This is an optimization exercise on Yosys and OpenROAD, whose aim is small area, not a production implementation. Where RTL was checked, it was by simulation tests only, not by an equivalence proof against the original. Some runs may be left out. An edit can pass the tests and still lose a function that they never use. Function not checked in runs 3 to 5: the RTL went through the layout flow alone. Power is estimated from default activity; no workload was simulated. No driver is modelled on the clock port, so clocking that relies on it looks cheaper here than on a real chip.

==> design.v <==
module voices (
    input  logic        clk,
    input  logic        rst_n,
    input  logic        sample_strobe,
    input  logic [63:0] freq_in,
    input  logic [47:0] pulse_width_in,
    input  logic [31:0] wave_ctrl_in,
    input  logic [15:0] attack_in,
    input  logic [15:0] decay_in,
    input  logic [15:0] sustain_in,
    input  logic [15:0] release_in,
    output logic [15:0] left_out,
    output logic [15:0] right_out
);
logic [6:0] t;           
logic       run;         
logic [2:0] kb;          
logic       fresh;       
wire [4:0] u = t[4:0];
wire last = run & (kb == 3'd6) & (u == 5'd5);
wire b1 = run & (kb >= 3'd1) & (kb <= 3'd4);
wire b2 = run & (kb >= 3'd2) & (kb <= 3'd5);
wire b3 = run & (kb >= 3'd3);
wire [1:0] v1 = t[6:5];            
wire [1:0] v2 = t[6:5] - 2'd1;     
always_ff @(posedge clk) begin
    if (!rst_n) begin
        t     <= 7'd0;
        run   <= 1'b0;
        fresh <= 1'b1;
    end else begin
        t <= t + 7'd1;
        if (!run) begin
            if (sample_strobe) begin
                run <= 1'b1;
                kb  <= 3'd0;
            end
        end else begin
            if (u == 5'd31) kb <= kb + 3'd1;
            if (last) begin
                run   <= 1'b0;
                fresh <= 1'b0;
            end
        end
    end
end
logic [127:0] X, Y;
logic xin17, xin25, yin1, yin17;    
always_ff @(posedge clk) begin
    X <= {X[126:25], xin25, X[23:17], xin17, X[15:0], X[127]};
    Y <= {Y[126:17], yin17, Y[15:1], yin1, Y[127]};
end
wire y0  = Y[0]  & ~fresh;
wire y1  = Y[1]  & ~fresh;
wire y2  = Y[2]  & ~fresh;
wire y16 = Y[16] & ~fresh;
wire x8  = X[8]  & ~fresh;
wire x16 = X[16] & ~fresh;
wire x2  = X[2]  | fresh;
wire x7  = X[7]  | fresh;
wire x24 = X[24] | fresh;
wire [3:0] sus_v = sustain_in[4*v1 +: 4];
wire       ss    = sus_v[u[1:0]];                  
wire       gate  = wave_ctrl_in[8*v1];
wire [3:0] att_v = attack_in[4*v1 +: 4];
wire [3:0] dec_v = decay_in[4*v1 +: 4];
wire [3:0] rel_v = release_in[4*v1 +: 4];
wire [15:0] frq_v = freq_in[16*v1 +: 16];
wire [11:0] pw_v  = pulse_width_in[12*v2 +: 12];
wire [7:0]  wc_v  = wave_ctrl_in[8*v2 +: 8];
logic [2:0] st;          
logic       ge;          
logic       cmpe;        
logic       cyc, cye;    
function automatic logic [12:0] attack_k(input logic [3:0] c);
    case (c)
        4'd0:  attack_k = 13'd0;
        4'd1:  attack_k = 13'd1;
        4'd2:  attack_k = 13'd2;
        4'd3:  attack_k = 13'd3;
        4'd4:  attack_k = 13'd6;
        4'd5:  attack_k = 13'd9;
        4'd6:  attack_k = 13'd12;
        4'd7:  attack_k = 13'd14;
        4'd8:  attack_k = 13'd18;
        4'd9:  attack_k = 13'd46;
        4'd10: attack_k = 13'd93;
        4'd11: attack_k = 13'd149;
        4'd12: attack_k = 13'd187;
        4'd13: attack_k = 13'd561;
        4'd14: attack_k = 13'd937;
        default: attack_k = 13'd1499;
    endcase
endfunction
function automatic logic [12:0] dr_k(input logic [3:0] c);
    case (c)
        4'd0:  dr_k = 13'd0;
        4'd1:  dr_k = 13'd3;
        4'd2:  dr_k = 13'd8;
        4'd3:  dr_k = 13'd13;
        4'd4:  dr_k = 13'd20;
        4'd5:  dr_k = 13'd31;
        4'd6:  dr_k = 13'd37;
        4'd7:  dr_k = 13'd44;
        4'd8:  dr_k = 13'd55;
        4'd9:  dr_k = 13'd140;
        4'd10: dr_k = 13'd280;
        4'd11: dr_k = 13'd449;
        4'd12: dr_k = 13'd561;
        4'd13: dr_k = 13'd1687;
        4'd14: dr_k = 13'd2811;
        default: dr_k = 13'd4499;
    endcase
endfunction
wire [12:0] kval = st[0] ? dr_k(st[2] ? dec_v : rel_v) : attack_k(att_v);
logic kbit;
always_comb begin
    case (u)
        5'd3:  kbit = kval[0];
        5'd4:  kbit = kval[1];
        5'd5:  kbit = kval[2];
        5'd6:  kbit = kval[3];
        5'd7:  kbit = kval[4];
        5'd8:  kbit = kval[5];
        5'd9:  kbit = kval[6];
        5'd10: kbit = kval[7];
        5'd11: kbit = kval[8];
        5'd12: kbit = kval[9];
        5'd13: kbit = kval[10];
        5'd14: kbit = kval[11];
        default: kbit = kval[12];
    endcase
end
wire gp    = st[2];
wire nogt  = ~(gate ^ gp);                  
wire clr   = ~nogt | ge | cmpe;             
wire step  = nogt & ~cmpe & ge & (st[0] | (st[2] & ~st[1]));
wire inc   = step & ~st[0];
wire setss = nogt & st[1];
logic [2:0] nst;
always_comb begin
    if (!gp) nst = gate ? 3'b100 : ((st[0] & ~cmpe) ? 3'b001 : 3'b000);
    else if (!gate) nst = 3'b001;
    else if (st[1]) nst = 3'b110;
    else nst = cmpe ? (st[0] ? 3'b110 : 3'b101) : st;
end
wire gef = (u == 5'd3) ? 1'b1 : ge;
wire cef = (u == 5'd8) ? 1'b1 : cmpe;
wire cyc_i = (u == 5'd19) ? 1'b1 : cyc;
wire cye_i = (u == 5'd16) ? 1'b1 : cye;
always_ff @(posedge clk) begin
    if (b1 & (u == 5'd2)) st <= {y0, y1, y2};
    if (b1 & (u >= 5'd3) & (u <= 5'd15))
        ge <= (y0 & ~kbit) | (~(y0 ^ kbit) & gef);
    if (b1 & (u >= 5'd8) & (u <= 5'd15))
        cmpe <= ~st[0] ? (cef & x8) :
                st[2]  ? ((~x8 & ss) | (~(x8 ^ ss) & cef)) :
                         (cef & ~x8);
    cyc <= cyc_i & y16;
    cye <= cye_i & ~(x16 ^ inc);
end
always_comb begin
    yin17 = Y[16];
    if (b1 & (u >= 5'd16) & (u <= 5'd18))
        yin17 = (u[1:0] == 2'd0) ? nst[0] : (u[1:0] == 2'd1) ? nst[1] : nst[2];
    else if (b1 & (u >= 5'd19))
        yin17 = ~clr & (y16 ^ cyc_i);
end
always_comb begin
    xin17 = X[16];
    if (b1 & (u >= 5'd16) & (u <= 5'd23))
        xin17 = setss ? ss : (step ? (x16 ^ cye_i) : x16);
end
logic pc, ovf, dly;
wire fbit = frq_v[u[3:0]];
wire pci  = (u == 5'd16) ? 1'b0 : pc;
wire pco  = (y0 & fbit) | (y0 & pci) | (fbit & pci);
always_comb begin
    yin1 = Y[0];
    if (b1 & u[4]) yin1 = y0 ^ fbit ^ pci;
end
always_ff @(posedge clk) begin
    pc  <= pco;
    if (b1 & (u == 5'd31)) ovf <= pco;
    dly <= x24;
end
always_comb begin
    xin25 = X[24];
    if (b2 & (u <= 5'd22))
        xin25 = ~ovf ? x24 : (u == 5'd0) ? (x2 ^ x7) : dly;
end
logic       pulse;       
logic [5:0] ph;          
logic [7:0] env;         
wire pwb = pw_v[u[3:0]];
wire puf = (u == 5'd0) ? 1'b1 : pulse;
always_ff @(posedge clk) begin
    if (b2 & (u <= 5'd11))
        pulse <= (Y[12] & ~pwb) | (~(Y[12] ^ pwb) & puf);
    if (b2 & (u >= 5'd6) & (u <= 5'd11))
        ph <= {Y[12], ph[5:1]};
    if (b2 & (u <= 5'd7))
        env <= {X[32], env[7:1]};
end
wire       mul = b2 & u[4] & (u[3:0] <= 4'd11);
wire [3:0] wi  = u[3:0];
wire       top = (wi == 4'd11);
function automatic logic [10:0] sine_lut(input logic [3:0] i);
    case (i)
        4'd0:  sine_lut = 11'd0;
        4'd1:  sine_lut = 11'd201;
        4'd2:  sine_lut = 11'd399;
        4'd3:  sine_lut = 11'd594;
        4'd4:  sine_lut = 11'd783;
        4'd5:  sine_lut = 11'd965;
        4'd6:  sine_lut = 11'd1137;
        4'd7:  sine_lut = 11'd1299;
        4'd8:  sine_lut = 11'd1447;
        4'd9:  sine_lut = 11'd1582;
        4'd10: sine_lut = 11'd1702;
        4'd11: sine_lut = 11'd1805;
        4'd12: sine_lut = 11'd1891;
        4'd13: sine_lut = 11'd1959;
        4'd14: sine_lut = 11'd2008;
        default: sine_lut = 11'd2037;
    endcase
endfunction
wire [10:0] lut = sine_lut(ph[3:0]);
wire        lb  = lut[wi];
logic       sf;           
wire        sfi = (wi == 4'd0) ? ph[4] : sf;
always_ff @(posedge clk) sf <= ph[4] ? (sfi & lb) : (sfi | lb);
wire sine  = top ? (ph[5] ? (~ph[4] & ~sfi) : 1'b1)
                 : (lb ^ (ph[5] ? sfi : ph[4]));
wire saw   = Y[28];
wire trw   = top ? ph[5] : (saw ^ ph[5]);
logic noise;
always_comb begin
    case (wi)
        4'd4:  noise = X[44];
        4'd5:  noise = X[43];
        4'd6:  noise = X[41];
        4'd7:  noise = X[38];
        4'd8:  noise = X[37];
        4'd9:  noise = X[35];
        4'd10: noise = X[32];
        4'd11: noise = X[31];
        default: noise = 1'b0;
    endcase
end
wire wave = (|wc_v[7:3]) & (~wc_v[5] | saw) & (~wc_v[4] | trw) &
            (~wc_v[6] | pulse) & (~wc_v[7] | noise) & (~wc_v[3] | sine);
wire sbit = mul & (top ? ~wave : wave);
logic [7:0] acc;
wire       neg = sbit & top;
wire [7:0] xb  = {8{sbit}} & (env ^ {8{top}});
logic [8:0] cy;
logic [7:0] sm;
always_comb begin
    cy[0] = neg;
    for (int k = 0; k < 8; k++) begin
        sm[k]   = acc[k] ^ xb[k] ^ cy[k];
        cy[k+1] = (acc[k] & xb[k]) | (acc[k] & cy[k]) | (xb[k] & cy[k]);
    end
end
wire arith = (b2 & (u >= 5'd28)) | (b3 & (u <= 5'd3));
always_ff @(posedge clk) acc <= {arith ? acc[7] : (cy[8] ^ neg), sm[7:1]};
wire pbit = sm[0];
logic [17:0] mix;
logic        mc;
wire mixw  = (b2 & (u >= 5'd20)) | (b3 & (u <= 5'd5));
wire first = (kb == 3'd2) | ((kb == 3'd3) & (u <= 5'd5));
wire mm    = ~first & mix[0];
wire mci   = (u == 5'd20) ? 1'b0 : mc;
always_ff @(posedge clk) begin
    mc <= (pbit & mm) | (pbit & mci) | (mm & mci);
    if (!rst_n) mix[17:2] <= 16'h0;
    else if (mixw) mix <= {pbit ^ mm ^ mci, mix[17:1]};
end
assign left_out  = mix[17:2];
assign right_out = mix[17:2];
endmodule
==> run.sh <==
#!/bin/bash
# synth_recipe.tcl (not shown) runs the flow's synth.tcl, then flattens the netlist and writes it again
# the make line also repeats each setting of config.mk as NAME=value (left out here)
make -C /OpenROAD-flow-scripts/flow DESIGN_CONFIG=/design/flow/config.mk WORK_HOME=/design/flow/orfs CLKGATE_MAP_FILE= SYNTH_SCRIPT=/design/flow/synth_recipe.tcl finish
==> config.mk <==
export PLATFORM = sky130hd
export DESIGN_NAME = voices
export DESIGN_NICKNAME = voices
export VERILOG_FILES = /design/flow/design.v
export SDC_FILE = /design/flow/constraint.sdc
export NUM_CORES = 4
export LEC_CHECK = 0
export CAP_MARGIN = 20
export CORE_MARGIN = 2
export CORE_UTILIZATION = 40
export SLEW_MARGIN = 20
==> constraint.sdc <==
create_clock -name core_clock -period 20.0 [get_ports {clk}]
set_input_delay 4.0000 -clock core_clock [delete_from_list [all_inputs] [get_ports {clk}]]
set_output_delay 4.0000 -clock core_clock [all_outputs]
set_load 0.01 [all_outputs]
### The whole layout, all layers, run 1

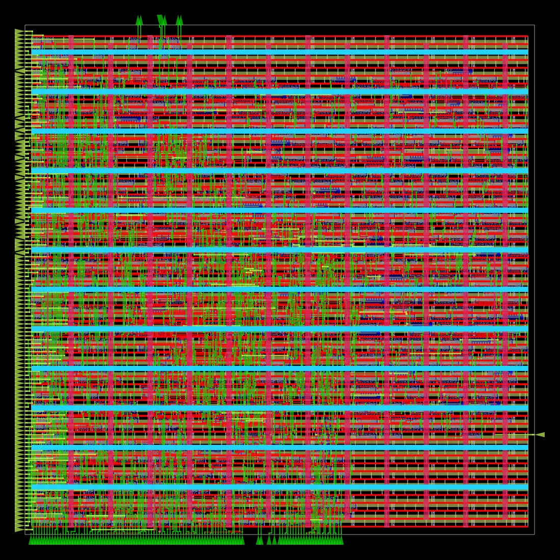
Ports: 243
drt total wl: 25,500 um
final core utilization: 52.7%

### Clock routing, run 1

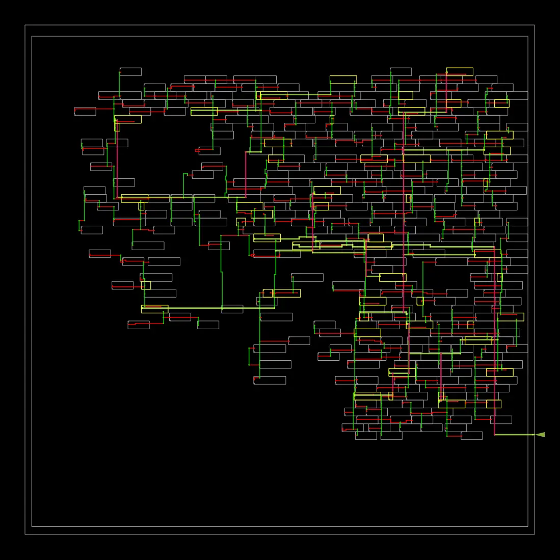
Num CTS Buffers: 29
clock buffer count: 42
num sequential: 332

### Signal wires by layer, run 1

Scale: 3 px per um.
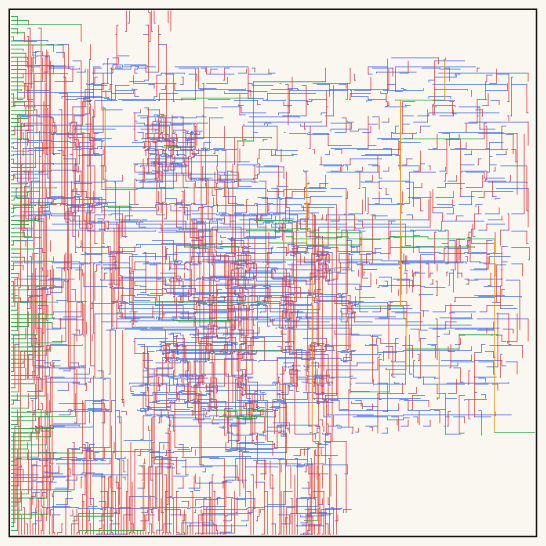
metal 4: marked orange, wire length 507 um. metal 1: marked blue, wire length 11,200 um. metal 2: marked red, wire length 12,400 um. metal 3: marked green, wire length 1,450 um.

==> summary.md, run 1 <==
| Metric | Value |
|---|---|
| Status | complete, no violations |
| Pre-CTS setup slack | around 10 ns |
| Dominant cell type by area after synthesis | dfxtp_1 |
| Worst hold path endpoint | X[49] |
| Syn avg cell area | ~13 um2 |
| Top Layer Used | met4 |
| # nets final | roughly 1.3k |
| Die area | a little over 30,000 um2 |
| Most common cell after layout, fill and taps aside | dfxtp_1 |
| Placer Congestion | roughly 0.84 |
| # resized after CTS | 0 |
| Main synth FF type | dfxtp_1 |
| Mux cell area share after synthesis | between 10% and 20% |
| Worst flop-to-flop path startpoint | t[0] |
| Buffering overhead | between 10% and 20% |
| Post-CTS setup buffers | 0 |
| Post-DP HPWL | between 15,000 and 20,000 um |
| Crit path launch type | input pin |
| Int Power | around 1.0 mW |
| Period minus WS final | between 9 and 10 ns |
| Largest regs | X x128, Y x128, mix x18 |
| Area Growth Syn to Fin | 29.4% |
| Syn Inst Count | between 800 and 900 |
| Placed cells | approximately 1.4k |
| Largest family of logic cells by synthesized area | multiplexers |
| Most frequent cells in the layout | dfxtp_1 (303), clkdlybuf4s50_1 (234), mux4_2 (58) |
| Crit path arrival time | 9.42 ns |
| Post-synthesis compound-gate area fraction | about 6.2% |
| Critical path startpoint | wave_ctrl_in[20] |
| Met1 Resource Use GR | between 20% and 30% |
| Reg2reg end | acc[7] |
| EDFF count, synth | 27 |
| Later-pin clock latency in the skew report | 0.55 ns |
| Crit path max-delay family | adder cells |
| DRC viols | 0 |
| Tap cells | ~380 |
| P_sw | ~280 uW |
| Reg2reg setup slack | approximately 13 ns |
| ANT cells | 1 |
| Power Total | 1.32 mW |
| Largest buffer count on any clock path | 3 |
| M1 wire length | approximately 11,000 um |
| Hold depth | 0 |
| Synth cell types | between 60 and 70 |
| Clock Sinks | 332 |
| Max stage delay on crit path | between 0.5 and 0.6 ns |
| Vias per inst | around 4.8 |
| Area of the multi-input gates | between 4000 and 5000 um2 |
| Synth Area in XOR/XNOR | less than 1% |
| Synth Area in Simple Gates | about 7.5% |
| Worst-path cell chain | clkdlybuf4s50_1 > mux4_2 > or4_1 > nor2_1 > a211o_1 > nor3_1 > o21ai_1 > mux2_2 > fa_1 > inv_1 > fa_1 > fa_1 > fa_1 > fa_1 > fa_1 > fa_1 > fa_1 > xnor2_1 |
| Worst Max-Slew Pin Slew | approximately 1 ns |
| Non-clock buffers | between 200 and 250 |
| Metal3 WL | between 1000 and 1500 um |
| Drt pass-1 iters | 5 |
| Slew margin rel. | a little over a third |
| Hold Crit Start | X[48] |
| Final Hold Fails | 0 |
| Layout cells sized above 1 | between 10% and 20% |
| P_clk | about 540 uW |
| Switching share of total power | a little over a fifth |
| CP Buf/Inv Count | 2 |
| Post-synth top area share | ~52% |
| Multi-input gates | about 450 |
| Number of DRC markers in iteration 0 | 255 |
| Syn_nets | between 1k and 1.5k |
| Biggest Area Class | sequential cells |
| Core box area | 28,800 um2 |
| Routed length on met2 | 12,400 um |
| Synth top area cells | dfxtp_1 (52%), mux4_2 (11%), edfxtp_1 (6.9%), ha_1 (3.8%), mux2i_1 (3.6%) |
| Via count | 7,250 |
| Multi-input combinational area share | between 20 and 30% |
| Port Buffer Count | between 200 and 250 |
| Endpoint type of the worst setup path | flip-flop |
| Ys async rst share | 0% |
| Clk cell area share | ~6.3% |
| Antenna violations before repair | 1 |
| Crit-path most repeated cell | fa_1 |
| Sequential share of power | about half |
| Setup violations, final | 0 |
| GRT Total Usage | 16.6% |
| CTS Root Cell | clkbuf_16 |
| Setup CP Type | input pin to flip-flop |
| Yosys reg bits | 332 |
| Comb group | between 90 and 100 uW |
| Post-synth top cells | dfxtp_1 (305), mux4_2 (58), mux2i_1 (42), nand2_1 (40), ha_1 (36) |
| Logic inverters | 34 |
| GR peak layer | met2 |
| Fmax | about 110 MHz |
| Cell with the largest stage delay on the worst path | or4_1 |
| Sequential Power | 686 uW |
| CTS tree | done |
| Hold Path Class | flip-flop to flip-flop |
| # fillers | about 2.5k |
| VDD IR max | 0.0000577 V |
| First-pass GRT wire length | roughly 40,000 um |
| Minimum hold slack | between 0.3 and 0.4 ns |
| Vias in the first global route | 7,459 |
| Req. time, crit path | a little over 20 ns |
| Reg area | between 6000 and 7000 um2 |
| Sequential share of the synthesized area | approximately three fifths |
| Ys Warns | 1 |
| Floorplan die width | 175 um |
| Max-cap viol count | 0 |
| Global route overflow | 0 |
| Die height | 175 um |
| Count of final max-slew check failures | 0 |
| Cell row count | 62 |
| Setup repair after global routing missed its margin | no |
| Leak | between 5 and 6 nW |
| Adder-Cell Fraction of Synth Area | 5.55% |
| Top power group | registers |
| Worst-path clk slew | about 0.06 ns |
| Pwr Density | 87.2 nW/um2 |
| Post-route cell area | 15,200 um2 |
| Area post-placement | about 14,000 um2 |
| Worst Reg2Reg Path Length in Cells | 18 |
| H-tree levels | 1 |
| Clock skew | between 0.01 and 0.015 ns |
| WP depth | 18 |
| Seq/total area | 45.6% |
| Final period utilization | between 40% and 50% |
==> run 1 -> run 2 <==
--- a/config.mk
+++ b/config.mk
@@ -6,6 +6,8 @@
 export NUM_CORES = 4
 export LEC_CHECK = 0
+export ABC_AREA = 1
 export CAP_MARGIN = 20
 export CORE_MARGIN = 2
 export CORE_UTILIZATION = 40
+export CTS_BUF_LIST = sky130_fd_sc_hd__clkbuf_2 sky130_fd_sc_hd__clkbuf_4
 export SLEW_MARGIN = 20
==> run 2 against run 1 <==
  * Cell count is 39% higher
  * Clock power is 1% lower
  * Clock skew is 0.026 ns higher
==> summary.md, run 2 <==
| Metric | Value |
|---|---|
| Adder-Cell Fraction of Synth Area | 5.30% |
| CP Buf/Inv Count | 2 |
| Fin cells | approximately 2.1k |
| Clk cell area share | under 10% |
| Clk network pwr share | 39.8% |
| Met1 Resource Use GR | approximately a quarter |
| Vias in the first global route | between 9k and 10k |
| Reg2reg end | acc[7] |
| Syn_nets | approximately 1.6k |
| Vias per inst | between 4 and 5 |
| GR peak layer | met2 |
| Synth cell types | between 40 and 50 |
| CP max FO | 2 |
| Reg area | roughly 6900 um2 |
| Num CTS Buffers | a little under 80 |
| CTS tree | done |
| Max-cap viol count | 0 |
| Top Layer Used | met4 |
| Routed wire per std cell | ~15 um |
| Synth top area cells | dfxtp_1 (50%), nand2_1 (8.5%), edfxtp_1 (6.6%), nor2_1 (4.7%), nand3_1 (4.0%) |
| CTS Hold Bufs | 0 |
| Layout cells sized above 1 | 10.3% |
| Placer Congestion | between 0.8 and 0.9 |
| End point of the critical path | acc[7] |
| P_sw | 309 uW |
| Worst Reg2Reg Path Length in Cells | 23 |
| Worst-path clk slew | about 0.070 ns |
| Power Total | around 1.3 mW |
| Drt total wl | approximately 31,000 um |
| Drt pass-1 iters | 5 |
| Pin count of the biggest net entering global routing | 70 |
| Main synth FF type | dfxtp_1 |
| Area post-placement | about 15,000 um2 |
| Int Power | around 1.0 mW |
| Largest buffer count on any clock path | 3 |
| Synth Area in Simple Gates | around a fifth |
| Most common cell after layout, fill and taps aside | dfxtp_1 |
| Hold Path Class | flip-flop to flip-flop |
| Total negative setup slack | 0 ns |
| Core box area | between 30,000 and 40,000 um2 |
| Global route overflow | 0 |
| Metal3 WL | 2420 um |
| Synth Area in XOR/XNOR | less than 1% |
| Post-synth top area share | slightly below 50% |
| Post-DP HPWL | 22,100 um |
| DRT antenna net count | 0 |
| Setup repair after global routing missed its margin | no |
| Tap cells | ~400 |
| Num sequential | ~330 |
| First-pass GRT wire length | 48,800 um |
| Post-CTS setup buffers | 0 |
| Endpoint type of the worst setup path | flip-flop |
| Sequential share of power | 51.7% |
| Crit path arrival time | between 8 and 9 ns |
| Setup violations, final | 0 |
| Pre-CTS setup slack | between 10 and 15 ns |
| Multi-input combinational area share | ~28% |
| Setup CP Type | input pin to flip-flop |
| # resized after CTS | 0 |
| Comb group | between 100 and 150 uW |
| Most frequent cells in the layout | dfxtp_1 (304), nand2_1 (279), clkdlybuf4s50_1 (234) |
| Slew margin rel. | ~43% |
| Met2 global-route usage | 30.8% |
| Buffering overhead | 15.1% |
| Worst flop-to-flop path startpoint | t[6] |
| Port Buffer Count | between 200 and 250 |
| Cell with the largest stage delay on the worst path | clkdlybuf4s50_1 |
| # nets final | around 1.9k |
| Non-clock buffers | ~240 |
| Post-route cell area | ~16,000 um2 |
| EDFF count, synth | 27 |
| Final core utilization | 51.5% |
| Worst Max-Slew Pin Slew | ~0.85 ns |
| Final Hold Fails | 0 |
| Routed length on met2 | 13,600 um |
| Sequential Power | roughly 690 uW |
| Final WS setup | ~12 ns |
| Placed cells | 1,942 |
| Fmax | between 100 and 150 MHz |
| ANT cells | 2 |
| Starting Density | ~40% |
| Floorplan die width | between 150 and 200 um |
| Ys async rst share | 0% |
| Hold depth | 0 |
| Syn avg cell area | 8.87 um2 |
| Switching share of total power | about 23% |
| Syn Inst Count | about 1.4k |
| Crit path launch type | input pin |
| Die area | ~32,000 um2 |
| Post-Syn Area | roughly 12,000 um2 |
| Seq/total area | between 40% and 50% |
| Via count | between 9k and 10k |
| Mux cell area share after synthesis | 0% |
| Status | complete, no violations |
| Logic inverters | between 100 and 150 |
| Cell with the most instances after synthesis | dfxtp_1 |
| Cell row count | 64 |
| Met3 usage | under 10% |
| Post-synth top cells | dfxtp_1 (305), nand2_1 (279), nor2_1 (153), inv_1 (131), nand3_1 (99) |
| Top power group | registers |
| WP depth | 22 |
| Die height | about 180 um |
| # fillers | approximately 2.9k |
| CTS Root Cell | clkbuf_4 |
| DRC viols | 0 |
| Critical path startpoint | wave_ctrl_in[19] |
| Biggest Area Class | sequential cells |
| Worst hold path endpoint | X[12] |
| Max stage delay on crit path | about 0.46 ns |
| Crit path max-delay family | adder cells |
| Antenna violations before repair | 1 |
| Crit-path most repeated cell | fa_1 |
| Post-synthesis compound-gate area fraction | 9.26% |
| Yosys reg bits | around 330 |
| VDD IR max | approximately 0.000076 V |
| Worst-path cell chain | clkdlybuf4s50_1 > nand2_1 > nand2_1 > nand2_1 > nand3_1 > nor2_1 > nand3b_1 > nand3_1 > nor2_1 > nand3_1 > nand4_1 > fa_1 > inv_1 > fa_1 > fa_1 > fa_1 > fa_1 > fa_1 > fa_1 > fa_1 > nand2_1 > nand2_1 |
| GRT Total Usage | about a fifth |
| Clock skew | 0.0375 ns |
| Final period utilization | 41.5% |
| Minimum hold slack | between 0.3 and 0.4 ns |
| Sequential share of the synthesized area | a little under three fifths |
| Req. time, crit path | 20.42 ns |
| Ys Warns | 1 |
| Dominant cell type by area after synthesis | dfxtp_1 |
| Reg2reg setup slack | approximately 14 ns |
| Count of final max-slew check failures | 0 |
| Area Growth Syn to Fin | 27.7% |
| Multi-input gates | approximately 830 |
| Pwr Density | about 85 nW/um2 |
| Ports | approximately 240 |
| M1 wire length | around 15,000 um |
| Hold Crit Start | X[11] |
| Leak | about 7 nW |
| Largest regs | X x128, Y x128, mix x18 |
| Logic pwr share | under 10% |
| Number of DRC markers in iteration 0 | just over 600 |
| Period minus WS final | 8.30 ns |
| H-tree levels | 3 |
| Largest family of logic cells by synthesized area | simple AND/OR/NAND/NOR gates |
| Area of the multi-input gates | roughly 4300 um2 |
### Clock routing, run 2

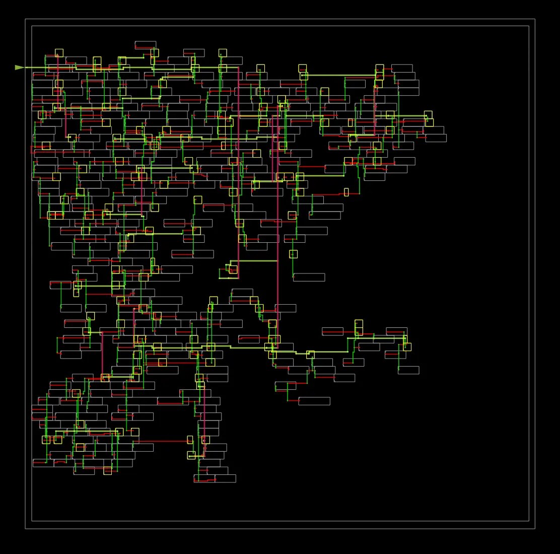
later-pin clock latency in the skew report: 0.67 ns
P_clk: 533 uW
Clock Sinks: 332
clock buffer count: 124

### Signal wires by layer, run 2

Scale: 3 px per um.
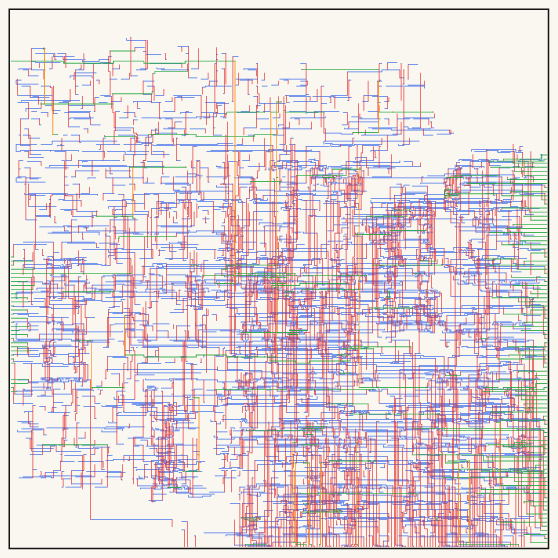
metal 2: marked red, wire length 13,600 um. metal 3: marked green, wire length 2,420 um. metal 1: marked blue, wire length 14,700 um. metal 4: marked orange, wire length 607 um.

### Signal metal coverage by tile, run 2

Scale: 2 px per um. 36 x 36 tiles, from white (low) to dark blue (high), scaled to the fullest tile. Values are wire area over tile area, all layers added.
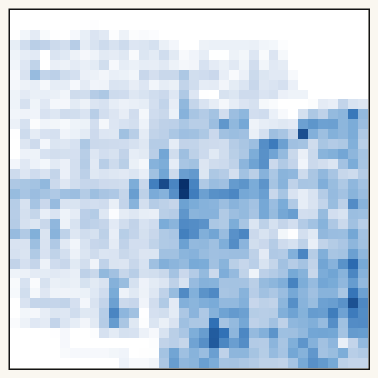
9.6% of the tiles are over half the peak. The fullest tile reaches 0.66. The mean over all tiles is 0.16. The emptiest ninth of the die: upper right. The densest ninth of the die: lower right.

### Cells by drive strength, run 2

Scale: 2 px per um.
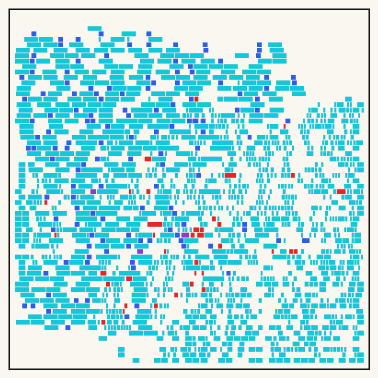

==> run 2 -> run 3 <==
--- a/design.v
+++ b/design.v
@@ -18,10 +18,24 @@
 logic       fresh;       
 wire [4:0] u = t[4:0];
+function automatic logic win(input logic [4:0] x, input integer lo, input integer hi);
+    logic [31:0] m;
+    integer k;
+    for (k = 0; k < 32; k = k + 1) m[k] = (k >= lo) && (k <= hi);
+    win = m[x];
+endfunction
 wire last = run & (kb == 3'd6) & (u == 5'd5);
-wire b1 = run & (kb >= 3'd1) & (kb <= 3'd4);
-wire b2 = run & (kb >= 3'd2) & (kb <= 3'd5);
-wire b3 = run & (kb >= 3'd3);
+logic b1, b2, b3;
+always_comb begin
+    case (kb)
+        3'd1:    {b1, b2, b3} = {run, 1'b0, 1'b0};
+        3'd2:    {b1, b2, b3} = {run, run, 1'b0};
+        3'd3,
+        3'd4:    {b1, b2, b3} = {run, run, run};
+        3'd5:    {b1, b2, b3} = {1'b0, run, run};
+        3'd6:    {b1, b2, b3} = {1'b0, 1'b0, run};
+        default: {b1, b2, b3} = 3'b000;
+    endcase
+end
 wire [1:0] v1 = t[6:5];            
-wire [1:0] v2 = t[6:5] - 2'd1;     
 always_ff @(posedge clk) begin
     if (!rst_n) begin
@@ -67,6 +81,14 @@
 wire [3:0] rel_v = release_in[4*v1 +: 4];
 wire [15:0] frq_v = freq_in[16*v1 +: 16];
-wire [11:0] pw_v  = pulse_width_in[12*v2 +: 12];
-wire [7:0]  wc_v  = wave_ctrl_in[8*v2 +: 8];
+logic [11:0] pw_v;
+logic [7:0]  wc_v;
+always_comb begin
+    case (v1)
+        2'd0:    begin pw_v = pulse_width_in[47:36]; wc_v = wave_ctrl_in[31:24]; end
+        2'd1:    begin pw_v = pulse_width_in[11:0];  wc_v = wave_ctrl_in[7:0];   end
+        2'd2:    begin pw_v = pulse_width_in[23:12]; wc_v = wave_ctrl_in[15:8];  end
+        default: begin pw_v = pulse_width_in[35:24]; wc_v = wave_ctrl_in[23:16]; end
+    endcase
+end
 logic [2:0] st;          
 logic       ge;          
@@ -151,7 +173,7 @@
 always_ff @(posedge clk) begin
     if (b1 & (u == 5'd2)) st <= {y0, y1, y2};
-    if (b1 & (u >= 5'd3) & (u <= 5'd15))
+    if (b1 & win(u, 3, 15))
         ge <= (y0 & ~kbit) | (~(y0 ^ kbit) & gef);
-    if (b1 & (u >= 5'd8) & (u <= 5'd15))
+    if (b1 & win(u, 8, 15))
         cmpe <= ~st[0] ? (cef & x8) :
                 st[2]  ? ((~x8 & ss) | (~(x8 ^ ss) & cef)) :
@@ -162,12 +184,12 @@
 always_comb begin
     yin17 = Y[16];
-    if (b1 & (u >= 5'd16) & (u <= 5'd18))
+    if (b1 & win(u, 16, 18))
         yin17 = (u[1:0] == 2'd0) ? nst[0] : (u[1:0] == 2'd1) ? nst[1] : nst[2];
-    else if (b1 & (u >= 5'd19))
+    else if (b1 & win(u, 19, 31))
         yin17 = ~clr & (y16 ^ cyc_i);
 end
 always_comb begin
     xin17 = X[16];
-    if (b1 & (u >= 5'd16) & (u <= 5'd23))
+    if (b1 & win(u, 16, 23))
         xin17 = setss ? ss : (step ? (x16 ^ cye_i) : x16);
 end
@@ -187,5 +209,5 @@
 always_comb begin
     xin25 = X[24];
-    if (b2 & (u <= 5'd22))
+    if (b2 & win(u, 0, 22))
         xin25 = ~ovf ? x24 : (u == 5'd0) ? (x2 ^ x7) : dly;
 end
@@ -196,12 +218,12 @@
 wire puf = (u == 5'd0) ? 1'b1 : pulse;
 always_ff @(posedge clk) begin
-    if (b2 & (u <= 5'd11))
+    if (b2 & win(u, 0, 11))
         pulse <= (Y[12] & ~pwb) | (~(Y[12] ^ pwb) & puf);
-    if (b2 & (u >= 5'd6) & (u <= 5'd11))
+    if (b2 & win(u, 6, 11))
         ph <= {Y[12], ph[5:1]};
-    if (b2 & (u <= 5'd7))
+    if (b2 & win(u, 0, 7))
         env <= {X[32], env[7:1]};
 end
-wire       mul = b2 & u[4] & (u[3:0] <= 4'd11);
+wire       mul = b2 & win(u, 16, 27);
 wire [3:0] wi  = u[3:0];
 wire       top = (wi == 4'd11);
@@ -264,11 +286,11 @@
     end
 end
-wire arith = (b2 & (u >= 5'd28)) | (b3 & (u <= 5'd3));
+wire arith = (b2 & win(u, 28, 31)) | (b3 & win(u, 0, 3));
 always_ff @(posedge clk) acc <= {arith ? acc[7] : (cy[8] ^ neg), sm[7:1]};
 wire pbit = sm[0];
 logic [17:0] mix;
 logic        mc;
-wire mixw  = (b2 & (u >= 5'd20)) | (b3 & (u <= 5'd5));
-wire first = (kb == 3'd2) | ((kb == 3'd3) & (u <= 5'd5));
+wire mixw  = (b2 & win(u, 20, 31)) | (b3 & win(u, 0, 5));
+wire first = (kb == 3'd2) | ((kb == 3'd3) & win(u, 0, 5));
 wire mm    = ~first & mix[0];
 wire mci   = (u == 5'd20) ? 1'b0 : mc;
--- a/config.mk
+++ b/config.mk
@@ -6,8 +6,6 @@
 export NUM_CORES = 4
 export LEC_CHECK = 0
-export ABC_AREA = 1
 export CAP_MARGIN = 20
 export CORE_MARGIN = 2
 export CORE_UTILIZATION = 40
-export CTS_BUF_LIST = sky130_fd_sc_hd__clkbuf_2 sky130_fd_sc_hd__clkbuf_4
 export SLEW_MARGIN = 20
### Cells by drive strength, run 3

Scale: 2 px per um.
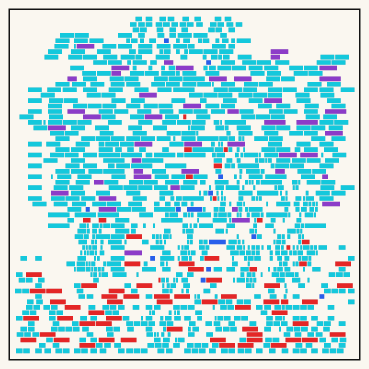
_3 and _4 cells: marked blue, cells 13, most used buf_4. _2 cells: marked red, cells 68, most used mux4_2. _6 and larger: marked purple, cells 44, most used clkbuf_16. _0 and _1 cells: marked cyan, cells 992, most used dfxtp_1.

### The whole layout, all layers, run 3

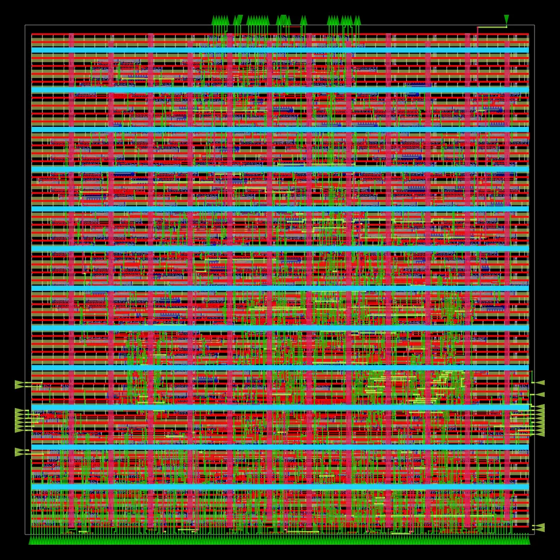
drt total wl: 25,800 um
fin cells: 1,502
post-route cell area: 15,100 um2
die height: 175 um

==> run 3 against run 2 <==
  * Via count down 26%
  * Synthesized cell count fell by 35%
  * Count of clock-buffer cells in the layout is 83 lower
  * Maximum frequency down 10%
  * Flip-flop and latch count is the same
  * Hold slack better by 0.014 ns
  * Combinational power fell by 16%
  * Clock power is 7.5% higher
  * Clock skew shrank 0.026 ns
  * Non-clock buffer count increased by 5
  * Largest cell class unchanged
  * First-iteration DRC count shrank 8.6%
  * Largest power group unchanged
  * Total power grew 1.0%
==> summary.md, run 3 <==
| Metric | Value |
|---|---|
| Syn avg cell area | 13.0 um2 |
| Reg2reg end | acc[7] |
| Final period utilization | 46.1% |
| Biggest Area Class | sequential cells |
| Main synth FF type | dfxtp_1 |
| Buffering overhead | between 10% and 20% |
| Fmax | roughly 110 MHz |
| Non-clock buffers | between 200 and 250 |
| Worst flop-to-flop path startpoint | t[1] |
| Post-synth top cells | dfxtp_1 (305), mux4_2 (52), mux2i_1 (47), nand2_1 (43), nor2_1 (41) |
| Worst hold path endpoint | Y[6] |
| Critical path startpoint | wave_ctrl_in[5] |
| Top power group | registers |
| # resized after CTS | 0 |
| Clock buffer count | between 40 and 50 |
| Ports | around 240 |
| Reg2reg setup slack | between 10 and 15 ns |
| Mux cell area share after synthesis | around 15% |
| Antenna violations before repair | 1 |
| WP depth | 18 |
| Sequential Power | ~700 uW |
| Vias in the first global route | between 7k and 8k |
| Slew margin rel. | about a third |
| Post-CTS setup buffers | 0 |
| Placed cells | approximately 1.5k |
| Largest buffer count on any clock path | 3 |
| P_sw | between 200 and 300 uW |
| Ys async rst share | 0% |
| Leak | 5.79 nW |
| Layout cells sized above 1 | roughly 11% |
| End point of the critical path | acc[7] |
| Seq/total area | between 40% and 50% |
| CP Buf/Inv Count | 2 |
| Final Hold Fails | 0 |
| Crit path launch type | input pin |
| Area post-placement | approximately 14,000 um2 |
| Routed length on met2 | about 12,000 um |
| Max-cap viol count | 0 |
| Top Layer Used | met4 |
| Setup repair after global routing missed its margin | no |
| Starting Density | between 40 and 50% |
| First-pass GRT wire length | ~40,000 um |
| Cell with the most instances after synthesis | dfxtp_1 |
| Switching share of total power | 20.0% |
| Die area | about 30,000 um2 |
| Period minus WS final | 9.23 ns |
| Logic inverters | 31 |
| Power Total | 1.35 mW |
| P_clk | around 570 uW |
| Status | complete, no violations |
| Synth Area in Simple Gates | about 7.4% |
| Worst Max-Slew Pin Slew | a little under 1 ns |
| VDD IR max | about 0.000066 V |
| Number of DRC markers in iteration 0 | around 560 |
| Vias per inst | just under 5 |
| Most common cell after layout, fill and taps aside | dfxtp_1 |
| Pin count of the biggest net entering global routing | 52 |
| Sequential share of power | approximately half |
| Crit-path most repeated cell | fa_1 |
| Clk cell area share | approximately 6.7% |
| Int Power | 1.08 mW |
| Synth Area in XOR/XNOR | 0.753% |
| Final core utilization | a little over half |
| M1 wire length | 12,500 um |
| DRC viols | 0 |
| Setup CP Type | input pin to flip-flop |
| Synth top area cells | dfxtp_1 (53%), mux4_2 (10%), edfxtp_1 (7.0%), mux2i_1 (4.0%), ha_1 (4.0%) |
| Dominant cell type by area after synthesis | dfxtp_1 |
| # fillers | 2,450 |
| Ys Warns | 1 |
| Tap cells | ~380 |
| Worst Reg2Reg Path Length in Cells | 18 |
| Clock skew | 0.0115 ns |
| Hold Crit Start | Y[5] |
| # nets final | roughly 1.4k |
| Drt pass-1 iters | 5 |
| Met3 usage | 2.36% |
| CTS Root Cell | clkbuf_16 |
| Post-Syn Area | 11,600 um2 |
| Hold depth | 0 |
| Pre-CTS setup slack | 10.17 ns |
| Adder-Cell Fraction of Synth Area | 5.70% |
| Max stage delay on crit path | between 0.5 and 0.6 ns |
| Port Buffer Count | approximately 230 |
| Later-pin clock latency in the skew report | between 0.5 and 0.6 ns |
| Cell with the largest stage delay on the worst path | mux4_2 |
| Worst-path cell chain | clkdlybuf4s50_1 > mux4_2 > a21oi_1 > nor2_1 > a221o_1 > a211oi_1 > a2111o_1 > mux2_2 > fa_1 > inv_1 > fa_1 > fa_1 > fa_1 > fa_1 > fa_1 > fa_1 > fa_1 > xnor2_1 |
| Synth cell types | 60 |
| Core box area | ~29,000 um2 |
| Logic pwr share | slightly above 7% |
| Area of the multi-input gates | between 4000 and 5000 um2 |
| Metal3 WL | about 990 um |
| Yosys reg bits | between 300 and 400 |
| Crit path max-delay family | adder cells |
| Num CTS Buffers | 28 |
| Crit path arrival time | about 9.5 ns |
| Sequential share of the synthesized area | between 50 and 60% |
| Floorplan die width | around 170 um |
### Signal metal coverage by tile, run 3

Scale: 2 px per um. 35 x 35 tiles, from white (low) to dark blue (high), scaled to the fullest tile. Values are wire area over tile area, all layers added.
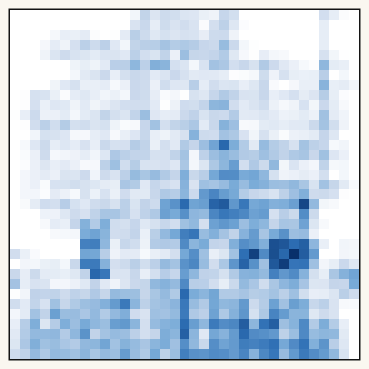
12% of the tiles are over half the peak. The fullest tile reaches 0.54. The mean over all tiles is 0.13. 15% of the tiles are nearly empty.

==> run 3 -> run 4 <==
--- a/config.mk
+++ b/config.mk
@@ -9,3 +9,5 @@
 export CORE_MARGIN = 2
 export CORE_UTILIZATION = 40
+export CTS_BUF_LIST = sky130_fd_sc_hd__clkbuf_4 sky130_fd_sc_hd__clkbuf_8
+export CTS_CLUSTER_SIZE = 20
 export SLEW_MARGIN = 20
### The whole layout, all layers, run 4

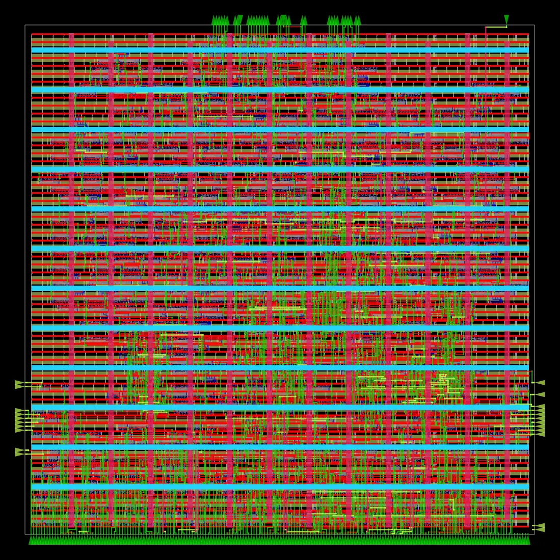
floorplan die width: 175 um
fin cells: 1,536
post-route cell area: 15,100 um2
final core utilization: 52.7%
drt total wl: 26,000 um

### Signal wires by layer, run 4

Scale: 3 px per um.
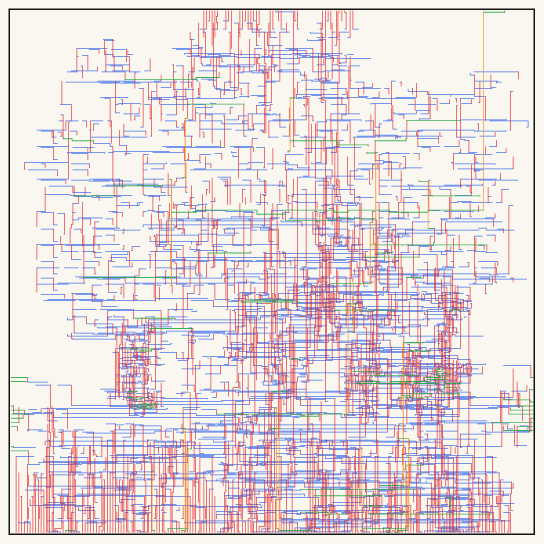
metal 4: marked orange, wire length 541 um. metal 3: marked green, wire length 1,080 um. metal 2: marked red, wire length 11,700 um. metal 1: marked blue, wire length 12,600 um.

==> run 4 against run 3 <==
  * Cell area is essentially flat
  * Critical endpoint unchanged
  * Clock power shrank 5.8%
  * Combinational power is essentially flat
  * Clock skew grew 0.0046 ns
  * Still clean on timing, DRC and antenna
  * Total power shrank 2.4%
==> summary.md, run 4 <==
| Metric | Value |
|---|---|
| Drt pass-1 iters | 5 |
| CP max FO | 10 |
| Vias in the first global route | between 7k and 8k |
| Global route overflow | 0 |
| Yosys reg bits | about 330 |
| Clock skew | 0.0160 ns |
| Clk network pwr share | between 40% and 50% |
| Critical path startpoint | wave_ctrl_in[5] |
| Post-synthesis compound-gate area fraction | roughly 7% |
| Post-CTS setup buffers | 0 |
| Final WS setup | 10.77 ns |
| Crit path arrival time | 9.51 ns |
| Cell with the most instances after synthesis | dfxtp_1 |
| Multi-input gates | 460 |
| Pre-CTS setup slack | about 10 ns |
| Worst-path clk slew | approximately 0.07 ns |
| End point of the critical path | acc[7] |
| CP Buf/Inv Count | 2 |
| Later-pin clock latency in the skew report | 0.54 ns |
| Largest family of logic cells by synthesized area | multiplexers |
| Routed wire per std cell | 16.9 um |
| Synth cell types | 60 |
| Area of the multi-input gates | about 4200 um2 |
| Met3 usage | between 3 and 4% |
| H-tree levels | 2 |
| Placer Congestion | 0.892 |
| Routed length on met2 | between 10,000 and 15,000 um |
| Worst hold path endpoint | X[52] |
| DRT antenna net count | 0 |
| Clock buffer count | slightly above 70 |
| Count of final max-slew check failures | 0 |
| Syn avg cell area | between 10 and 15 um2 |
| Port Buffer Count | between 200 and 250 |
| Cell row count | 62 |
| Antenna violations before repair | 1 |
| Switching share of total power | 21.0% |
| # fillers | 2,472 |
| Hold Crit Start | X[51] |
| Area Growth Syn to Fin | 30.0% |
| Pin count of the biggest net entering global routing | between 50 and 60 |
| Most frequent cells in the layout | dfxtp_1 (303), clkdlybuf4s50_1 (234), mux4_2 (52), clkbuf_8 (52), mux2i_1 (47) |
| Setup CP Type | input pin to flip-flop |
| Synth top area cells | dfxtp_1 (53%), mux4_2 (10%), edfxtp_1 (7.0%), mux2i_1 (4.0%), ha_1 (4.0%) |
| Slew margin rel. | between 30% and 40% |
| # nets final | 1,372 |
| Sequential Power | 685 uW |
| Starting Density | between 40% and 50% |
| Non-clock buffers | about 240 |
| CTS tree | done |
| Power Total | 1.32 mW |
| Logic inverters | 31 |
| Buffering overhead | ~16% |
| EDFF count, synth | 27 |
| Cell with the largest stage delay on the worst path | mux4_2 |
| Met1 Resource Use GR | 25.0% |
| Sequential share of the synthesized area | approximately three fifths |
| Comb group | 96.1 uW |
| CTS Root Cell | clkbuf_8 |
| Reg2reg end | acc[7] |
| Worst Reg2Reg Path Length in Cells | 18 |
| Period minus WS final | 9.23 ns |
| Total negative setup slack | 0 ns |
| Crit path launch type | input pin |
| Int Power | ~1.0 mW |
| Clk cell area share | 6.63% |
| Main synth FF type | dfxtp_1 |
| Endpoint type of the worst setup path | flip-flop |
| DRC viols | 0 |
| Met2 global-route usage | between 20% and 30% |
| Most common cell after layout, fill and taps aside | dfxtp_1 |
| Vias per inst | roughly 4.8 |
| GR peak layer | met2 |
| Fmax | roughly 110 MHz |
| ANT cells | 1 |
| Setup repair after global routing missed its margin | no |
| Worst flop-to-flop path startpoint | t[1] |
| Die area | between 30,000 and 40,000 um2 |
| Final period utilization | roughly 46% |
| GRT Total Usage | between 10% and 20% |
| Syn Inst Count | 895 |
| P_clk | 540 uW |
| Status | complete, no violations |
| Sequential share of power | between 50% and 60% |
| Biggest Area Class | sequential cells |
| Synth Area in Simple Gates | 7.39% |
| Post-DP HPWL | approximately 19,000 um |
| Max stage delay on crit path | around 0.55 ns |
| Largest regs | X x128, Y x128, mix x18 |
| P_sw | approximately 280 uW |
| Reg area | a little under 7000 um2 |
| Placed cells | 1,450 |
| Minimum hold slack | around 0.3 ns |
| Worst Max-Slew Pin Slew | around 0.97 ns |
| Top Layer Used | met4 |
| Num CTS Buffers | 46 |
| CTS Hold Bufs | 0 |
| Metal3 WL | between 1000 and 1500 um |
| Adder-Cell Fraction of Synth Area | under 10% |
| Post-synth top area share | 52.5% |
| Core box area | 28,700 um2 |
| Logic pwr share | around 7.3% |
| Hold depth | 0 |
| Req. time, crit path | 20.29 ns |
| Dominant cell type by area after synthesis | dfxtp_1 |
| Ys async rst share | 0% |
| M1 wire length | approximately 13,000 um |
| Number of DRC markers in iteration 0 | roughly 500 |
| VDD IR max | just under 0.00005 V |
| Crit path max-delay family | adder cells |
| WP depth | 18 |
| Layout cells sized above 1 | 14.0% |
| First-pass GRT wire length | 41,500 um |
| Setup violations, final | 0 |
| Synth Area in XOR/XNOR | less than 1% |
| # resized after CTS | 0 |
| Post-Syn Area | 11,600 um2 |
| Largest buffer count on any clock path | 3 |
| Top power group | registers |
| Ports | approximately 240 |
| Seq/total area | about 46% |
| Max-cap viol count | 0 |
| Multi-input combinational area share | between 20 and 30% |
| Post-synth top cells | dfxtp_1 (305), mux4_2 (52), mux2i_1 (47), nand2_1 (43), nor2_1 (41) |
| Worst-path cell chain | clkdlybuf4s50_1 > mux4_2 > a21oi_1 > nor2_1 > a221o_1 > a211oi_1 > a2111o_1 > mux2_2 > fa_1 > inv_1 > fa_1 > fa_1 > fa_1 > fa_1 > fa_1 > fa_1 > fa_1 > xnor2_1 |
### Register map, names as in the netlist, run 4

Scale: 2 px per um.
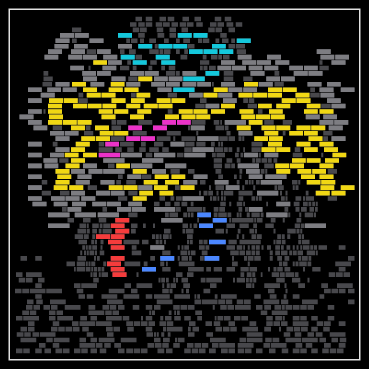
`t`: marked blue, flops 7. `X`: marked yellow, flops 128. `mix`: marked cyan, flops 18, where top center. `lut`: marked red, flops 11. `acc`: marked magenta, flops 8.
Another 160 sequential cells are not colored.

### Signal metal coverage by tile, run 4

Scale: 2 px per um. 35 x 35 tiles, from white (low) to dark blue (high), scaled to the fullest tile. Values are wire area over tile area, all layers added.
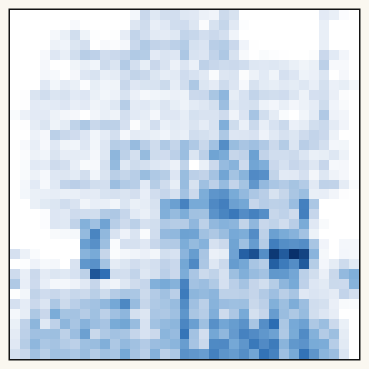

==> run 4 -> run 5 <==
--- a/config.mk
+++ b/config.mk
@@ -9,5 +9,6 @@
 export CORE_MARGIN = 2
 export CORE_UTILIZATION = 40
-export CTS_BUF_LIST = sky130_fd_sc_hd__clkbuf_4 sky130_fd_sc_hd__clkbuf_8
-export CTS_CLUSTER_SIZE = 20
+export CTS_BUF_LIST = sky130_fd_sc_hd__clkbuf_16
+export CTS_CLUSTER_DIAMETER = 100
+export CTS_CLUSTER_SIZE = 30
 export SLEW_MARGIN = 20
### Signal metal coverage by tile, run 5

Scale: 2 px per um. 35 x 35 tiles, from white (low) to dark blue (high), scaled to the fullest tile. Values are wire area over tile area, all layers added.
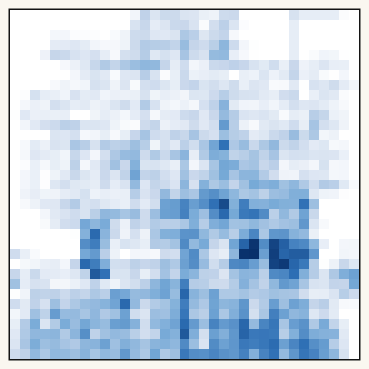
16% of the tiles are nearly empty. The fullest tile reaches 0.52. 13% of the tiles are over half the peak.

### Clock routing, run 5

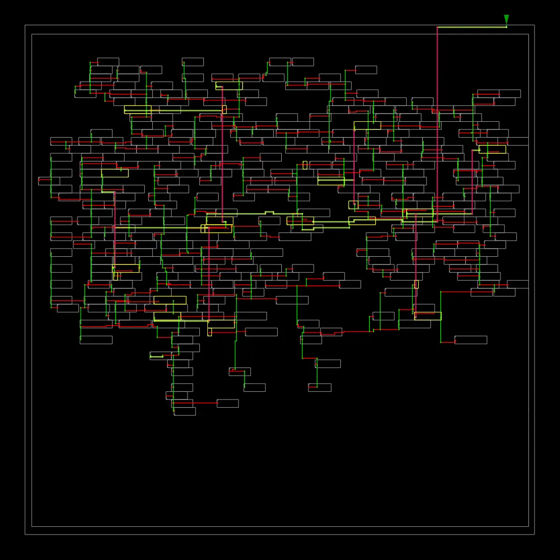
clock buffer count: 15
clock skew: 0.0371 ns
later-pin clock latency in the skew report: 0.50 ns

==> run 5 against run 4 <==
  * Still clean on timing, DRC and antenna
  * Wire length fell by 2.5%
  * Register-to-register slack barely moved
  * Clock skew rose by 0.021 ns
  * Total power fell by 16%
  * Cell count fell by 4.0%
  * Maximum frequency fell by 0.32%
  * Critical endpoint unchanged
  * Largest power group unchanged
==> summary.md, run 5 <==
| Metric | Value |
|---|---|
| Non-clock buffers | 243 |
| Leak | between 5 and 6 nW |
| Via count | 7,137 |
| Fin cells | 1,474 |
| Number of DRC markers in iteration 0 | between 600 and 700 |
| Status | complete, no violations |
| Final Hold Fails | 0 |
| Final core utilization | slightly above 50% |
| Yosys reg bits | 332 |
| Pre-CTS setup slack | 10.17 ns |
| Top power group | registers |
| Int Power | ~880 uW |
| Worst-path cell chain | clkdlybuf4s50_1 > mux4_2 > a21oi_1 > nor2_1 > a221o_1 > a211oi_1 > a2111o_1 > mux2_2 > fa_1 > inv_1 > fa_1 > fa_1 > fa_1 > fa_1 > fa_1 > fa_1 > fa_1 > xnor2_1 |
| Core box area | between 20,000 and 30,000 um2 |
| WP depth | 18 |
| Reg2reg setup slack | 13.31 ns |
| Logic inverters | 31 |
| Crit-path most repeated cell | fa_1 |
| Syn avg cell area | approximately 13 um2 |
| Max-cap viol count | 0 |
| Final period utilization | ~46% |
| EDFF count, synth | 27 |
| Global route overflow | 0 |
| Port Buffer Count | between 200 and 250 |
| Comb group | about 96 uW |
| Die area | roughly 30,000 um2 |
| End point of the critical path | acc[7] |
| Post-synth top cells | dfxtp_1 (305), mux4_2 (52), mux2i_1 (47), nand2_1 (43), nor2_1 (41) |
| Req. time, crit path | 20.25 ns |
| GR peak layer | met2 |
| CTS Hold Bufs | 0 |
| Area of the multi-input gates | 4180 um2 |
| Area post-placement | about 14,000 um2 |
| Sequential share of power | around three fifths |
| Worst-path clk slew | ~0.11 ns |
| Met3 usage | ~2% |
| Largest buffer count on any clock path | 3 |
| Vias per inst | just under 5 |
| Ys async rst share | 0% |
| Multi-input combinational area share | 28.7% |
| Setup repair after global routing missed its margin | no |
| Cell with the most instances after synthesis | dfxtp_1 |
| Tap cells | about 380 |
| Switching share of total power | a little over a fifth |
| VDD IR max | 0.0000448 V |
| Starting Density | around two fifths |
| Sequential share of the synthesized area | 59.5% |
| Placer Congestion | 0.892 |
| Setup CP Type | input pin to flip-flop |
| # fillers | ~2.5k |
| Mux cell area share after synthesis | approximately 15% |
| CTS Root Cell | clkbuf_16 |
| Worst Max-Slew Pin Slew | slightly below 1 ns |
| Syn_nets | 1,153 |
| Hold Crit Start | Y[21] |
| CP max FO | 10 |
| Clk network pwr share | between 30% and 40% |
| Adder-Cell Fraction of Synth Area | 5.70% |
| Largest family of logic cells by synthesized area | multiplexers |
| Minimum hold slack | ~0.30 ns |
| Pwr Density | ~77 nW/um2 |
### Cells by drive strength, run 5

Scale: 2 px per um.
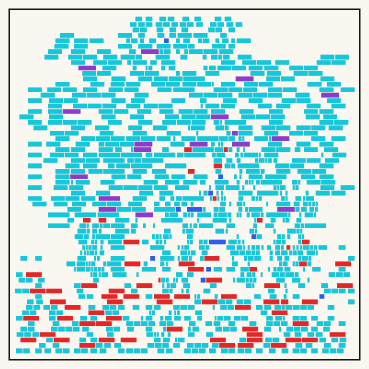
_6 and larger: marked purple, cells 17, most used clkbuf_16. _2 cells: marked red, cells 67, most used mux4_2. _3 and _4 cells: marked blue, cells 11, most used buf_4. _0 and _1 cells: marked cyan, cells 995, most used dfxtp_1.

==> run 5 -> run 6 <==
--- a/design.v
+++ b/design.v
@@ -135,23 +135,19 @@
     endcase
 endfunction
-wire [12:0] kval = st[0] ? dr_k(st[2] ? dec_v : rel_v) : attack_k(att_v);
-logic kbit;
-always_comb begin
-    case (u)
-        5'd3:  kbit = kval[0];
-        5'd4:  kbit = kval[1];
-        5'd5:  kbit = kval[2];
-        5'd6:  kbit = kval[3];
-        5'd7:  kbit = kval[4];
-        5'd8:  kbit = kval[5];
-        5'd9:  kbit = kval[6];
-        5'd10: kbit = kval[7];
-        5'd11: kbit = kval[8];
-        5'd12: kbit = kval[9];
-        5'd13: kbit = kval[10];
-        5'd14: kbit = kval[11];
-        default: kbit = kval[12];
-    endcase
-end
+function automatic logic [255:0] ktab(input logic dr);
+    logic [255:0] m;
+    logic [12:0]  k;
+    integer c, b;
+    for (c = 0; c < 16; c = c + 1) begin
+        k = dr ? dr_k(c[3:0]) : attack_k(c[3:0]);
+        for (b = 0; b < 16; b = b + 1)
+            m[c*16 + b] = (b >= 3) ? k[b - 3] : 1'b0;
+    end
+    ktab = m;
+endfunction
+localparam logic [255:0] KATT = ktab(1'b0);
+localparam logic [255:0] KDR  = ktab(1'b1);
+wire [3:0] drc  = st[2] ? dec_v : rel_v;
+wire       kbit = st[0] ? KDR[{drc, u[3:0]}] : KATT[{att_v, u[3:0]}];
 wire gp    = st[2];
 wire nogt  = ~(gate ^ gp);                  
@@ -174,8 +170,8 @@
     if (b1 & (u == 5'd2)) st <= {y0, y1, y2};
     if (b1 & win(u, 3, 15))
-        ge <= (y0 & ~kbit) | (~(y0 ^ kbit) & gef);
+        ge <= (y0 & ~kbit) | (y0 & gef) | (~kbit & gef);
     if (b1 & win(u, 8, 15))
         cmpe <= ~st[0] ? (cef & x8) :
-                st[2]  ? ((~x8 & ss) | (~(x8 ^ ss) & cef)) :
+                st[2]  ? ((~x8 & ss) | (~x8 & cef) | (ss & cef)) :
                          (cef & ~x8);
     cyc <= cyc_i & y16;
@@ -219,5 +215,5 @@
 always_ff @(posedge clk) begin
     if (b2 & win(u, 0, 11))
-        pulse <= (Y[12] & ~pwb) | (~(Y[12] ^ pwb) & puf);
+        pulse <= (Y[12] & ~pwb) | (Y[12] & puf) | (~pwb & puf);
     if (b2 & win(u, 6, 11))
         ph <= {Y[12], ph[5:1]};
@@ -248,6 +244,17 @@
     endcase
 endfunction
-wire [10:0] lut = sine_lut(ph[3:0]);
-wire        lb  = lut[wi];
+function automatic logic [255:0] stab();
+    logic [255:0] m;
+    logic [10:0]  l;
+    integer c, b;
+    for (c = 0; c < 16; c = c + 1) begin
+        l = sine_lut(c[3:0]);
+        for (b = 0; b < 16; b = b + 1)
+            m[c*16 + b] = (b <= 10) ? l[b] : 1'b0;
+    end
+    stab = m;
+endfunction
+localparam logic [255:0] STAB = stab();
+wire        lb  = STAB[{ph[3:0], wi}];
 logic       sf;           
 wire        sfi = (wi == 4'd0) ? ph[4] : sf;
--- a/config.mk
+++ b/config.mk
@@ -9,6 +9,6 @@
 export CORE_MARGIN = 2
 export CORE_UTILIZATION = 40
-export CTS_BUF_LIST = sky130_fd_sc_hd__clkbuf_16
-export CTS_CLUSTER_DIAMETER = 100
-export CTS_CLUSTER_SIZE = 30
+export CTS_BUF_LIST = sky130_fd_sc_hd__clkbuf_8
+export CTS_CLUSTER_DIAMETER = 60
+export CTS_CLUSTER_SIZE = 18
 export SLEW_MARGIN = 20
### The whole layout, all layers, run 6

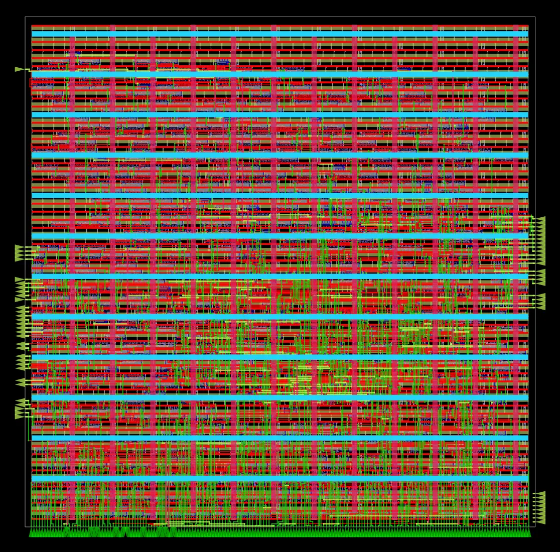
floorplan die width: 172 um
final core utilization: 50.8%
post-route cell area: 14,100 um2
cell row count: 61

### Clock routing, run 6

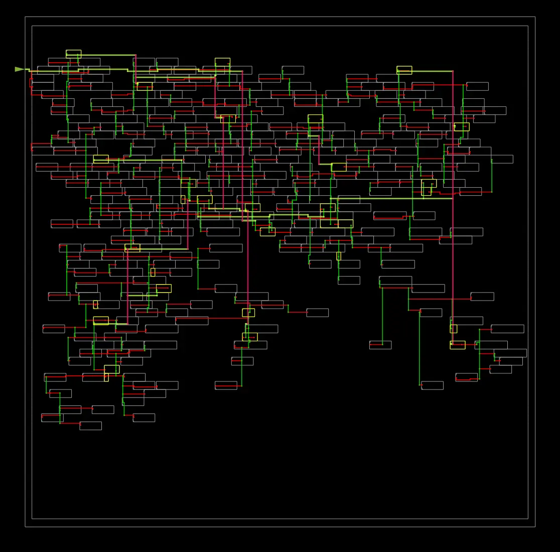
num sequential: 321
Clock Sinks: 321
later-pin clock latency in the skew report: 0.56 ns

### Cells by drive strength, run 6

Scale: 2 px per um.
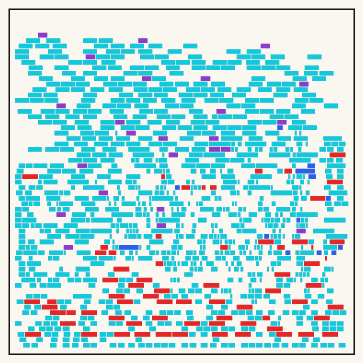
_0 and _1 cells: marked cyan, cells 952, most used dfxtp_1. _6 and larger: marked purple, cells 24, most used clkbuf_8. _2 cells: marked red, cells 69, most used mux4_2. _3 and _4 cells: marked blue, cells 13, most used buf_4.

==> run 6 against run 5 <==
  * Largest cell class unchanged
  * First-iteration DRC count is 24% lower
  * Total power is 4.4% lower
  * Worst setup slack better by 0.12 ns
  * Sequential share of layout area hardly changed
  * Synthesized area is 3.3% lower
  * Global-route usage is 1.6 points higher
  * Hold slack better by 0.017 ns
  * Critical endpoint unchanged
  * Sequential power is 3.5% lower
  * Combinational power is 15% higher
==> summary.md, run 6 <==
| Metric | Value |
|---|---|
| Status | complete, no violations |
| Ys Warns | 1 |
| P_clk | around 300 uW |
| Clock buffer count | 22 |
| Seq/total area | around 48% |
| Die area | 29,500 um2 |
| Top power group | registers |
| Core box area | between 20,000 and 30,000 um2 |
| Largest regs | X x128, Y x128, mix x18 |
| VDD IR max | 0.0000523 V |
| Synth top area cells | dfxtp_1 (52%), mux4_2 (9.8%), edfxtp_1 (7.2%), mux2i_1 (3.3%), ha_1 (2.2%) |
| Synth Area in Simple Gates | 7.53% |
| Vias per inst | about 4.9 |
| Ports | between 200 and 250 |
| Main synth FF type | dfxtp_1 |
| Buffering overhead | between 15 and 20% |
| Switching share of total power | a little under a quarter |
| Count of final max-slew check failures | 0 |
| Pwr Density | 75.8 nW/um2 |
| Area Growth Syn to Fin | 25.0% |
| Worst Reg2Reg Path Length in Cells | 19 |
| Sequential share of power | 61.9% |
| Hold Crit Start | Y[63] |
| # resized after CTS | 0 |
| End point of the critical path | acc[7] |
| H-tree levels | 1 |
| CP max FO | 10 |
| Hold depth | 0 |
| Endpoint type of the worst setup path | flip-flop |
| Final WS setup | approximately 11 ns |
| Int Power | between 800 and 900 uW |
| Dominant cell type by area after synthesis | dfxtp_1 |
| Most common cell after layout, fill and taps aside | dfxtp_1 |
| Number of DRC markers in iteration 0 | ~470 |
| Crit-path most repeated cell | fa_1 |
| Logic pwr share | between 10% and 20% |
| DRT antenna net count | 0 |
| Starting Density | 40.6% |
| Max-cap viol count | 0 |
| WP depth | 17 |
| GRT Total Usage | a little under a fifth |
| First-pass GRT wire length | approximately 42,000 um |
| Placer Congestion | just under 0.9 |
| Setup repair after global routing missed its margin | no |
| Req. time, crit path | approximately 20 ns |
| Cell with the most instances after synthesis | dfxtp_1 |
| Minimum hold slack | 0.320 ns |
| Pin count of the biggest net entering global routing | 43 |
| Ys async rst share | 0% |
| Multi-input combinational area share | approximately 29% |
| Worst hold path endpoint | Y[64] |
| Num CTS Buffers | 22 |
| Worst Max-Slew Pin Slew | between 1 and 1.5 ns |
| # nets final | around 1.3k |
| Routed wire per std cell | approximately 18 um |
| CTS tree | done |
| Comb group | 110 uW |
| Period minus WS final | approximately 9 ns |
| Yosys reg bits | approximately 320 |
| Largest family of logic cells by synthesized area | multiplexers |
| Post-DP HPWL | between 15,000 and 20,000 um |
| Drt total wl | roughly 27,000 um |
| Met1 Resource Use GR | around 28% |
| Power Total | approximately 1.1 mW |
| Placed cells | between 1k and 1.5k |
| Synth cell types | ~70 |
| Fmax | 109 MHz |
| EDFF count, synth | 27 |
| Setup violations, final | 0 |
| Hold Path Class | flip-flop to flip-flop |
| Area of the multi-input gates | 4020 um2 |
| Slew margin rel. | roughly 31% |
| Routed length on met2 | between 10,000 and 15,000 um |
| Met2 global-route usage | roughly 27% |
| Antenna violations before repair | 0 |
| Worst flop-to-flop path startpoint | t[0] |
| Syn avg cell area | about 13 um2 |
| Mux cell area share after synthesis | ~15% |
| Sequential share of the synthesized area | 59.5% |
| Met3 usage | 3.13% |
| Layout cells sized above 1 | between 10% and 20% |
| Most frequent cells in the layout | dfxtp_1 (292), clkdlybuf4s50_1 (234), mux4_2 (49) |
| CTS Root Cell | clkbuf_8 |
| Syn_nets | approximately 1.1k |
| # fillers | around 2.4k |
| Vias in the first global route | approximately 7.1k |
| Non-clock buffers | about 240 |
| CTS Hold Bufs | 0 |
| Area post-placement | 13,700 um2 |
| Final Hold Fails | 0 |
| Multi-input gates | roughly 440 |
| Tap cells | between 300 and 400 |
| Worst-path clk slew | 0.10 ns |
| Total negative setup slack | 0 ns |
| DRC viols | 0 |
| Post-synthesis compound-gate area fraction | under 10% |
| P_sw | 240 uW |
| Leak | 5.23 nW |
| Crit path launch type | input pin |
| Clk network pwr share | approximately 28% |
| Adder-Cell Fraction of Synth Area | around 4.1% |
| Logic inverters | 30 |
| Top Layer Used | met4 |
==> run 6 -> run 7 <==
--- a/config.mk
+++ b/config.mk
@@ -9,6 +9,6 @@
 export CORE_MARGIN = 2
 export CORE_UTILIZATION = 40
-export CTS_BUF_LIST = sky130_fd_sc_hd__clkbuf_8
-export CTS_CLUSTER_DIAMETER = 60
-export CTS_CLUSTER_SIZE = 18
+export CTS_BUF_LIST = sky130_fd_sc_hd__clkbuf_16
+export CTS_CLUSTER_DIAMETER = 100
+export CTS_CLUSTER_SIZE = 30
 export SLEW_MARGIN = 20
### The whole layout, all layers, run 7

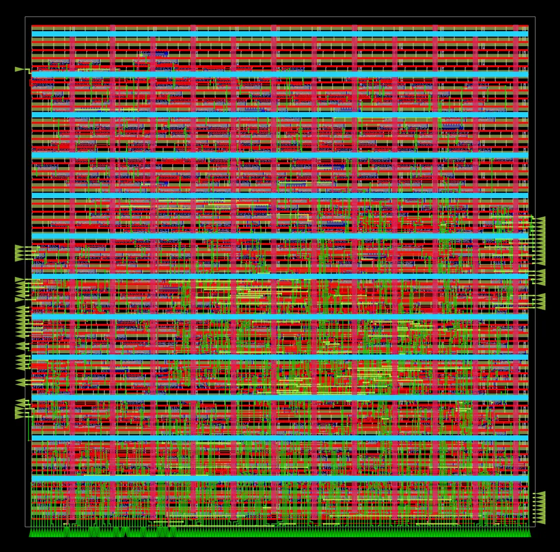
post-route cell area: 14,100 um2
drt total wl: 26,200 um
final core utilization: 50.9%

### Register map, names as in the netlist, run 7

Scale: 2 px per um.
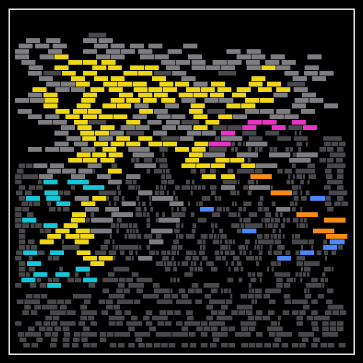
`mix`: marked cyan, flops 18. `X`: marked yellow, flops 128. `acc`: marked magenta, flops 8. `t`: marked blue, flops 7. `ph`: marked orange, flops 6, where middle right.

### Signal wires by layer, run 7

Scale: 3 px per um.
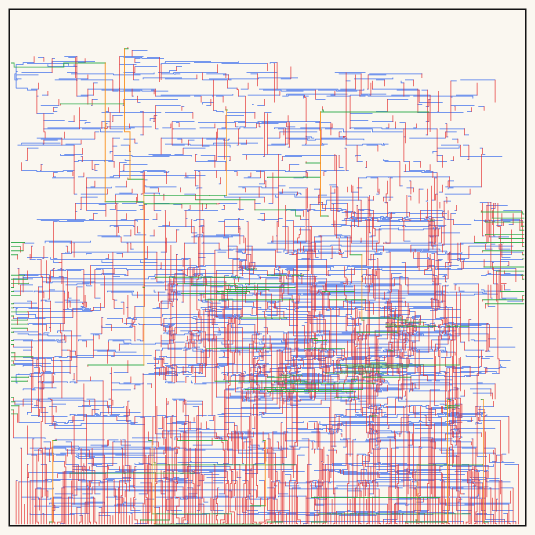
metal 4: marked orange, wire length 436 um. metal 1: marked blue, wire length 13,000 um. metal 2: marked red, wire length 11,400 um. metal 3: marked green, wire length 1,430 um.

==> run 7 against run 6 <==
  * Clock power is 7.4% higher
  * Sequential share of layout area down 0.11 points
  * Still clean on timing, DRC and antenna
  * Combinational power hardly changed
  * Largest power group unchanged
  * Critical path type unchanged
  * Flip-flop and latch count unchanged
==> summary.md, run 7 <==
| Metric | Value |
|---|---|
| Pre-CTS setup slack | approximately 10 ns |
| Layout cells sized above 1 | about 9% |
| GR peak layer | met1 |
| M1 wire length | between 10,000 and 15,000 um |
| Top power group | registers |
| Max-cap viol count | 0 |
| Met1 Resource Use GR | between 20 and 30% |
| Endpoint type of the worst setup path | flip-flop |
| Starting Density | between 40% and 50% |
| ANT cells | 0 |
| DRC viols | 0 |
| Reg2reg setup slack | 13.14 ns |
| Final WS setup | 10.81 ns |
| Later-pin clock latency in the skew report | around 0.48 ns |
| DRT antenna net count | 0 |
| # fillers | 2,413 |
| Ys Warns | 1 |
| Main synth FF type | dfxtp_1 |
| Synth cell types | just under 70 |
| Placed cells | about 1.4k |
| Setup repair after global routing missed its margin | no |
| Core box area | 27,700 um2 |
| WP depth | 17 |
| Mux cell area share after synthesis | roughly 15% |
| First-pass GRT wire length | approximately 41,000 um |
| Post-synth top cells | dfxtp_1 (294), mux4_2 (49), nand2_1 (41), mux2i_1 (37), nor2b_1 (36) |
| Hold depth | 0 |
| Comb group | approximately 110 uW |
| Adder-Cell Fraction of Synth Area | 4.09% |
| CP Buf/Inv Count | 3 |
| Worst-path clk slew | approximately 0.11 ns |
| Worst flop-to-flop path startpoint | t[0] |
| Logic pwr share | roughly a tenth |
| Reg2reg end | acc[7] |
| Tap cells | 378 |
| Critical path startpoint | wave_ctrl_in[6] |
| CTS Hold Bufs | 0 |
| P_sw | approximately 230 uW |
| Post-synthesis compound-gate area fraction | between 8 and 9% |
| Pwr Density | 77.2 nW/um2 |
| Synth Area in XOR/XNOR | less than 1% |
| Pin count of the biggest net entering global routing | between 40 and 50 |
| Clock Sinks | ~320 |
| Int Power | ~860 uW |
| Die area | just under 30,000 um2 |
| Metal3 WL | approximately 1400 um |
| Syn_nets | about 1.1k |
| Status | complete, no violations |
| Most frequent cells in the layout | dfxtp_1 (292), clkdlybuf4s50_1 (234), mux4_2 (49) |
| P_clk | approximately 320 uW |
| Via count | 7,055 |
| Clock skew | between 0.015 and 0.02 ns |
| Slew margin rel. | 28.1% |
| Area of the multi-input gates | ~4000 um2 |
| Routed length on met2 | approximately 11,000 um |
| Sequential Power | about 660 uW |
| Fmax | 109 MHz |
| Crit path max-delay family | adder cells |
| Max stage delay on crit path | 0.63 ns |
| Post-synth top area share | between 50% and 60% |
| Ports | between 200 and 250 |
| Dominant cell type by area after synthesis | dfxtp_1 |
| Antenna violations before repair | 0 |
| Largest family of logic cells by synthesized area | multiplexers |
| Top Layer Used | met4 |
| Synth Area in Simple Gates | 7.53% |
| Count of final max-slew check failures | 0 |
### Signal metal coverage by tile, run 7

Scale: 2 px per um. 34 x 34 tiles, from white (low) to dark blue (high), scaled to the fullest tile. Values are wire area over tile area, all layers added.
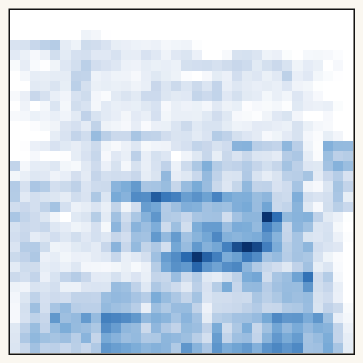

==> run 7 -> run 8 <==
==> flow/run.sh (new file) <==
#!/bin/bash
# Standard ORFS layout, with the port buffers made of the smallest buffer cell.
set -euo pipefail
export BUFFER_PORTS_ARGS="-buffer_cell sky130_fd_sc_hd__buf_1"
bash standard.sh finish > standard.log 2>&1
==> standard.sh (new file) <==
#!/bin/bash
# synth_recipe.tcl (not shown) runs the flow's synth.tcl, then flattens the netlist and writes it again
# the make line also repeats each setting of config.mk as NAME=value (left out here)
make -C /OpenROAD-flow-scripts/flow DESIGN_CONFIG=/design/flow/config.mk WORK_HOME=/design/flow/orfs CLKGATE_MAP_FILE= SYNTH_SCRIPT=/design/flow/synth_recipe.tcl "${@:-finish}"
removed: run.sh
### Signal metal coverage by tile, run 8

Scale: 2 px per um. 34 x 34 tiles, from white (low) to dark blue (high), scaled to the fullest tile. Values are wire area over tile area, all layers added.
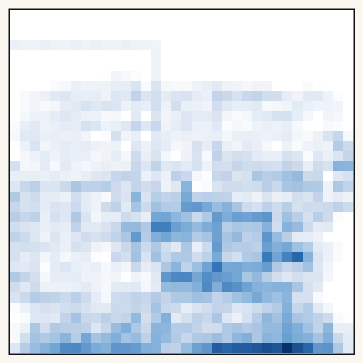
24% of the tiles are nearly empty. 6.0% of the tiles are over half the peak. The emptiest ninth of the die: upper right. The mean over all tiles is 0.13. The fullest tile reaches 0.77.

### Register map, names as in the netlist, run 8

Scale: 2 px per um.
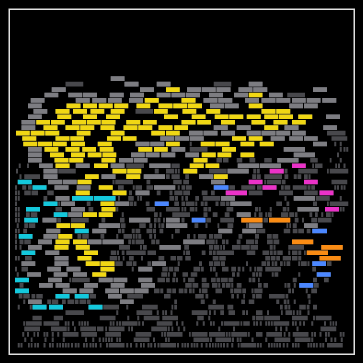
`acc`: marked magenta, flops 8, where middle right. `mix`: marked cyan, flops 18. `X`: marked yellow, flops 128. `t`: marked blue, flops 7. `ph`: marked orange, flops 6.
Another 154 sequential cells are not colored.

==> run 8 against run 7 <==
  * Global-route usage down 0.99 points
  * Largest power group unchanged
  * Hold slack lost 0.0047 ns
  * Sequential power about the same
  * Combinational power down 22%
  * Flip-flop and latch count unchanged
  * Total power shrank 2.1%
==> summary.md, run 8 <==
| Metric | Value |
|---|---|
| Clk network pwr share | between 30% and 40% |
| Multi-input gates | approximately 440 |
| Port Buffer Count | between 200 and 250 |
| Status | complete, no violations |
| Crit path arrival time | approximately 9.2 ns |
| # fillers | ~2.6k |
| Comb group | 85.3 uW |
| Ys async rst share | 0% |
| Pin count of the biggest net entering global routing | 43 |
| Tap cells | around 380 |
| Num CTS Buffers | 14 |
| Hold Path Class | flip-flop to flip-flop |
| Worst Max-Slew Pin Slew | ~1.0 ns |
| Buffering overhead | under 10% |
| Clk cell area share | under 10% |
| Post-synthesis compound-gate area fraction | 8.30% |
| Post-Syn Area | around 11,000 um2 |
| Ports | between 200 and 250 |
| Setup repair after global routing missed its margin | no |
| Cell with the most instances after synthesis | dfxtp_1 |
| Area Growth Syn to Fin | 12.6% |
| Clock Sinks | about 320 |
| Final Hold Fails | 0 |
| VDD IR max | 0.0000459 V |
| Worst hold path endpoint | Y[12] |
| Drt pass-1 iters | 5 |
| Most common cell after layout, fill and taps aside | dfxtp_1 |
| Post-synth top cells | dfxtp_1 (294), mux4_2 (49), nand2_1 (41), mux2i_1 (37), nor2b_1 (36) |
| Power Total | 1.07 mW |
| Switching share of total power | a little over a fifth |
| Fin cells | ~1.4k |
| Dominant cell type by area after synthesis | dfxtp_1 |
| Yosys reg bits | roughly 320 |
| DRT antenna net count | 0 |
| Number of DRC markers in iteration 0 | a little over 600 |
| Max-cap viol count | 0 |
| Met3 usage | 3.43% |
| Slew margin rel. | a little under a third |
| GRT Total Usage | 17.2% |
| Logic inverters | 30 |
| Num sequential | around 320 |
| Routed length on met2 | about 10,000 um |
| Post-DP HPWL | 17,700 um |
| Syn avg cell area | roughly 13 um2 |
| CP max FO | 10 |
| Multi-input combinational area share | around a third |
| Hold depth | 0 |
| DRC viols | 0 |
| Post-CTS setup buffers | 0 |
| Crit path launch type | input pin |
| Synth Area in Simple Gates | 7.53% |
| # nets final | ~1.3k |
| M1 wire length | ~13,000 um |
| Cell row count | about 60 |
| Post-synth top area share | between 50% and 60% |
| Top Layer Used | met4 |
| Sequential share of the synthesized area | about three fifths |
| WP depth | 17 |
| CTS Hold Bufs | 0 |
| Sequential Power | between 600 and 700 uW |
| Setup violations, final | 0 |
| Vias in the first global route | 7,157 |
| Count of final max-slew check failures | 0 |
| Critical path startpoint | wave_ctrl_in[5] |
| Worst-path clk slew | 0.11 ns |
| Worst-path cell chain | buf_1 > mux4_1 > inv_1 > o22ai_1 > a2111oi_4 > a211o_1 > o22a_1 > fa_1 > inv_1 > fa_1 > fa_1 > fa_1 > fa_1 > fa_1 > fa_1 > fa_1 > xnor2_1 |
| Syn_nets | roughly 1.1k |
| Floorplan die width | 172 um |
| Vias per inst | 5.02 |
| Non-clock buffers | roughly 240 |
| Clock buffer count | 15 |
| Reg2reg end | acc[7] |
| Die area | approximately 29,000 um2 |
| Placer Congestion | 0.874 |
| Main synth FF type | dfxtp_1 |
| Pre-CTS setup slack | between 10 and 15 ns |
| Met2 global-route usage | 23.9% |
| Endpoint type of the worst setup path | flip-flop |
| Worst flop-to-flop path startpoint | t[0] |
| P_sw | between 200 and 250 uW |
| Reg area | approximately 6700 um2 |
| Routed wire per std cell | between 15 and 20 um |
| Placed cells | between 1k and 1.5k |
| Leak | roughly 4.6 nW |
| Synth cell types | a little under 70 |
| Worst Reg2Reg Path Length in Cells | 19 |
| Starting Density | roughly 41% |
| Logic pwr share | 8.0% |
| Final core utilization | a little under half |
| Fmax | around 110 MHz |
| End point of the critical path | acc[7] |
| Req. time, crit path | slightly above 20 ns |
| Post-route cell area | roughly 13,000 um2 |
| Largest family of logic cells by synthesized area | multiplexers |
| Total negative setup slack | 0 ns |
| Setup CP Type | input pin to flip-flop |
| Layout cells sized above 1 | around a tenth |
| H-tree levels | 1 |
| Cell with the largest stage delay on the worst path | a2111oi_4 |
| Ys Warns | 1 |
| Synth Area in XOR/XNOR | 0.767% |
| Clock skew | roughly 0.012 ns |
| EDFF count, synth | 27 |
| Mux cell area share after synthesis | 15.0% |
| Syn Inst Count | between 800 and 900 |
| CTS Root Cell | clkbuf_16 |
| Max stage delay on crit path | just over 0.6 ns |
| Largest regs | X x128, Y x128, mix x18 |
| Final period utilization | roughly 45% |
| Int Power | roughly 830 uW |
| Period minus WS final | around 8.9 ns |
| Adder-Cell Fraction of Synth Area | 4.09% |
| Sequential share of power | between 60 and 70% |
| GR peak layer | met1 |
| Most frequent cells in the layout | dfxtp_1 (292), buf_1 (234), mux4_2 (49) |
| Core box area | around 28,000 um2 |
| Metal3 WL | approximately 1700 um |
| Via count | between 7k and 8k |
| Biggest Area Class | sequential cells |
| Synth top area cells | dfxtp_1 (52%), mux4_2 (9.8%), edfxtp_1 (7.2%), mux2i_1 (3.3%), ha_1 (2.2%) |
| Area of the multi-input gates | approximately 4000 um2 |
| First-pass GRT wire length | slightly below 40,000 um |
| Crit-path most repeated cell | fa_1 |
| Pwr Density | 84.1 nW/um2 |
| Area post-placement | between 10,000 and 15,000 um2 |
| Drt total wl | ~25,000 um |
| Later-pin clock latency in the skew report | a little under 0.5 ns |
| Crit path max-delay family | adder cells |
| Minimum hold slack | around 0.32 ns |
| Hold Crit Start | Y[11] |
| Global route overflow | 0 |
| Antenna violations before repair | 1 |
| Final WS setup | between 10 and 15 ns |
| Seq/total area | 52.9% |
| Largest buffer count on any clock path | 3 |
| Die height | between 150 and 200 um |
| Top power group | registers |
### Cells by drive strength, run 8

Scale: 2 px per um.
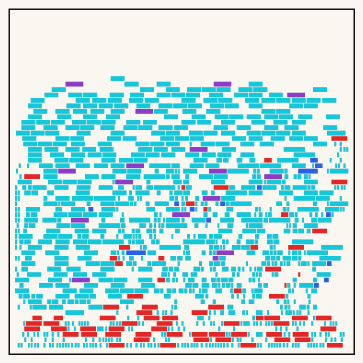
_6 and larger: marked purple, cells 16, most used clkbuf_16. _3 and _4 cells: marked blue, cells 14, most used buf_4. _2 cells: marked red, cells 68, most used mux4_2. _0 and _1 cells: marked cyan, cells 953, most used dfxtp_1.

### Signal wires by layer, run 8

Scale: 3 px per um.
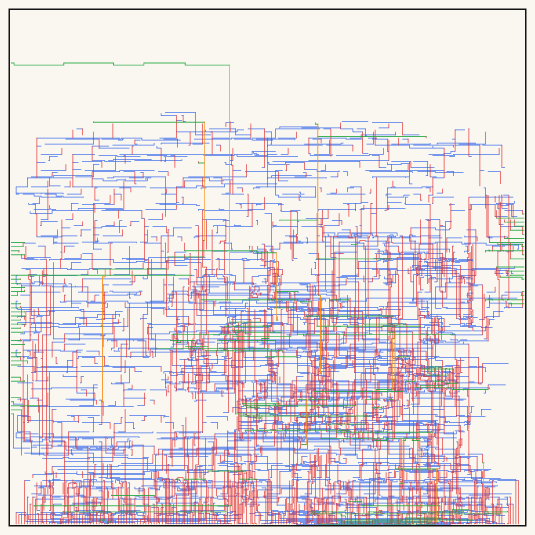

==> run 8 -> run 9 <==
--- a/config.mk
+++ b/config.mk
@@ -8,7 +8,7 @@
 export CAP_MARGIN = 20
 export CORE_MARGIN = 2
-export CORE_UTILIZATION = 40
-export CTS_BUF_LIST = sky130_fd_sc_hd__clkbuf_16
-export CTS_CLUSTER_DIAMETER = 100
-export CTS_CLUSTER_SIZE = 30
+export CORE_UTILIZATION = 60
+export CTS_BUF_LIST = sky130_fd_sc_hd__clkbuf_8
+export CTS_CLUSTER_DIAMETER = 40
+export CTS_CLUSTER_SIZE = 20
 export SLEW_MARGIN = 20
### Signal wires by layer, run 9

Scale: 4 px per um.
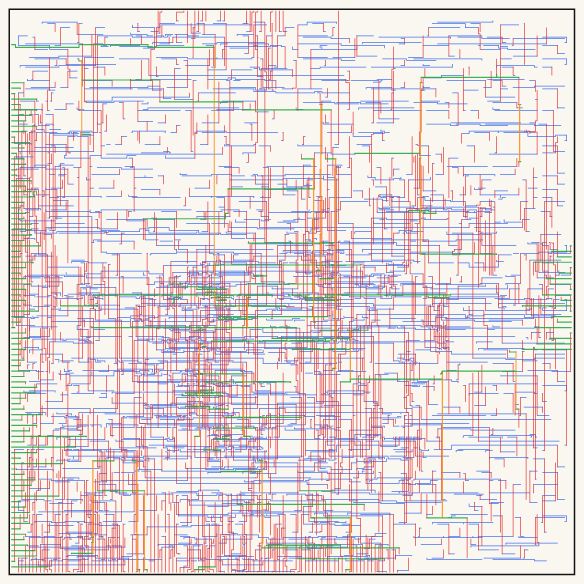
metal 4: marked orange, wire length 488 um. metal 3: marked green, wire length 1,450 um. metal 1: marked blue, wire length 10,500 um. metal 2: marked red, wire length 10,200 um.

### The whole layout, all layers, run 9

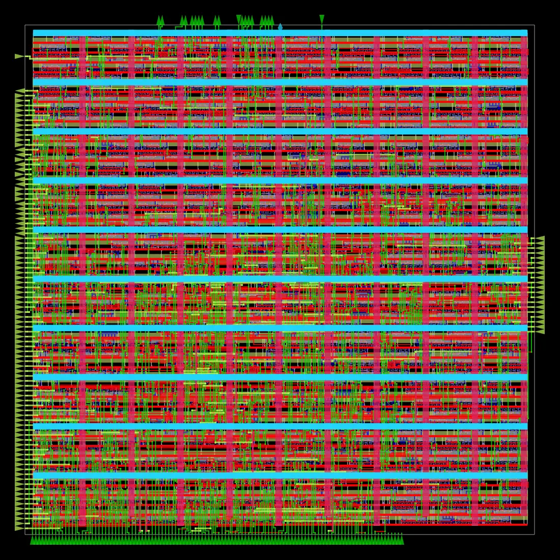
post-route cell area: 12,700 um2
die area: 19,900 um2
fin cells: 1,313
floorplan die width: 141 um
final core utilization: 68.4%

### Clock routing, run 9

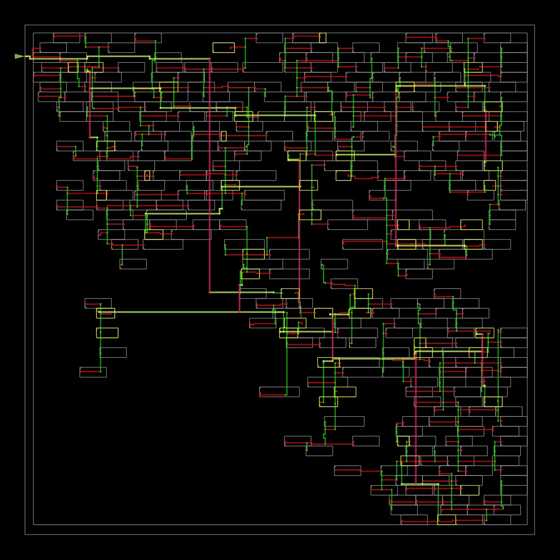
clock skew: 0.0365 ns
clock buffer count: 30
Num CTS Buffers: 28
P_clk: 396 uW
later-pin clock latency in the skew report: 0.58 ns

==> run 9 against run 8 <==
  * Total power is 6.7% higher
  * Still clean on timing, DRC and antenna
  * Register-to-register slack improved by 0.19 ns
  * Via count shrank 1.4%
  * Synthesized cell count unchanged
  * Count of clock-buffer cells in the layout grew 15
  * First-iteration DRC count is 16% lower
  * Global-route usage up 6.0 points
  * Cell count down 8.2%
==> summary.md, run 9 <==
| Metric | Value |
|---|---|
| Status | complete, no violations |
| P_sw | about 280 uW |
| Final Hold Fails | 0 |
| Met3 usage | between 4 and 5% |
| Largest family of logic cells by synthesized area | multiplexers |
| Hold Crit Start | X[3] |
| Syn Inst Count | 858 |
| EDFF count, synth | 27 |
| Worst Reg2Reg Path Length in Cells | 19 |
| Metal3 WL | 1450 um |
| Post-synthesis compound-gate area fraction | 8.30% |
| Adder-Cell Fraction of Synth Area | between 4 and 5% |
| CTS Root Cell | clkbuf_8 |
| Area post-placement | between 10,000 and 15,000 um2 |
| Largest buffer count on any clock path | 3 |
| Post-synth top cells | dfxtp_1 (294), mux4_2 (49), nand2_1 (41), mux2i_1 (37), nor2b_1 (36) |
| Max stage delay on crit path | 0.61 ns |
| GRT Total Usage | between 20% and 30% |
| Int Power | 854 uW |
| Synth top area cells | dfxtp_1 (52%), mux4_2 (9.8%), edfxtp_1 (7.2%), mux2i_1 (3.3%), ha_1 (2.2%) |
| Clk cell area share | slightly above 5% |
| Pin count of the biggest net entering global routing | 44 |
| Crit path arrival time | ~9.1 ns |
| Req. time, crit path | a little over 20 ns |
| ANT cells | 0 |
| Final period utilization | between 40% and 50% |
| Yosys reg bits | around 320 |
| Fmax | between 100 and 150 MHz |
| Multi-input combinational area share | a little under a third |
| Num sequential | 321 |
| Clk network pwr share | between 30% and 40% |
| Hold Path Class | flip-flop to flip-flop |
| Drt pass-1 iters | 5 |
| Met1 Resource Use GR | between 30% and 40% |
| Ys async rst share | 0% |
| Power Total | ~1.1 mW |
| End point of the critical path | acc[7] |
| Placer Congestion | about 0.9 |
| DRT antenna net count | 0 |
| Post-synth top area share | 52.3% |
| H-tree levels | 1 |
| Core box area | 18,600 um2 |
| Routed length on met2 | roughly 10,000 um |
| Vias per inst | about 5.4 |
| Switching share of total power | approximately a quarter |
| VDD IR max | a little over 0.00006 V |
| Post-DP HPWL | 15,800 um |
| Clock Sinks | 321 |
| Ports | ~240 |
| Post-CTS setup buffers | 0 |
| Reg2reg end | acc[7] |
| # resized after CTS | 0 |
| Via count | slightly above 7k |
| Cell with the largest stage delay on the worst path | a2111oi_4 |
| Logic inverters | 30 |
| Placed cells | between 1k and 1.5k |
| Synth Area in XOR/XNOR | less than 1% |
| Routed wire per std cell | ~17 um |
| Syn_nets | approximately 1.1k |
| Most common cell after layout, fill and taps aside | dfxtp_1 |
| Setup repair after global routing missed its margin | no |
| DRC viols | 0 |
| Worst-path clk slew | roughly 0.1 ns |
| Setup CP Type | input pin to flip-flop |
| Max-cap viol count | 0 |
| CP max FO | 10 |
| Worst Max-Slew Pin Slew | ~1.0 ns |
| Antenna violations before repair | 0 |
| Slew margin rel. | a little under a third |
| Vias in the first global route | between 7k and 8k |
| Cell row count | 50 |
| Critical path startpoint | wave_ctrl_in[6] |
| Dominant cell type by area after synthesis | dfxtp_1 |
| WP depth | 17 |
| Port Buffer Count | 234 |
| Final WS setup | about 11 ns |
| CTS tree | done |
| Hold depth | 0 |
| Reg area | around 6700 um2 |
| M1 wire length | around 11,000 um |
| Non-clock buffers | 243 |
| Cell with the most instances after synthesis | dfxtp_1 |
| Leak | around 4.7 nW |
| Syn avg cell area | ~13 um2 |
| Layout cells sized above 1 | around an eighth |
| Largest regs | X x128, Y x128, mix x18 |
| Pwr Density | between 80 and 90 nW/um2 |
| First-pass GRT wire length | 36,300 um |
| Global route overflow | 0 |
| Multi-input gates | between 400 and 500 |
| Setup violations, final | 0 |
| CTS Hold Bufs | 0 |
| Tap cells | 234 |
| Drt total wl | between 20,000 and 25,000 um |
| Worst hold path endpoint | X[4] |
| GR peak layer | met2 |
| Crit path launch type | input pin |
| Seq/total area | 52.7% |
| Logic pwr share | 7.1% |
| # nets final | around 1.3k |
| Ys Warns | 1 |
| Pre-CTS setup slack | about 11 ns |
| Sequential share of power | roughly three fifths |
| Crit-path most repeated cell | fa_1 |
| CP Buf/Inv Count | 3 |
==> run 9 -> run 10 <==
--- a/config.mk
+++ b/config.mk
@@ -8,7 +8,7 @@
 export CAP_MARGIN = 20
 export CORE_MARGIN = 2
-export CORE_UTILIZATION = 60
+export CORE_UTILIZATION = 40
 export CTS_BUF_LIST = sky130_fd_sc_hd__clkbuf_8
-export CTS_CLUSTER_DIAMETER = 40
-export CTS_CLUSTER_SIZE = 20
+export CTS_CLUSTER_DIAMETER = 60
+export CTS_CLUSTER_SIZE = 18
 export SLEW_MARGIN = 20
==> run 10 against run 9 <==
  * Critical path type unchanged
  * Critical endpoint unchanged
  * Flip-flop and latch count is the same
  * Combinational power increased by 4.9%
  * Utilization down 23 points
  * Total power down 7.7%
  * Clock skew rose by 0.0023 ns
  * Wire length increased by 9.2%
  * Register-to-register slack lost 0.17 ns
==> summary.md, run 10 <==
| Metric | Value |
|---|---|
| Hold depth | 0 |
| Adder-Cell Fraction of Synth Area | 4.09% |
| Worst-path clk slew | approximately 0.11 ns |
| VDD IR max | 0.0000610 V |
| Switching share of total power | between 20 and 25% |
| Cell row count | between 60 and 70 |
| Logic pwr share | a little over 8% |
| Pin count of the biggest net entering global routing | 43 |
| Total negative setup slack | 0 ns |
| Post-Syn Area | 11,200 um2 |
| Vias per inst | approximately 5 |
| Endpoint type of the worst setup path | flip-flop |
| Critical path startpoint | wave_ctrl_in[5] |
| Status | complete, no violations |
| Number of DRC markers in iteration 0 | approximately 530 |
| Final Hold Fails | 0 |
| Metal3 WL | 1810 um |
| GR peak layer | met1 |
| Pre-CTS setup slack | approximately 11 ns |
| # nets final | about 1.3k |
| Max-cap viol count | 0 |
| Slew margin rel. | between 30% and 40% |
| Final core utilization | a little under half |
| # resized after CTS | 0 |
| Synth Area in XOR/XNOR | 0.767% |
| End point of the critical path | acc[7] |
| Area Growth Syn to Fin | 12.4% |
| ANT cells | 1 |
| Fin cells | around 1.4k |
| Vias in the first global route | slightly above 7k |
| Starting Density | between 40% and 50% |
| Post-route cell area | roughly 13,000 um2 |
| Most common cell after layout, fill and taps aside | dfxtp_1 |
| Buffering overhead | approximately 7.5% |
| Antenna violations before repair | 1 |
| Ports | approximately 240 |
| Ys async rst share | 0% |
| Reg area | 6700 um2 |
| Worst flop-to-flop path startpoint | t[0] |
| Die area | between 20,000 and 30,000 um2 |
| Sequential share of the synthesized area | 59.5% |
| Seq/total area | a little over half |
| Layout cells sized above 1 | between 10% and 20% |
| Hold Crit Start | X[42] |
| Dominant cell type by area after synthesis | dfxtp_1 |
| Floorplan die width | 172 um |
| Ys Warns | 1 |
| Mux cell area share after synthesis | between 10% and 20% |
| DRT antenna net count | 0 |
| Largest buffer count on any clock path | 3 |
| CTS tree | done |
| Worst Reg2Reg Path Length in Cells | 19 |
| Clock Sinks | about 320 |
| Clk network pwr share | 29.0% |
| Worst Max-Slew Pin Slew | 1.00 ns |
| Drt total wl | about 25,000 um |
| Worst hold path endpoint | X[43] |
| Synth top area cells | dfxtp_1 (52%), mux4_2 (9.8%), edfxtp_1 (7.2%), mux2i_1 (3.3%), ha_1 (2.2%) |
| Period minus WS final | 8.86 ns |
| Met1 Resource Use GR | a little over a quarter |
| Req. time, crit path | slightly above 20 ns |
| Leak | ~4.6 nW |
| CTS Hold Bufs | 0 |
| Largest family of logic cells by synthesized area | multiplexers |
| Core box area | approximately 28,000 um2 |
| Setup CP Type | input pin to flip-flop |
| GRT Total Usage | 17.2% |
| Post-CTS setup buffers | 0 |
| Post-synth top cells | dfxtp_1 (294), mux4_2 (49), nand2_1 (41), mux2i_1 (37), nor2b_1 (36) |
| Met2 global-route usage | 23.9% |
| Num sequential | 321 |
| Synth cell types | 69 |
| Setup repair after global routing missed its margin | no |
| Syn avg cell area | 13.1 um2 |
| Largest regs | X x128, Y x128, mix x18 |
| Pwr Density | between 80 and 90 nW/um2 |
| DRC viols | 0 |
| Comb group | about 85 uW |
| Synth Area in Simple Gates | about 7.5% |
| P_sw | between 200 and 250 uW |
| Biggest Area Class | sequential cells |
| Reg2reg setup slack | roughly 13 ns |
| Final WS setup | about 11 ns |
| Crit path max-delay family | adder cells |
| Top Layer Used | met4 |
| Syn_nets | between 1k and 1.5k |
| Main synth FF type | dfxtp_1 |
| Area of the multi-input gates | 4020 um2 |
| WP depth | 17 |
| Most frequent cells in the layout | dfxtp_1 (292), buf_1 (234), mux4_2 (49) |
| Routed length on met2 | slightly above 10,000 um |
| Post-synthesis compound-gate area fraction | about 8.3% |
| Max stage delay on crit path | 0.61 ns |
| Count of final max-slew check failures | 0 |
| Post-DP HPWL | between 15,000 and 20,000 um |
| Setup violations, final | 0 |
| Int Power | around 800 uW |
| Non-clock buffers | 244 |
| Via count | just over 7k |
| EDFF count, synth | 27 |
| Top power group | registers |
| Die height | between 150 and 200 um |
| Minimum hold slack | approximately 0.32 ns |
| Met3 usage | between 3 and 4% |
| Crit-path most repeated cell | fa_1 |
| Sequential share of power | a little over three fifths |
| H-tree levels | 1 |
| CP Buf/Inv Count | 3 |
| Multi-input combinational area share | between 30% and 40% |
| Fmax | 113 MHz |
| Reg2reg end | acc[7] |
| Tap cells | between 300 and 400 |
| Clk cell area share | a little over 3% |
| Syn Inst Count | 858 |
| Routed wire per std cell | 17.2 um |
| Placed cells | 1,408 |
| CP max FO | 10 |
| Cell with the most instances after synthesis | dfxtp_1 |
| Final period utilization | 44.3% |
| Cell with the largest stage delay on the worst path | a2111oi_4 |
| Crit path arrival time | 9.15 ns |
| Later-pin clock latency in the skew report | ~0.56 ns |
| # fillers | 2,572 |
| Drt pass-1 iters | 5 |
| Clock buffer count | 22 |
| CTS Root Cell | clkbuf_8 |
| First-pass GRT wire length | 39,400 um |
| Crit path launch type | input pin |
| Post-synth top area share | between 50 and 60% |
| Power Total | ~1.1 mW |
| Sequential Power | about 660 uW |
### Register map, names as in the netlist, run 10

Scale: 2 px per um.
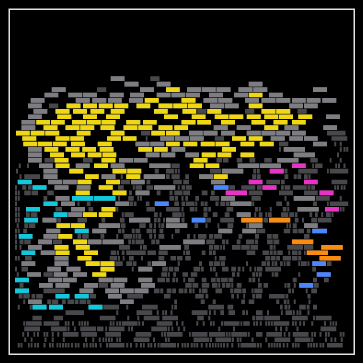
`t`: marked blue, flops 7. `ph`: marked orange, flops 6. `acc`: marked magenta, flops 8, where middle right. `X`: marked yellow, flops 128. `mix`: marked cyan, flops 18.
Another 154 sequential cells are not colored.

### Clock routing, run 10

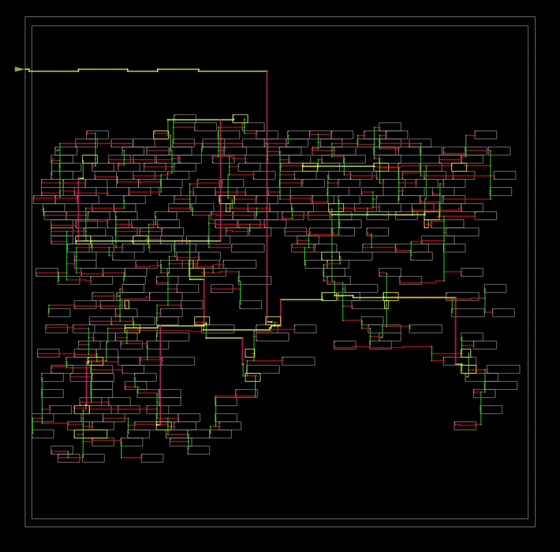
clock skew: 0.0387 ns
P_clk: 305 uW
Num CTS Buffers: 22

### Cells by drive strength, run 10

Scale: 2 px per um.
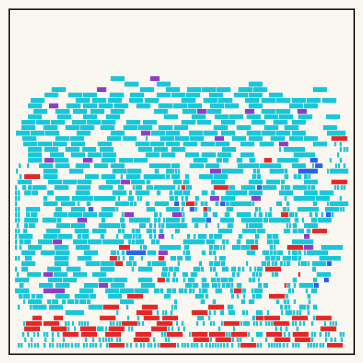
_2 cells: marked red, cells 68, most used mux4_2. _0 and _1 cells: marked cyan, cells 953, most used dfxtp_1. _6 and larger: marked purple, cells 26, most used clkbuf_8. _3 and _4 cells: marked blue, cells 14, most used buf_4.

==> run 10 -> run 11 <==
--- a/design.v
+++ b/design.v
@@ -304,8 +304,7 @@
 always_ff @(posedge clk) begin
     mc <= (pbit & mm) | (pbit & mci) | (mm & mci);
-    if (!rst_n) mix[17:2] <= 16'h0;
-    else if (mixw) mix <= {pbit ^ mm ^ mci, mix[17:1]};
+    if (mixw) mix <= {pbit ^ mm ^ mci, mix[17:1]};
 end
-assign left_out  = mix[17:2];
-assign right_out = mix[17:2];
+assign left_out  = mix[17:2] & {16{~fresh}};
+assign right_out = mix[17:2] & {16{~fresh}};
 endmodule
==> flow/run.sh (replaced) <==
#!/bin/bash
# Standard ORFS layout, with the port buffers made of the smallest buffer cell
# and a clock tree of clkbuf_8 cells without dummy loads.
set -euo pipefail
export BUFFER_PORTS_ARGS="-buffer_cell sky130_fd_sc_hd__buf_1"
export CTS_ARGS="-sink_clustering_enable -repair_clock_nets -buf_list sky130_fd_sc_hd__clkbuf_8 -sink_clustering_size 18 -sink_clustering_max_diameter 60 -dont_use_dummy_load"
bash standard.sh finish > standard.log 2>&1
### Signal wires by layer, run 11

Scale: 3 px per um.
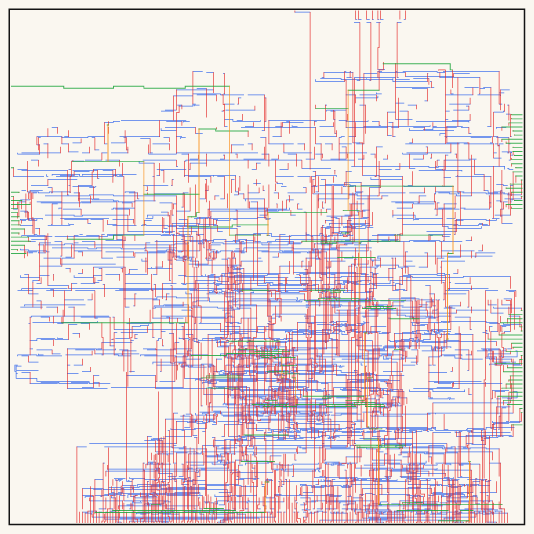
metal 3: marked green, wire length 1,280 um. metal 2: marked red, wire length 10,400 um. metal 4: marked orange, wire length 384 um. metal 1: marked blue, wire length 11,400 um.

### Register map, names as in the netlist, run 11

Scale: 2 px per um.
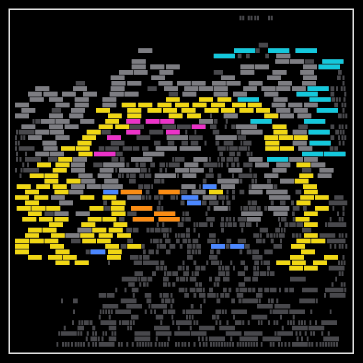
`ph`: marked orange, flops 6, where center. `t`: marked blue, flops 7, where center. `X`: marked yellow, flops 128. `acc`: marked magenta, flops 8. `mix`: marked cyan, flops 18.

==> run 11 against run 10 <==
  * Critical path depth decreased by 1
  * Count of clock-buffer cells in the layout decreased by 1
  * Still clean on timing, DRC and antenna
  * Flip-flop and latch count unchanged
  * Critical endpoint unchanged
  * Highest routed layer unchanged
  * Largest cell class unchanged
  * Largest power group unchanged
  * Clock power decreased by 12%
==> summary.md, run 11 <==
| Metric | Value |
|---|---|
| Core box area | between 20,000 and 30,000 um2 |
| Mux cell area share after synthesis | ~15% |
| Clock skew | 0.0212 ns |
| Vias per inst | approximately 5.0 |
| Area Growth Syn to Fin | 12.5% |
| Hold Crit Start | X[111] |
| Total negative setup slack | 0 ns |
| Placed cells | 1,396 |
| Ys async rst share | 0% |
| Cell with the most instances after synthesis | dfxtp_1 |
| Sequential share of the synthesized area | 61.3% |
| Main synth FF type | dfxtp_1 |
| Non-clock buffers | roughly 240 |
| Cell row count | 61 |
| Worst-path cell chain | buf_1 > mux4_2 > or4_1 > o211a_1 > o2111ai_1 > mux2_2 > fa_1 > inv_1 > fa_1 > fa_1 > fa_1 > fa_1 > fa_1 > fa_1 > fa_1 > xnor2_1 |
| Layout cells sized above 1 | under 10% |
| Dominant cell type by area after synthesis | dfxtp_1 |
| CTS Hold Bufs | 0 |
| DRC viols | 0 |
| CP Buf/Inv Count | 2 |
| Buffering overhead | under 10% |
| Syn_nets | approximately 1.1k |
| Power Total | between 1 and 1.5 mW |
| Syn Inst Count | roughly 840 |
| Crit path arrival time | between 8 and 9 ns |
| CTS tree | done |
| Endpoint type of the worst setup path | flip-flop |
| Worst Reg2Reg Path Length in Cells | 20 |
| Largest buffer count on any clock path | 3 |
| Logic pwr share | roughly 7.6% |
| Final Hold Fails | 0 |
| Worst flop-to-flop path startpoint | t[0] |
| Setup CP Type | input pin to flip-flop |
| Yosys reg bits | around 320 |
| Top Layer Used | met4 |
| Clk network pwr share | 26.4% |
| Met2 global-route usage | between 20% and 30% |
| Max-cap viol count | 0 |
| Ys Warns | 1 |
| Pin count of the biggest net entering global routing | between 50 and 60 |
| Num sequential | ~320 |
| Synth cell types | 65 |
| Pre-CTS setup slack | between 10 and 15 ns |
| Reg2reg setup slack | roughly 13 ns |
| Die area | just under 30,000 um2 |
| CTS Root Cell | clkbuf_8 |
| Routed wire per std cell | 16.5 um |
| Worst Max-Slew Pin Slew | around 1.1 ns |
| Worst-path clk slew | around 0.11 ns |
| # resized after CTS | 0 |
| Worst hold path endpoint | X[112] |
| Largest family of logic cells by synthesized area | multiplexers |
| ANT cells | 0 |
| Fmax | approximately 120 MHz |
| Synth Area in Simple Gates | between 7 and 8% |
| Comb group | approximately 77 uW |
| Routed length on met2 | roughly 10,000 um |
| Leak | 4.54 nW |
| Sequential Power | roughly 670 uW |
| Later-pin clock latency in the skew report | between 0.5 and 0.6 ns |
| Max stage delay on crit path | ~0.55 ns |
| Post-synth top cells | dfxtp_1 (278), mux4_2 (44), edfxtp_1 (43), nand2_1 (39), nor2b_1 (35) |
| P_clk | 268 uW |
| Clock buffer count | 21 |
| Adder-Cell Fraction of Synth Area | 4.22% |
| Count of final max-slew check failures | 0 |
| M1 wire length | 11,400 um |
| Crit path launch type | input pin |
| Post-DP HPWL | 16,600 um |
| Pwr Density | 80.6 nW/um2 |
| Period minus WS final | 8.67 ns |
| Hold Path Class | flip-flop to flip-flop |
| Final core utilization | approximately 46% |
| Most common cell after layout, fill and taps aside | dfxtp_1 |
| H-tree levels | 1 |
| GRT Total Usage | approximately 16% |
| GR peak layer | met2 |
| Setup violations, final | 0 |
| Multi-input gates | approximately 430 |
| Most frequent cells in the layout | dfxtp_1 (275), buf_1 (234), mux4_2 (44) |
| Hold depth | 0 |
| Met1 Resource Use GR | 24.0% |
| Setup repair after global routing missed its margin | no |
| Crit path max-delay family | adder cells |
| Clk cell area share | approximately 2.3% |
| Sequential share of power | between 60% and 70% |
| Status | complete, no violations |
| Critical path startpoint | wave_ctrl_in[19] |
| EDFF count, synth | 43 |
| Req. time, crit path | slightly above 20 ns |
| Post-Syn Area | between 10,000 and 15,000 um2 |
| Minimum hold slack | 0.322 ns |
| Synth top area cells | dfxtp_1 (50%), edfxtp_1 (12%), mux4_2 (8.9%), mux2i_1 (2.9%), ha_1 (2.2%) |
| Floorplan die width | around 170 um |
| Synth Area in XOR/XNOR | less than 1% |
| Reg2reg end | acc[7] |
| Syn avg cell area | between 10 and 15 um2 |
| Largest regs | X x128, Y x128, mix x18 |
| DRT antenna net count | 0 |
| Post-route cell area | 12,600 um2 |
| Drt total wl | ~23,000 um |
| Biggest Area Class | sequential cells |
| Ports | roughly 240 |
| Post-synth top area share | just under 50% |
| Antenna violations before repair | 0 |
| # nets final | 1,282 |
| Logic inverters | 29 |
| First-pass GRT wire length | approximately 37,000 um |
| Placer Congestion | ~0.86 |
| Final WS setup | 11.33 ns |
| P_sw | 221 uW |
### Cells by drive strength, run 11

Scale: 2 px per um.
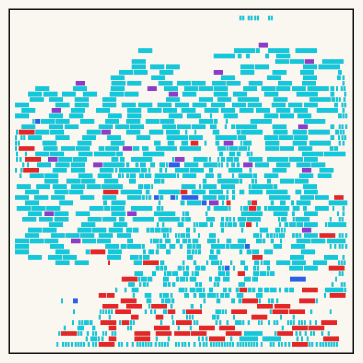
_0 and _1 cells: marked cyan, cells 943, most used dfxtp_1. _3 and _4 cells: marked blue, cells 10, most used buf_4. _2 cells: marked red, cells 65, most used mux4_2. _6 and larger: marked purple, cells 21, most used clkbuf_8.

==> run 11 -> run 12 <==
==> flow/run.sh (replaced) <==
#!/bin/bash
# Standard ORFS layout, with the port buffers made of the smallest buffer cell
# and a clock tree of clkbuf_8 cells without dummy loads.
set -euo pipefail
export BUFFER_PORTS_ARGS="-buffer_cell sky130_fd_sc_hd__buf_1"
export CTS_ARGS="-sink_clustering_enable -repair_clock_nets -buf_list sky130_fd_sc_hd__clkbuf_16 -sink_clustering_size 36 -sink_clustering_max_diameter 80 -dont_use_dummy_load"
bash standard.sh finish > standard.log 2>&1
### Cells by drive strength, run 12

Scale: 2 px per um.
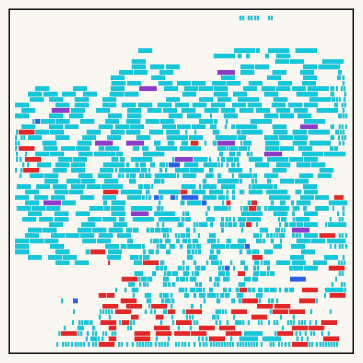
_6 and larger: marked purple, cells 12, most used clkbuf_16. _3 and _4 cells: marked blue, cells 10, most used buf_4. _2 cells: marked red, cells 65, most used mux4_2. _0 and _1 cells: marked cyan, cells 943, most used dfxtp_1.

### Signal metal coverage by tile, run 12

Scale: 2 px per um. 34 x 34 tiles, from white (low) to dark blue (high), scaled to the fullest tile. Values are wire area over tile area, all layers added.
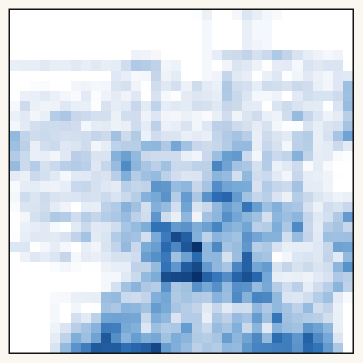
12% of the tiles are over half the peak. The mean over all tiles is 0.12. The densest ninth of the die: bottom center. The fullest tile reaches 0.55. 21% of the tiles are nearly empty.

==> run 12 against run 11 <==
  * Register-to-register slack got worse by 0.03 ns
  * Count of clock-buffer cells in the layout fell by 9
  * Total power rose by 1.1%
  * Largest cell class unchanged
  * Global-route usage fell by 0.24 points
  * First-iteration DRC count fell by 4.7%
  * Cell area barely moved
  * Clock skew barely moved
  * Still clean
  * Via count fell by 0.88%
  * Sequential share of layout area barely moved
  * Cell count fell by 0.64%
  * Worst setup slack got worse by 0.042 ns
==> summary.md, run 12 <==
| Metric | Value |
|---|---|
| Status | complete, no violations |
| Minimum hold slack | about 0.33 ns |
| Mux cell area share after synthesis | roughly 15% |
| Post-synth top area share | between 40% and 50% |
| Hold Crit Start | X[77] |
| Global route overflow | 0 |
| Final Hold Fails | 0 |
| Switching share of total power | between 20% and 30% |
| Fmax | roughly 110 MHz |
| CTS Hold Bufs | 0 |
| P_sw | ~220 uW |
| GR peak layer | met2 |
| CP max FO | 8 |
| Top power group | registers |
| Drt pass-1 iters | 5 |
| Port Buffer Count | between 200 and 250 |
| Clock Sinks | between 300 and 400 |
| Post-DP HPWL | 16,600 um |
| Sequential Power | 670 uW |
| Syn_nets | ~1.1k |
| Later-pin clock latency in the skew report | 0.48 ns |
| Hold depth | 0 |
| Pre-CTS setup slack | roughly 11 ns |
| Placer Congestion | ~0.86 |
| Syn avg cell area | around 13 um2 |
| Top Layer Used | met4 |
| Count of final max-slew check failures | 0 |
| Comb group | just under 80 uW |
| Crit path arrival time | 8.95 ns |
| Buffering overhead | around 7.4% |
| Synth Area in Simple Gates | under 10% |
| Routed length on met2 | 10,300 um |
| Met2 global-route usage | 24.1% |
| Clk network pwr share | a little over a quarter |
| Leak | about 4.5 nW |
| Worst flop-to-flop path startpoint | t[0] |
| Area of the multi-input gates | 3920 um2 |
| # nets final | ~1.3k |
| Clock buffer count | 12 |
| Period minus WS final | between 8 and 9 ns |
| Starting Density | between 40% and 50% |
| Drt total wl | around 23,000 um |
| Final core utilization | 45.6% |
| Synth Area in XOR/XNOR | less than 1% |
| Placed cells | 1,396 |
| Core box area | about 28,000 um2 |
| Fin cells | about 1.4k |
| Worst Reg2Reg Path Length in Cells | 20 |
| WP depth | 16 |
| Clock skew | approximately 0.022 ns |
| Non-clock buffers | roughly 240 |
| Reg area | 6860 um2 |
| Final period utilization | 43.5% |
| Ys async rst share | 0% |
| Dominant cell type by area after synthesis | dfxtp_1 |
| Post-CTS setup buffers | 0 |
| Die area | 29,300 um2 |
| Reg2reg setup slack | approximately 13 ns |
| Reg2reg end | acc[7] |
| Final WS setup | between 10 and 15 ns |
| Layout cells sized above 1 | 8.45% |
| # resized after CTS | 0 |
| Worst hold path endpoint | X[78] |
| Largest family of logic cells by synthesized area | multiplexers |
| Met1 Resource Use GR | around a quarter |
| First-pass GRT wire length | roughly 36,000 um |
| Worst Max-Slew Pin Slew | about 1.1 ns |
| Adder-Cell Fraction of Synth Area | under 10% |
| Cell row count | 61 |
### Register map, names as in the netlist, run 12

Scale: 2 px per um.
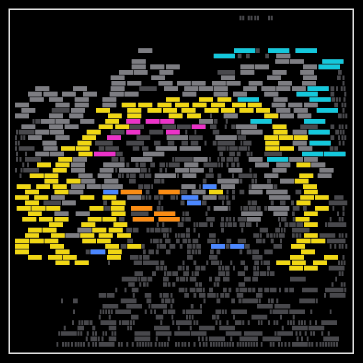
`mix`: marked cyan, flops 18. `X`: marked yellow, flops 128. `t`: marked blue, flops 7, where center. `acc`: marked magenta, flops 8. `ph`: marked orange, flops 6, where center.
Another 154 sequential cells are not colored.

==> run 12 -> run 13 <==
==> flow/run.sh (replaced) <==
#!/bin/bash
# Standard ORFS layout, with the port buffers made of the smallest buffer cell
# and a clock tree of clkbuf_8 cells without dummy loads.
set -euo pipefail
export BUFFER_PORTS_ARGS="-buffer_cell sky130_fd_sc_hd__buf_1"
export CTS_ARGS="-sink_clustering_enable -repair_clock_nets -buf_list sky130_fd_sc_hd__clkbuf_4 -sink_clustering_size 10 -sink_clustering_max_diameter 40 -dont_use_dummy_load"
bash standard.sh finish > standard.log 2>&1
==> run 13 against run 12 <==
  * Clock power fell by 5%
  * Synthesized area did not move
  * Synthesized cell count did not move
  * Die area did not move
  * Utilization barely moved
  * Flip-flop and latch count did not move
  * Worst setup slack improved by 0.087 ns
  * Total power fell by 1.4%
  * Cell count rose by 1.9%
==> summary.md, run 13 <==
| Metric | Value |
|---|---|
| Crit path max-delay family | adder cells |
| Clk network pwr share | a little over a quarter |
| Non-clock buffers | approximately 240 |
| Met1 Resource Use GR | a little under a quarter |
| Top Layer Used | met4 |
| Ports | between 200 and 250 |
| Top power group | registers |
| Hold Crit Start | X[52] |
| Ys async rst share | 0% |
| Power Total | a little over 1 mW |
| Comb group | about 77 uW |
| Endpoint type of the worst setup path | flip-flop |
| Worst Max-Slew Pin Slew | approximately 1.1 ns |
| Status | complete, no violations |
| Switching share of total power | approximately 22% |
| Crit path launch type | input pin |
| End point of the critical path | acc[7] |
| Post-synthesis compound-gate area fraction | under 10% |
| Clock Sinks | ~320 |
| Cell with the largest stage delay on the worst path | or4_1 |
| Yosys reg bits | approximately 320 |
| Cell row count | a little over 60 |
| Synth Area in Simple Gates | roughly 7.6% |
| Later-pin clock latency in the skew report | about 0.63 ns |
| Final core utilization | 45.5% |
| Placer Congestion | between 0.8 and 0.9 |
| Crit-path most repeated cell | fa_1 |
| M1 wire length | 11,500 um |
| Max stage delay on crit path | 0.55 ns |
| Port Buffer Count | about 230 |
| Dominant cell type by area after synthesis | dfxtp_1 |
| Number of DRC markers in iteration 0 | about 400 |
| Vias in the first global route | just under 7k |
| Minimum hold slack | 0.298 ns |
| Via count | between 7k and 8k |
| EDFF count, synth | 43 |
| Antenna violations before repair | 1 |
| # nets final | between 1k and 1.5k |
| Pre-CTS setup slack | between 10 and 15 ns |
| Met2 global-route usage | between 20 and 25% |
| Tap cells | 378 |
| Num sequential | about 320 |
| Syn_nets | roughly 1.1k |
| Period minus WS final | ~8.6 ns |
| Multi-input gates | 427 |
| Core box area | about 28,000 um2 |
| Sequential share of the synthesized area | 61.3% |
| Most common cell after layout, fill and taps aside | dfxtp_1 |
| Num CTS Buffers | 38 |
| Pin count of the biggest net entering global routing | 51 |
| Setup repair after global routing missed its margin | no |
| Metal3 WL | roughly 1300 um |
| Area post-placement | ~12,000 um2 |
| Area Growth Syn to Fin | 12.5% |
| # resized after CTS | 0 |
| Max-cap viol count | 0 |
| Logic pwr share | just under 8% |
| Pwr Density | 80.4 nW/um2 |
| Vias per inst | approximately 5.0 |
| Adder-Cell Fraction of Synth Area | around 4.2% |
| Critical path startpoint | wave_ctrl_in[19] |
| Area of the multi-input gates | 3920 um2 |
| Placed cells | 1,396 |
| Routed wire per std cell | roughly 16 um |
| Fmax | around 120 MHz |
| Buffering overhead | 7.40% |
| CP max FO | 8 |
| Setup violations, final | 0 |
| Count of final max-slew check failures | 0 |
| Final WS setup | 11.38 ns |
| Reg2reg end | acc[7] |
| Worst flop-to-flop path startpoint | t[0] |
| CTS tree | done |
| Post-synth top cells | dfxtp_1 (278), mux4_2 (44), edfxtp_1 (43), nand2_1 (39), nor2b_1 (35) |
| Leak | between 4 and 5 nW |
| CTS Root Cell | clkbuf_4 |
| Seq/total area | about 55% |
| Hold depth | 0 |
| Final Hold Fails | 0 |
| Ys Warns | 1 |
| Multi-input combinational area share | between 30 and 40% |
| Sequential Power | around 670 uW |
| Fin cells | around 1.4k |
| Post-route cell area | 12,600 um2 |
| VDD IR max | between 0.00005 and 0.00006 V |
| Final period utilization | between 40% and 50% |
| DRT antenna net count | 0 |
| ANT cells | 1 |
| Int Power | slightly below 800 uW |
| Req. time, crit path | between 20 and 25 ns |
| Clock buffer count | 38 |
| Synth top area cells | dfxtp_1 (50%), edfxtp_1 (12%), mux4_2 (8.9%), mux2i_1 (2.9%), ha_1 (2.2%) |
| WP depth | 16 |
| CTS Hold Bufs | 0 |
| GRT Total Usage | roughly 16% |
| Layout cells sized above 1 | between 10% and 20% |
| Reg area | around 6900 um2 |
| Routed length on met2 | between 10,000 and 15,000 um |
| GR peak layer | met2 |
| P_clk | 265 uW |
| Post-Syn Area | ~11,000 um2 |
| Synth cell types | 65 |
| Largest regs | X x128, Y x128, mix x18 |
| Logic inverters | 29 |
| Setup CP Type | input pin to flip-flop |
| Post-synth top area share | about half |
| First-pass GRT wire length | 37,000 um |
| H-tree levels | 2 |
| Worst-path clk slew | about 0.10 ns |
| Starting Density | 40.5% |
| # fillers | 2,592 |
| Post-CTS setup buffers | 0 |
| Reg2reg setup slack | between 10 and 15 ns |
| Biggest Area Class | sequential cells |
| Synth Area in XOR/XNOR | less than 1% |
| Sequential share of power | ~66% |
| Hold Path Class | flip-flop to flip-flop |
| Most frequent cells in the layout | dfxtp_1 (275), buf_1 (234), mux4_2 (44) |
| Main synth FF type | dfxtp_1 |
| P_sw | about 220 uW |
| Largest buffer count on any clock path | 3 |
| Met3 usage | 3.34% |
| Drt pass-1 iters | 5 |
| Mux cell area share after synthesis | 14.7% |
### Register map, names as in the netlist, run 13

Scale: 2 px per um.
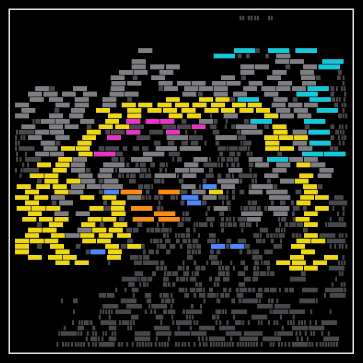
`t`: marked blue, flops 7, where center. `acc`: marked magenta, flops 8. `mix`: marked cyan, flops 18. `ph`: marked orange, flops 6, where center. `X`: marked yellow, flops 128.
Another 154 sequential cells are not colored.

### Signal wires by layer, run 13

Scale: 3 px per um.
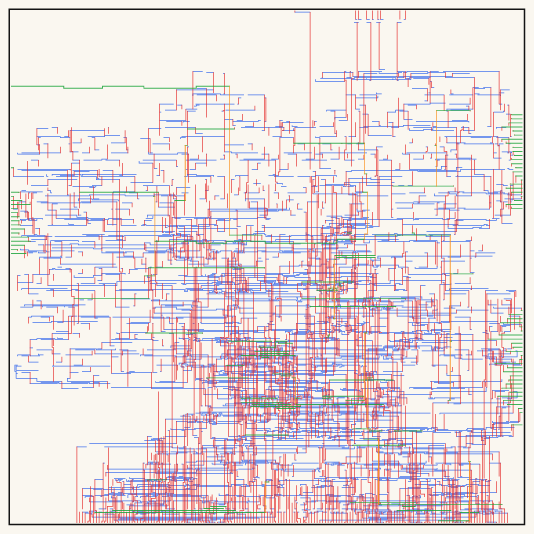
metal 4: marked orange, wire length 321 um. metal 3: marked green, wire length 1,270 um. metal 1: marked blue, wire length 11,500 um. metal 2: marked red, wire length 10,500 um.

### The whole layout, all layers, run 13

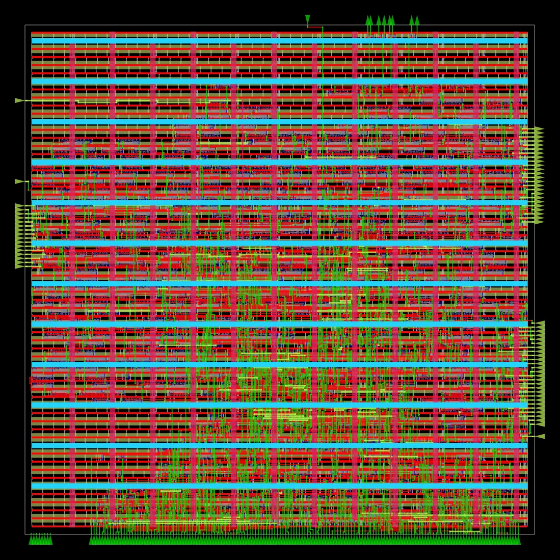
floorplan die width: 171 um
die area: 29,300 um2


==> screenshots <==
Cells by drive strength.
image #1
Scale: 2 px per um.
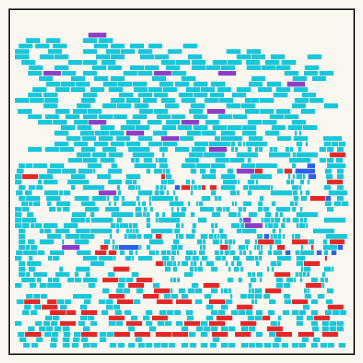
image #2
Scale: 2 px per um.
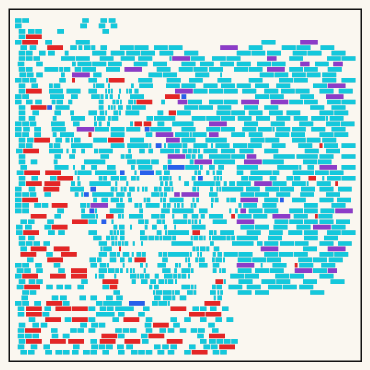
image #3
Scale: 3 px per um.
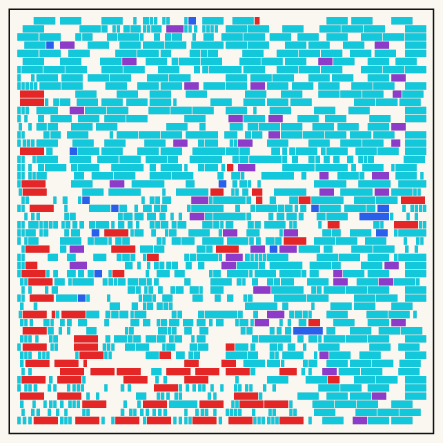
image #4
Scale: 2 px per um.
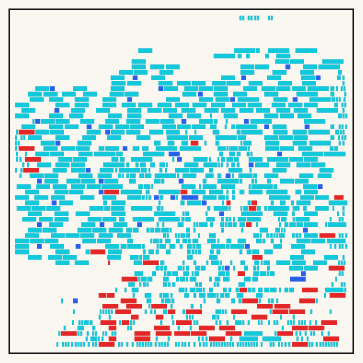
image #5
Scale: 2 px per um.
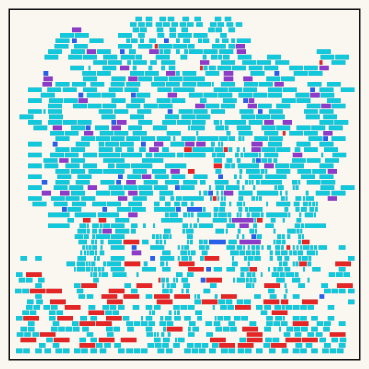
| from | picture |
|---|---|
| run 1 | image #2 |
| run 9 | image #3 |
| run 4 | image #5 |
| run 13 | image #4 |
| run 7 | image #1 |
- smallest die: image #3

Key to image #1:
_0 and _1 cells: marked cyan, cells 950, most used dfxtp_1. _3 and _4 cells: marked blue, cells 11, most used buf_4. _2 cells: marked red, cells 69, most used mux4_2. _6 and larger: marked purple, cells 16, most used clkbuf_16.


==> gallery <==
The whole layout, all layers.
panel A
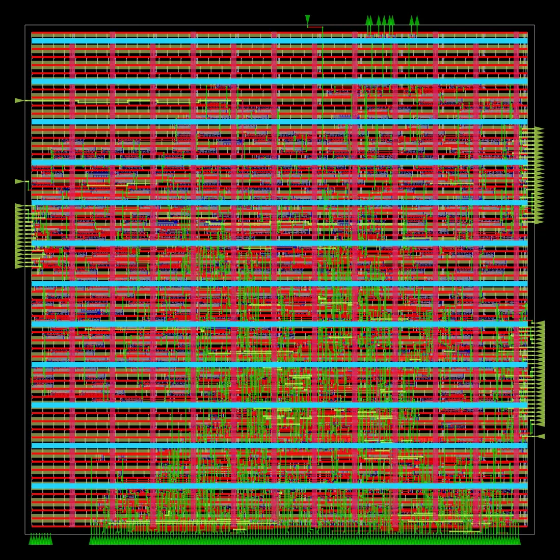
panel B
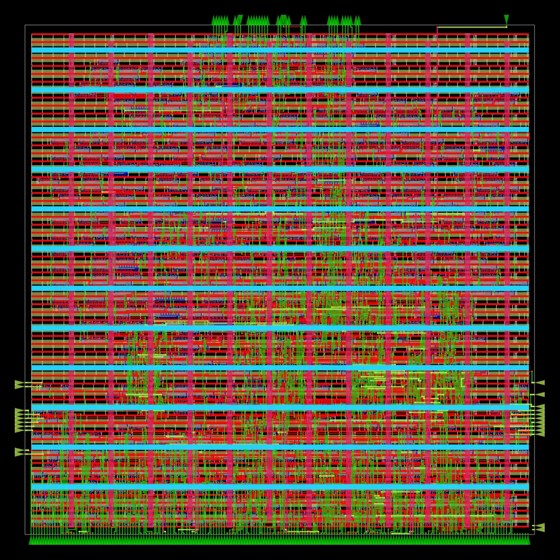
panel C
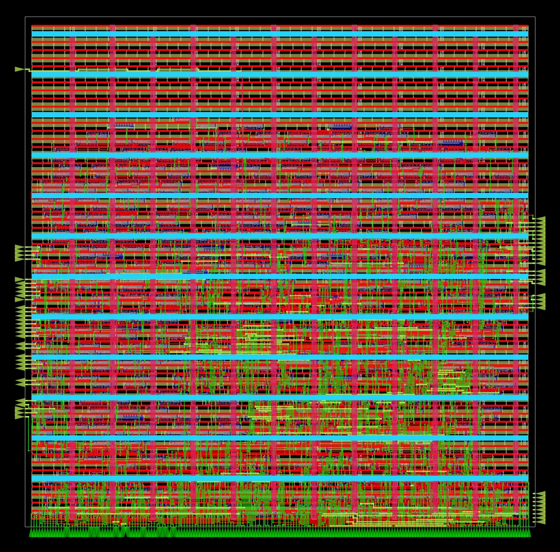
panel D
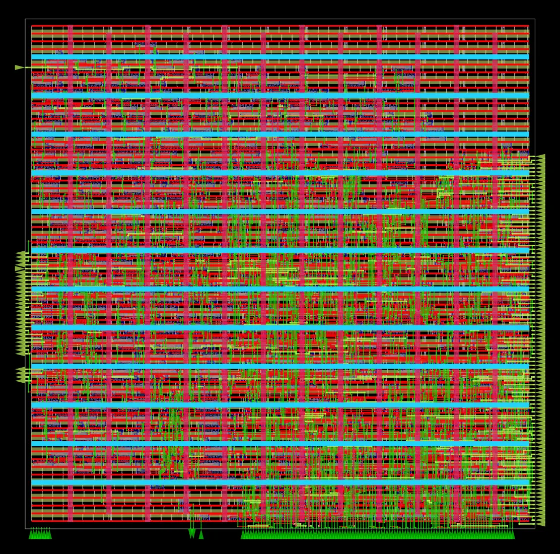
The one with the most wire is panel D.
The one with the most cells is panel D.
- panel D = run 2
- panel B = run 5
- panel A = run 12
- panel C = run 8

## afterwards: timing with drivers on the ports
The results above use ideal ports. As a check the final layouts listed here were re-extracted and re-timed, cells and wires unchanged.
Step 1 assumes that a clkbuf_16 drives the clock port and a buf_2 every other input.
Step 2 adds t to the input delays and takes it off the output delays; t is the mean of the earliest and latest rising clock arrival at the registers after step 1. Input paths then give back, and output paths get back, about the clock's delay inside the block.
Three values: no drivers, after step 1, after step 2; two values: the first two.
| run | t (ns) | setup WS [ns] | clock arrival spread, ns | worst data-port slew with drivers (ns) | pins driven straight from the clock port |
|---|---|---|---|---|---|
| run 1 | 0.587 | 10.859 / 10.876 / 10.289 | 0.014 / 0.014 | 0.11 | 1 |
| run 2 | 0.706 | 11.701 / 11.699 / 10.994 | 0.047 / 0.047 | 0.08 | 1 |
| run 3 | 0.574 | 10.773 / 10.793 / 10.219 | 0.012 / 0.012 | 0.07 | 1 |
| run 4 | 0.575 | 10.770 / 10.785 / 10.210 | 0.021 / 0.021 | 0.07 | 1 |
| run 5 | 0.526 | 10.741 / 10.759 / 10.232 | 0.037 / 0.037 | 0.07 | 1 |
| run 6 | 0.582 | 10.857 / 10.864 / 10.282 | 0.041 / 0.041 | 0.07 | 1 |
| run 7 | 0.516 | 10.807 / 10.815 / 10.300 | 0.021 / 0.021 | 0.07 | 1 |
| run 8 | 0.528 | 11.081 / 11.108 / 10.580 | 0.015 / 0.016 | 0.09 | 1 |
| run 9 | 0.606 | 11.237 / 11.254 / 10.648 | 0.036 / 0.036 | 0.05 | 1 |
| run 10 | 0.585 | 11.137 / 11.158 / 10.574 | 0.039 / 0.039 | 0.09 | 1 |
| run 11 | 0.555 | 11.334 / 11.348 / 10.793 | 0.024 / 0.024 | 0.07 | 1 |
| run 12 | 0.512 | 11.292 / 11.310 / 10.798 | 0.026 / 0.025 | 0.07 | 1 |
| run 13 | 0.630 | 11.380 / 11.392 / 10.762 | 0.063 / 0.062 | 0.07 | 1 |
After both steps setup and hold are still met in every run listed. For run 2, which loses most, drivers alone change the setup slack by -0.002 ns; drivers and shift together by -0.707 ns.
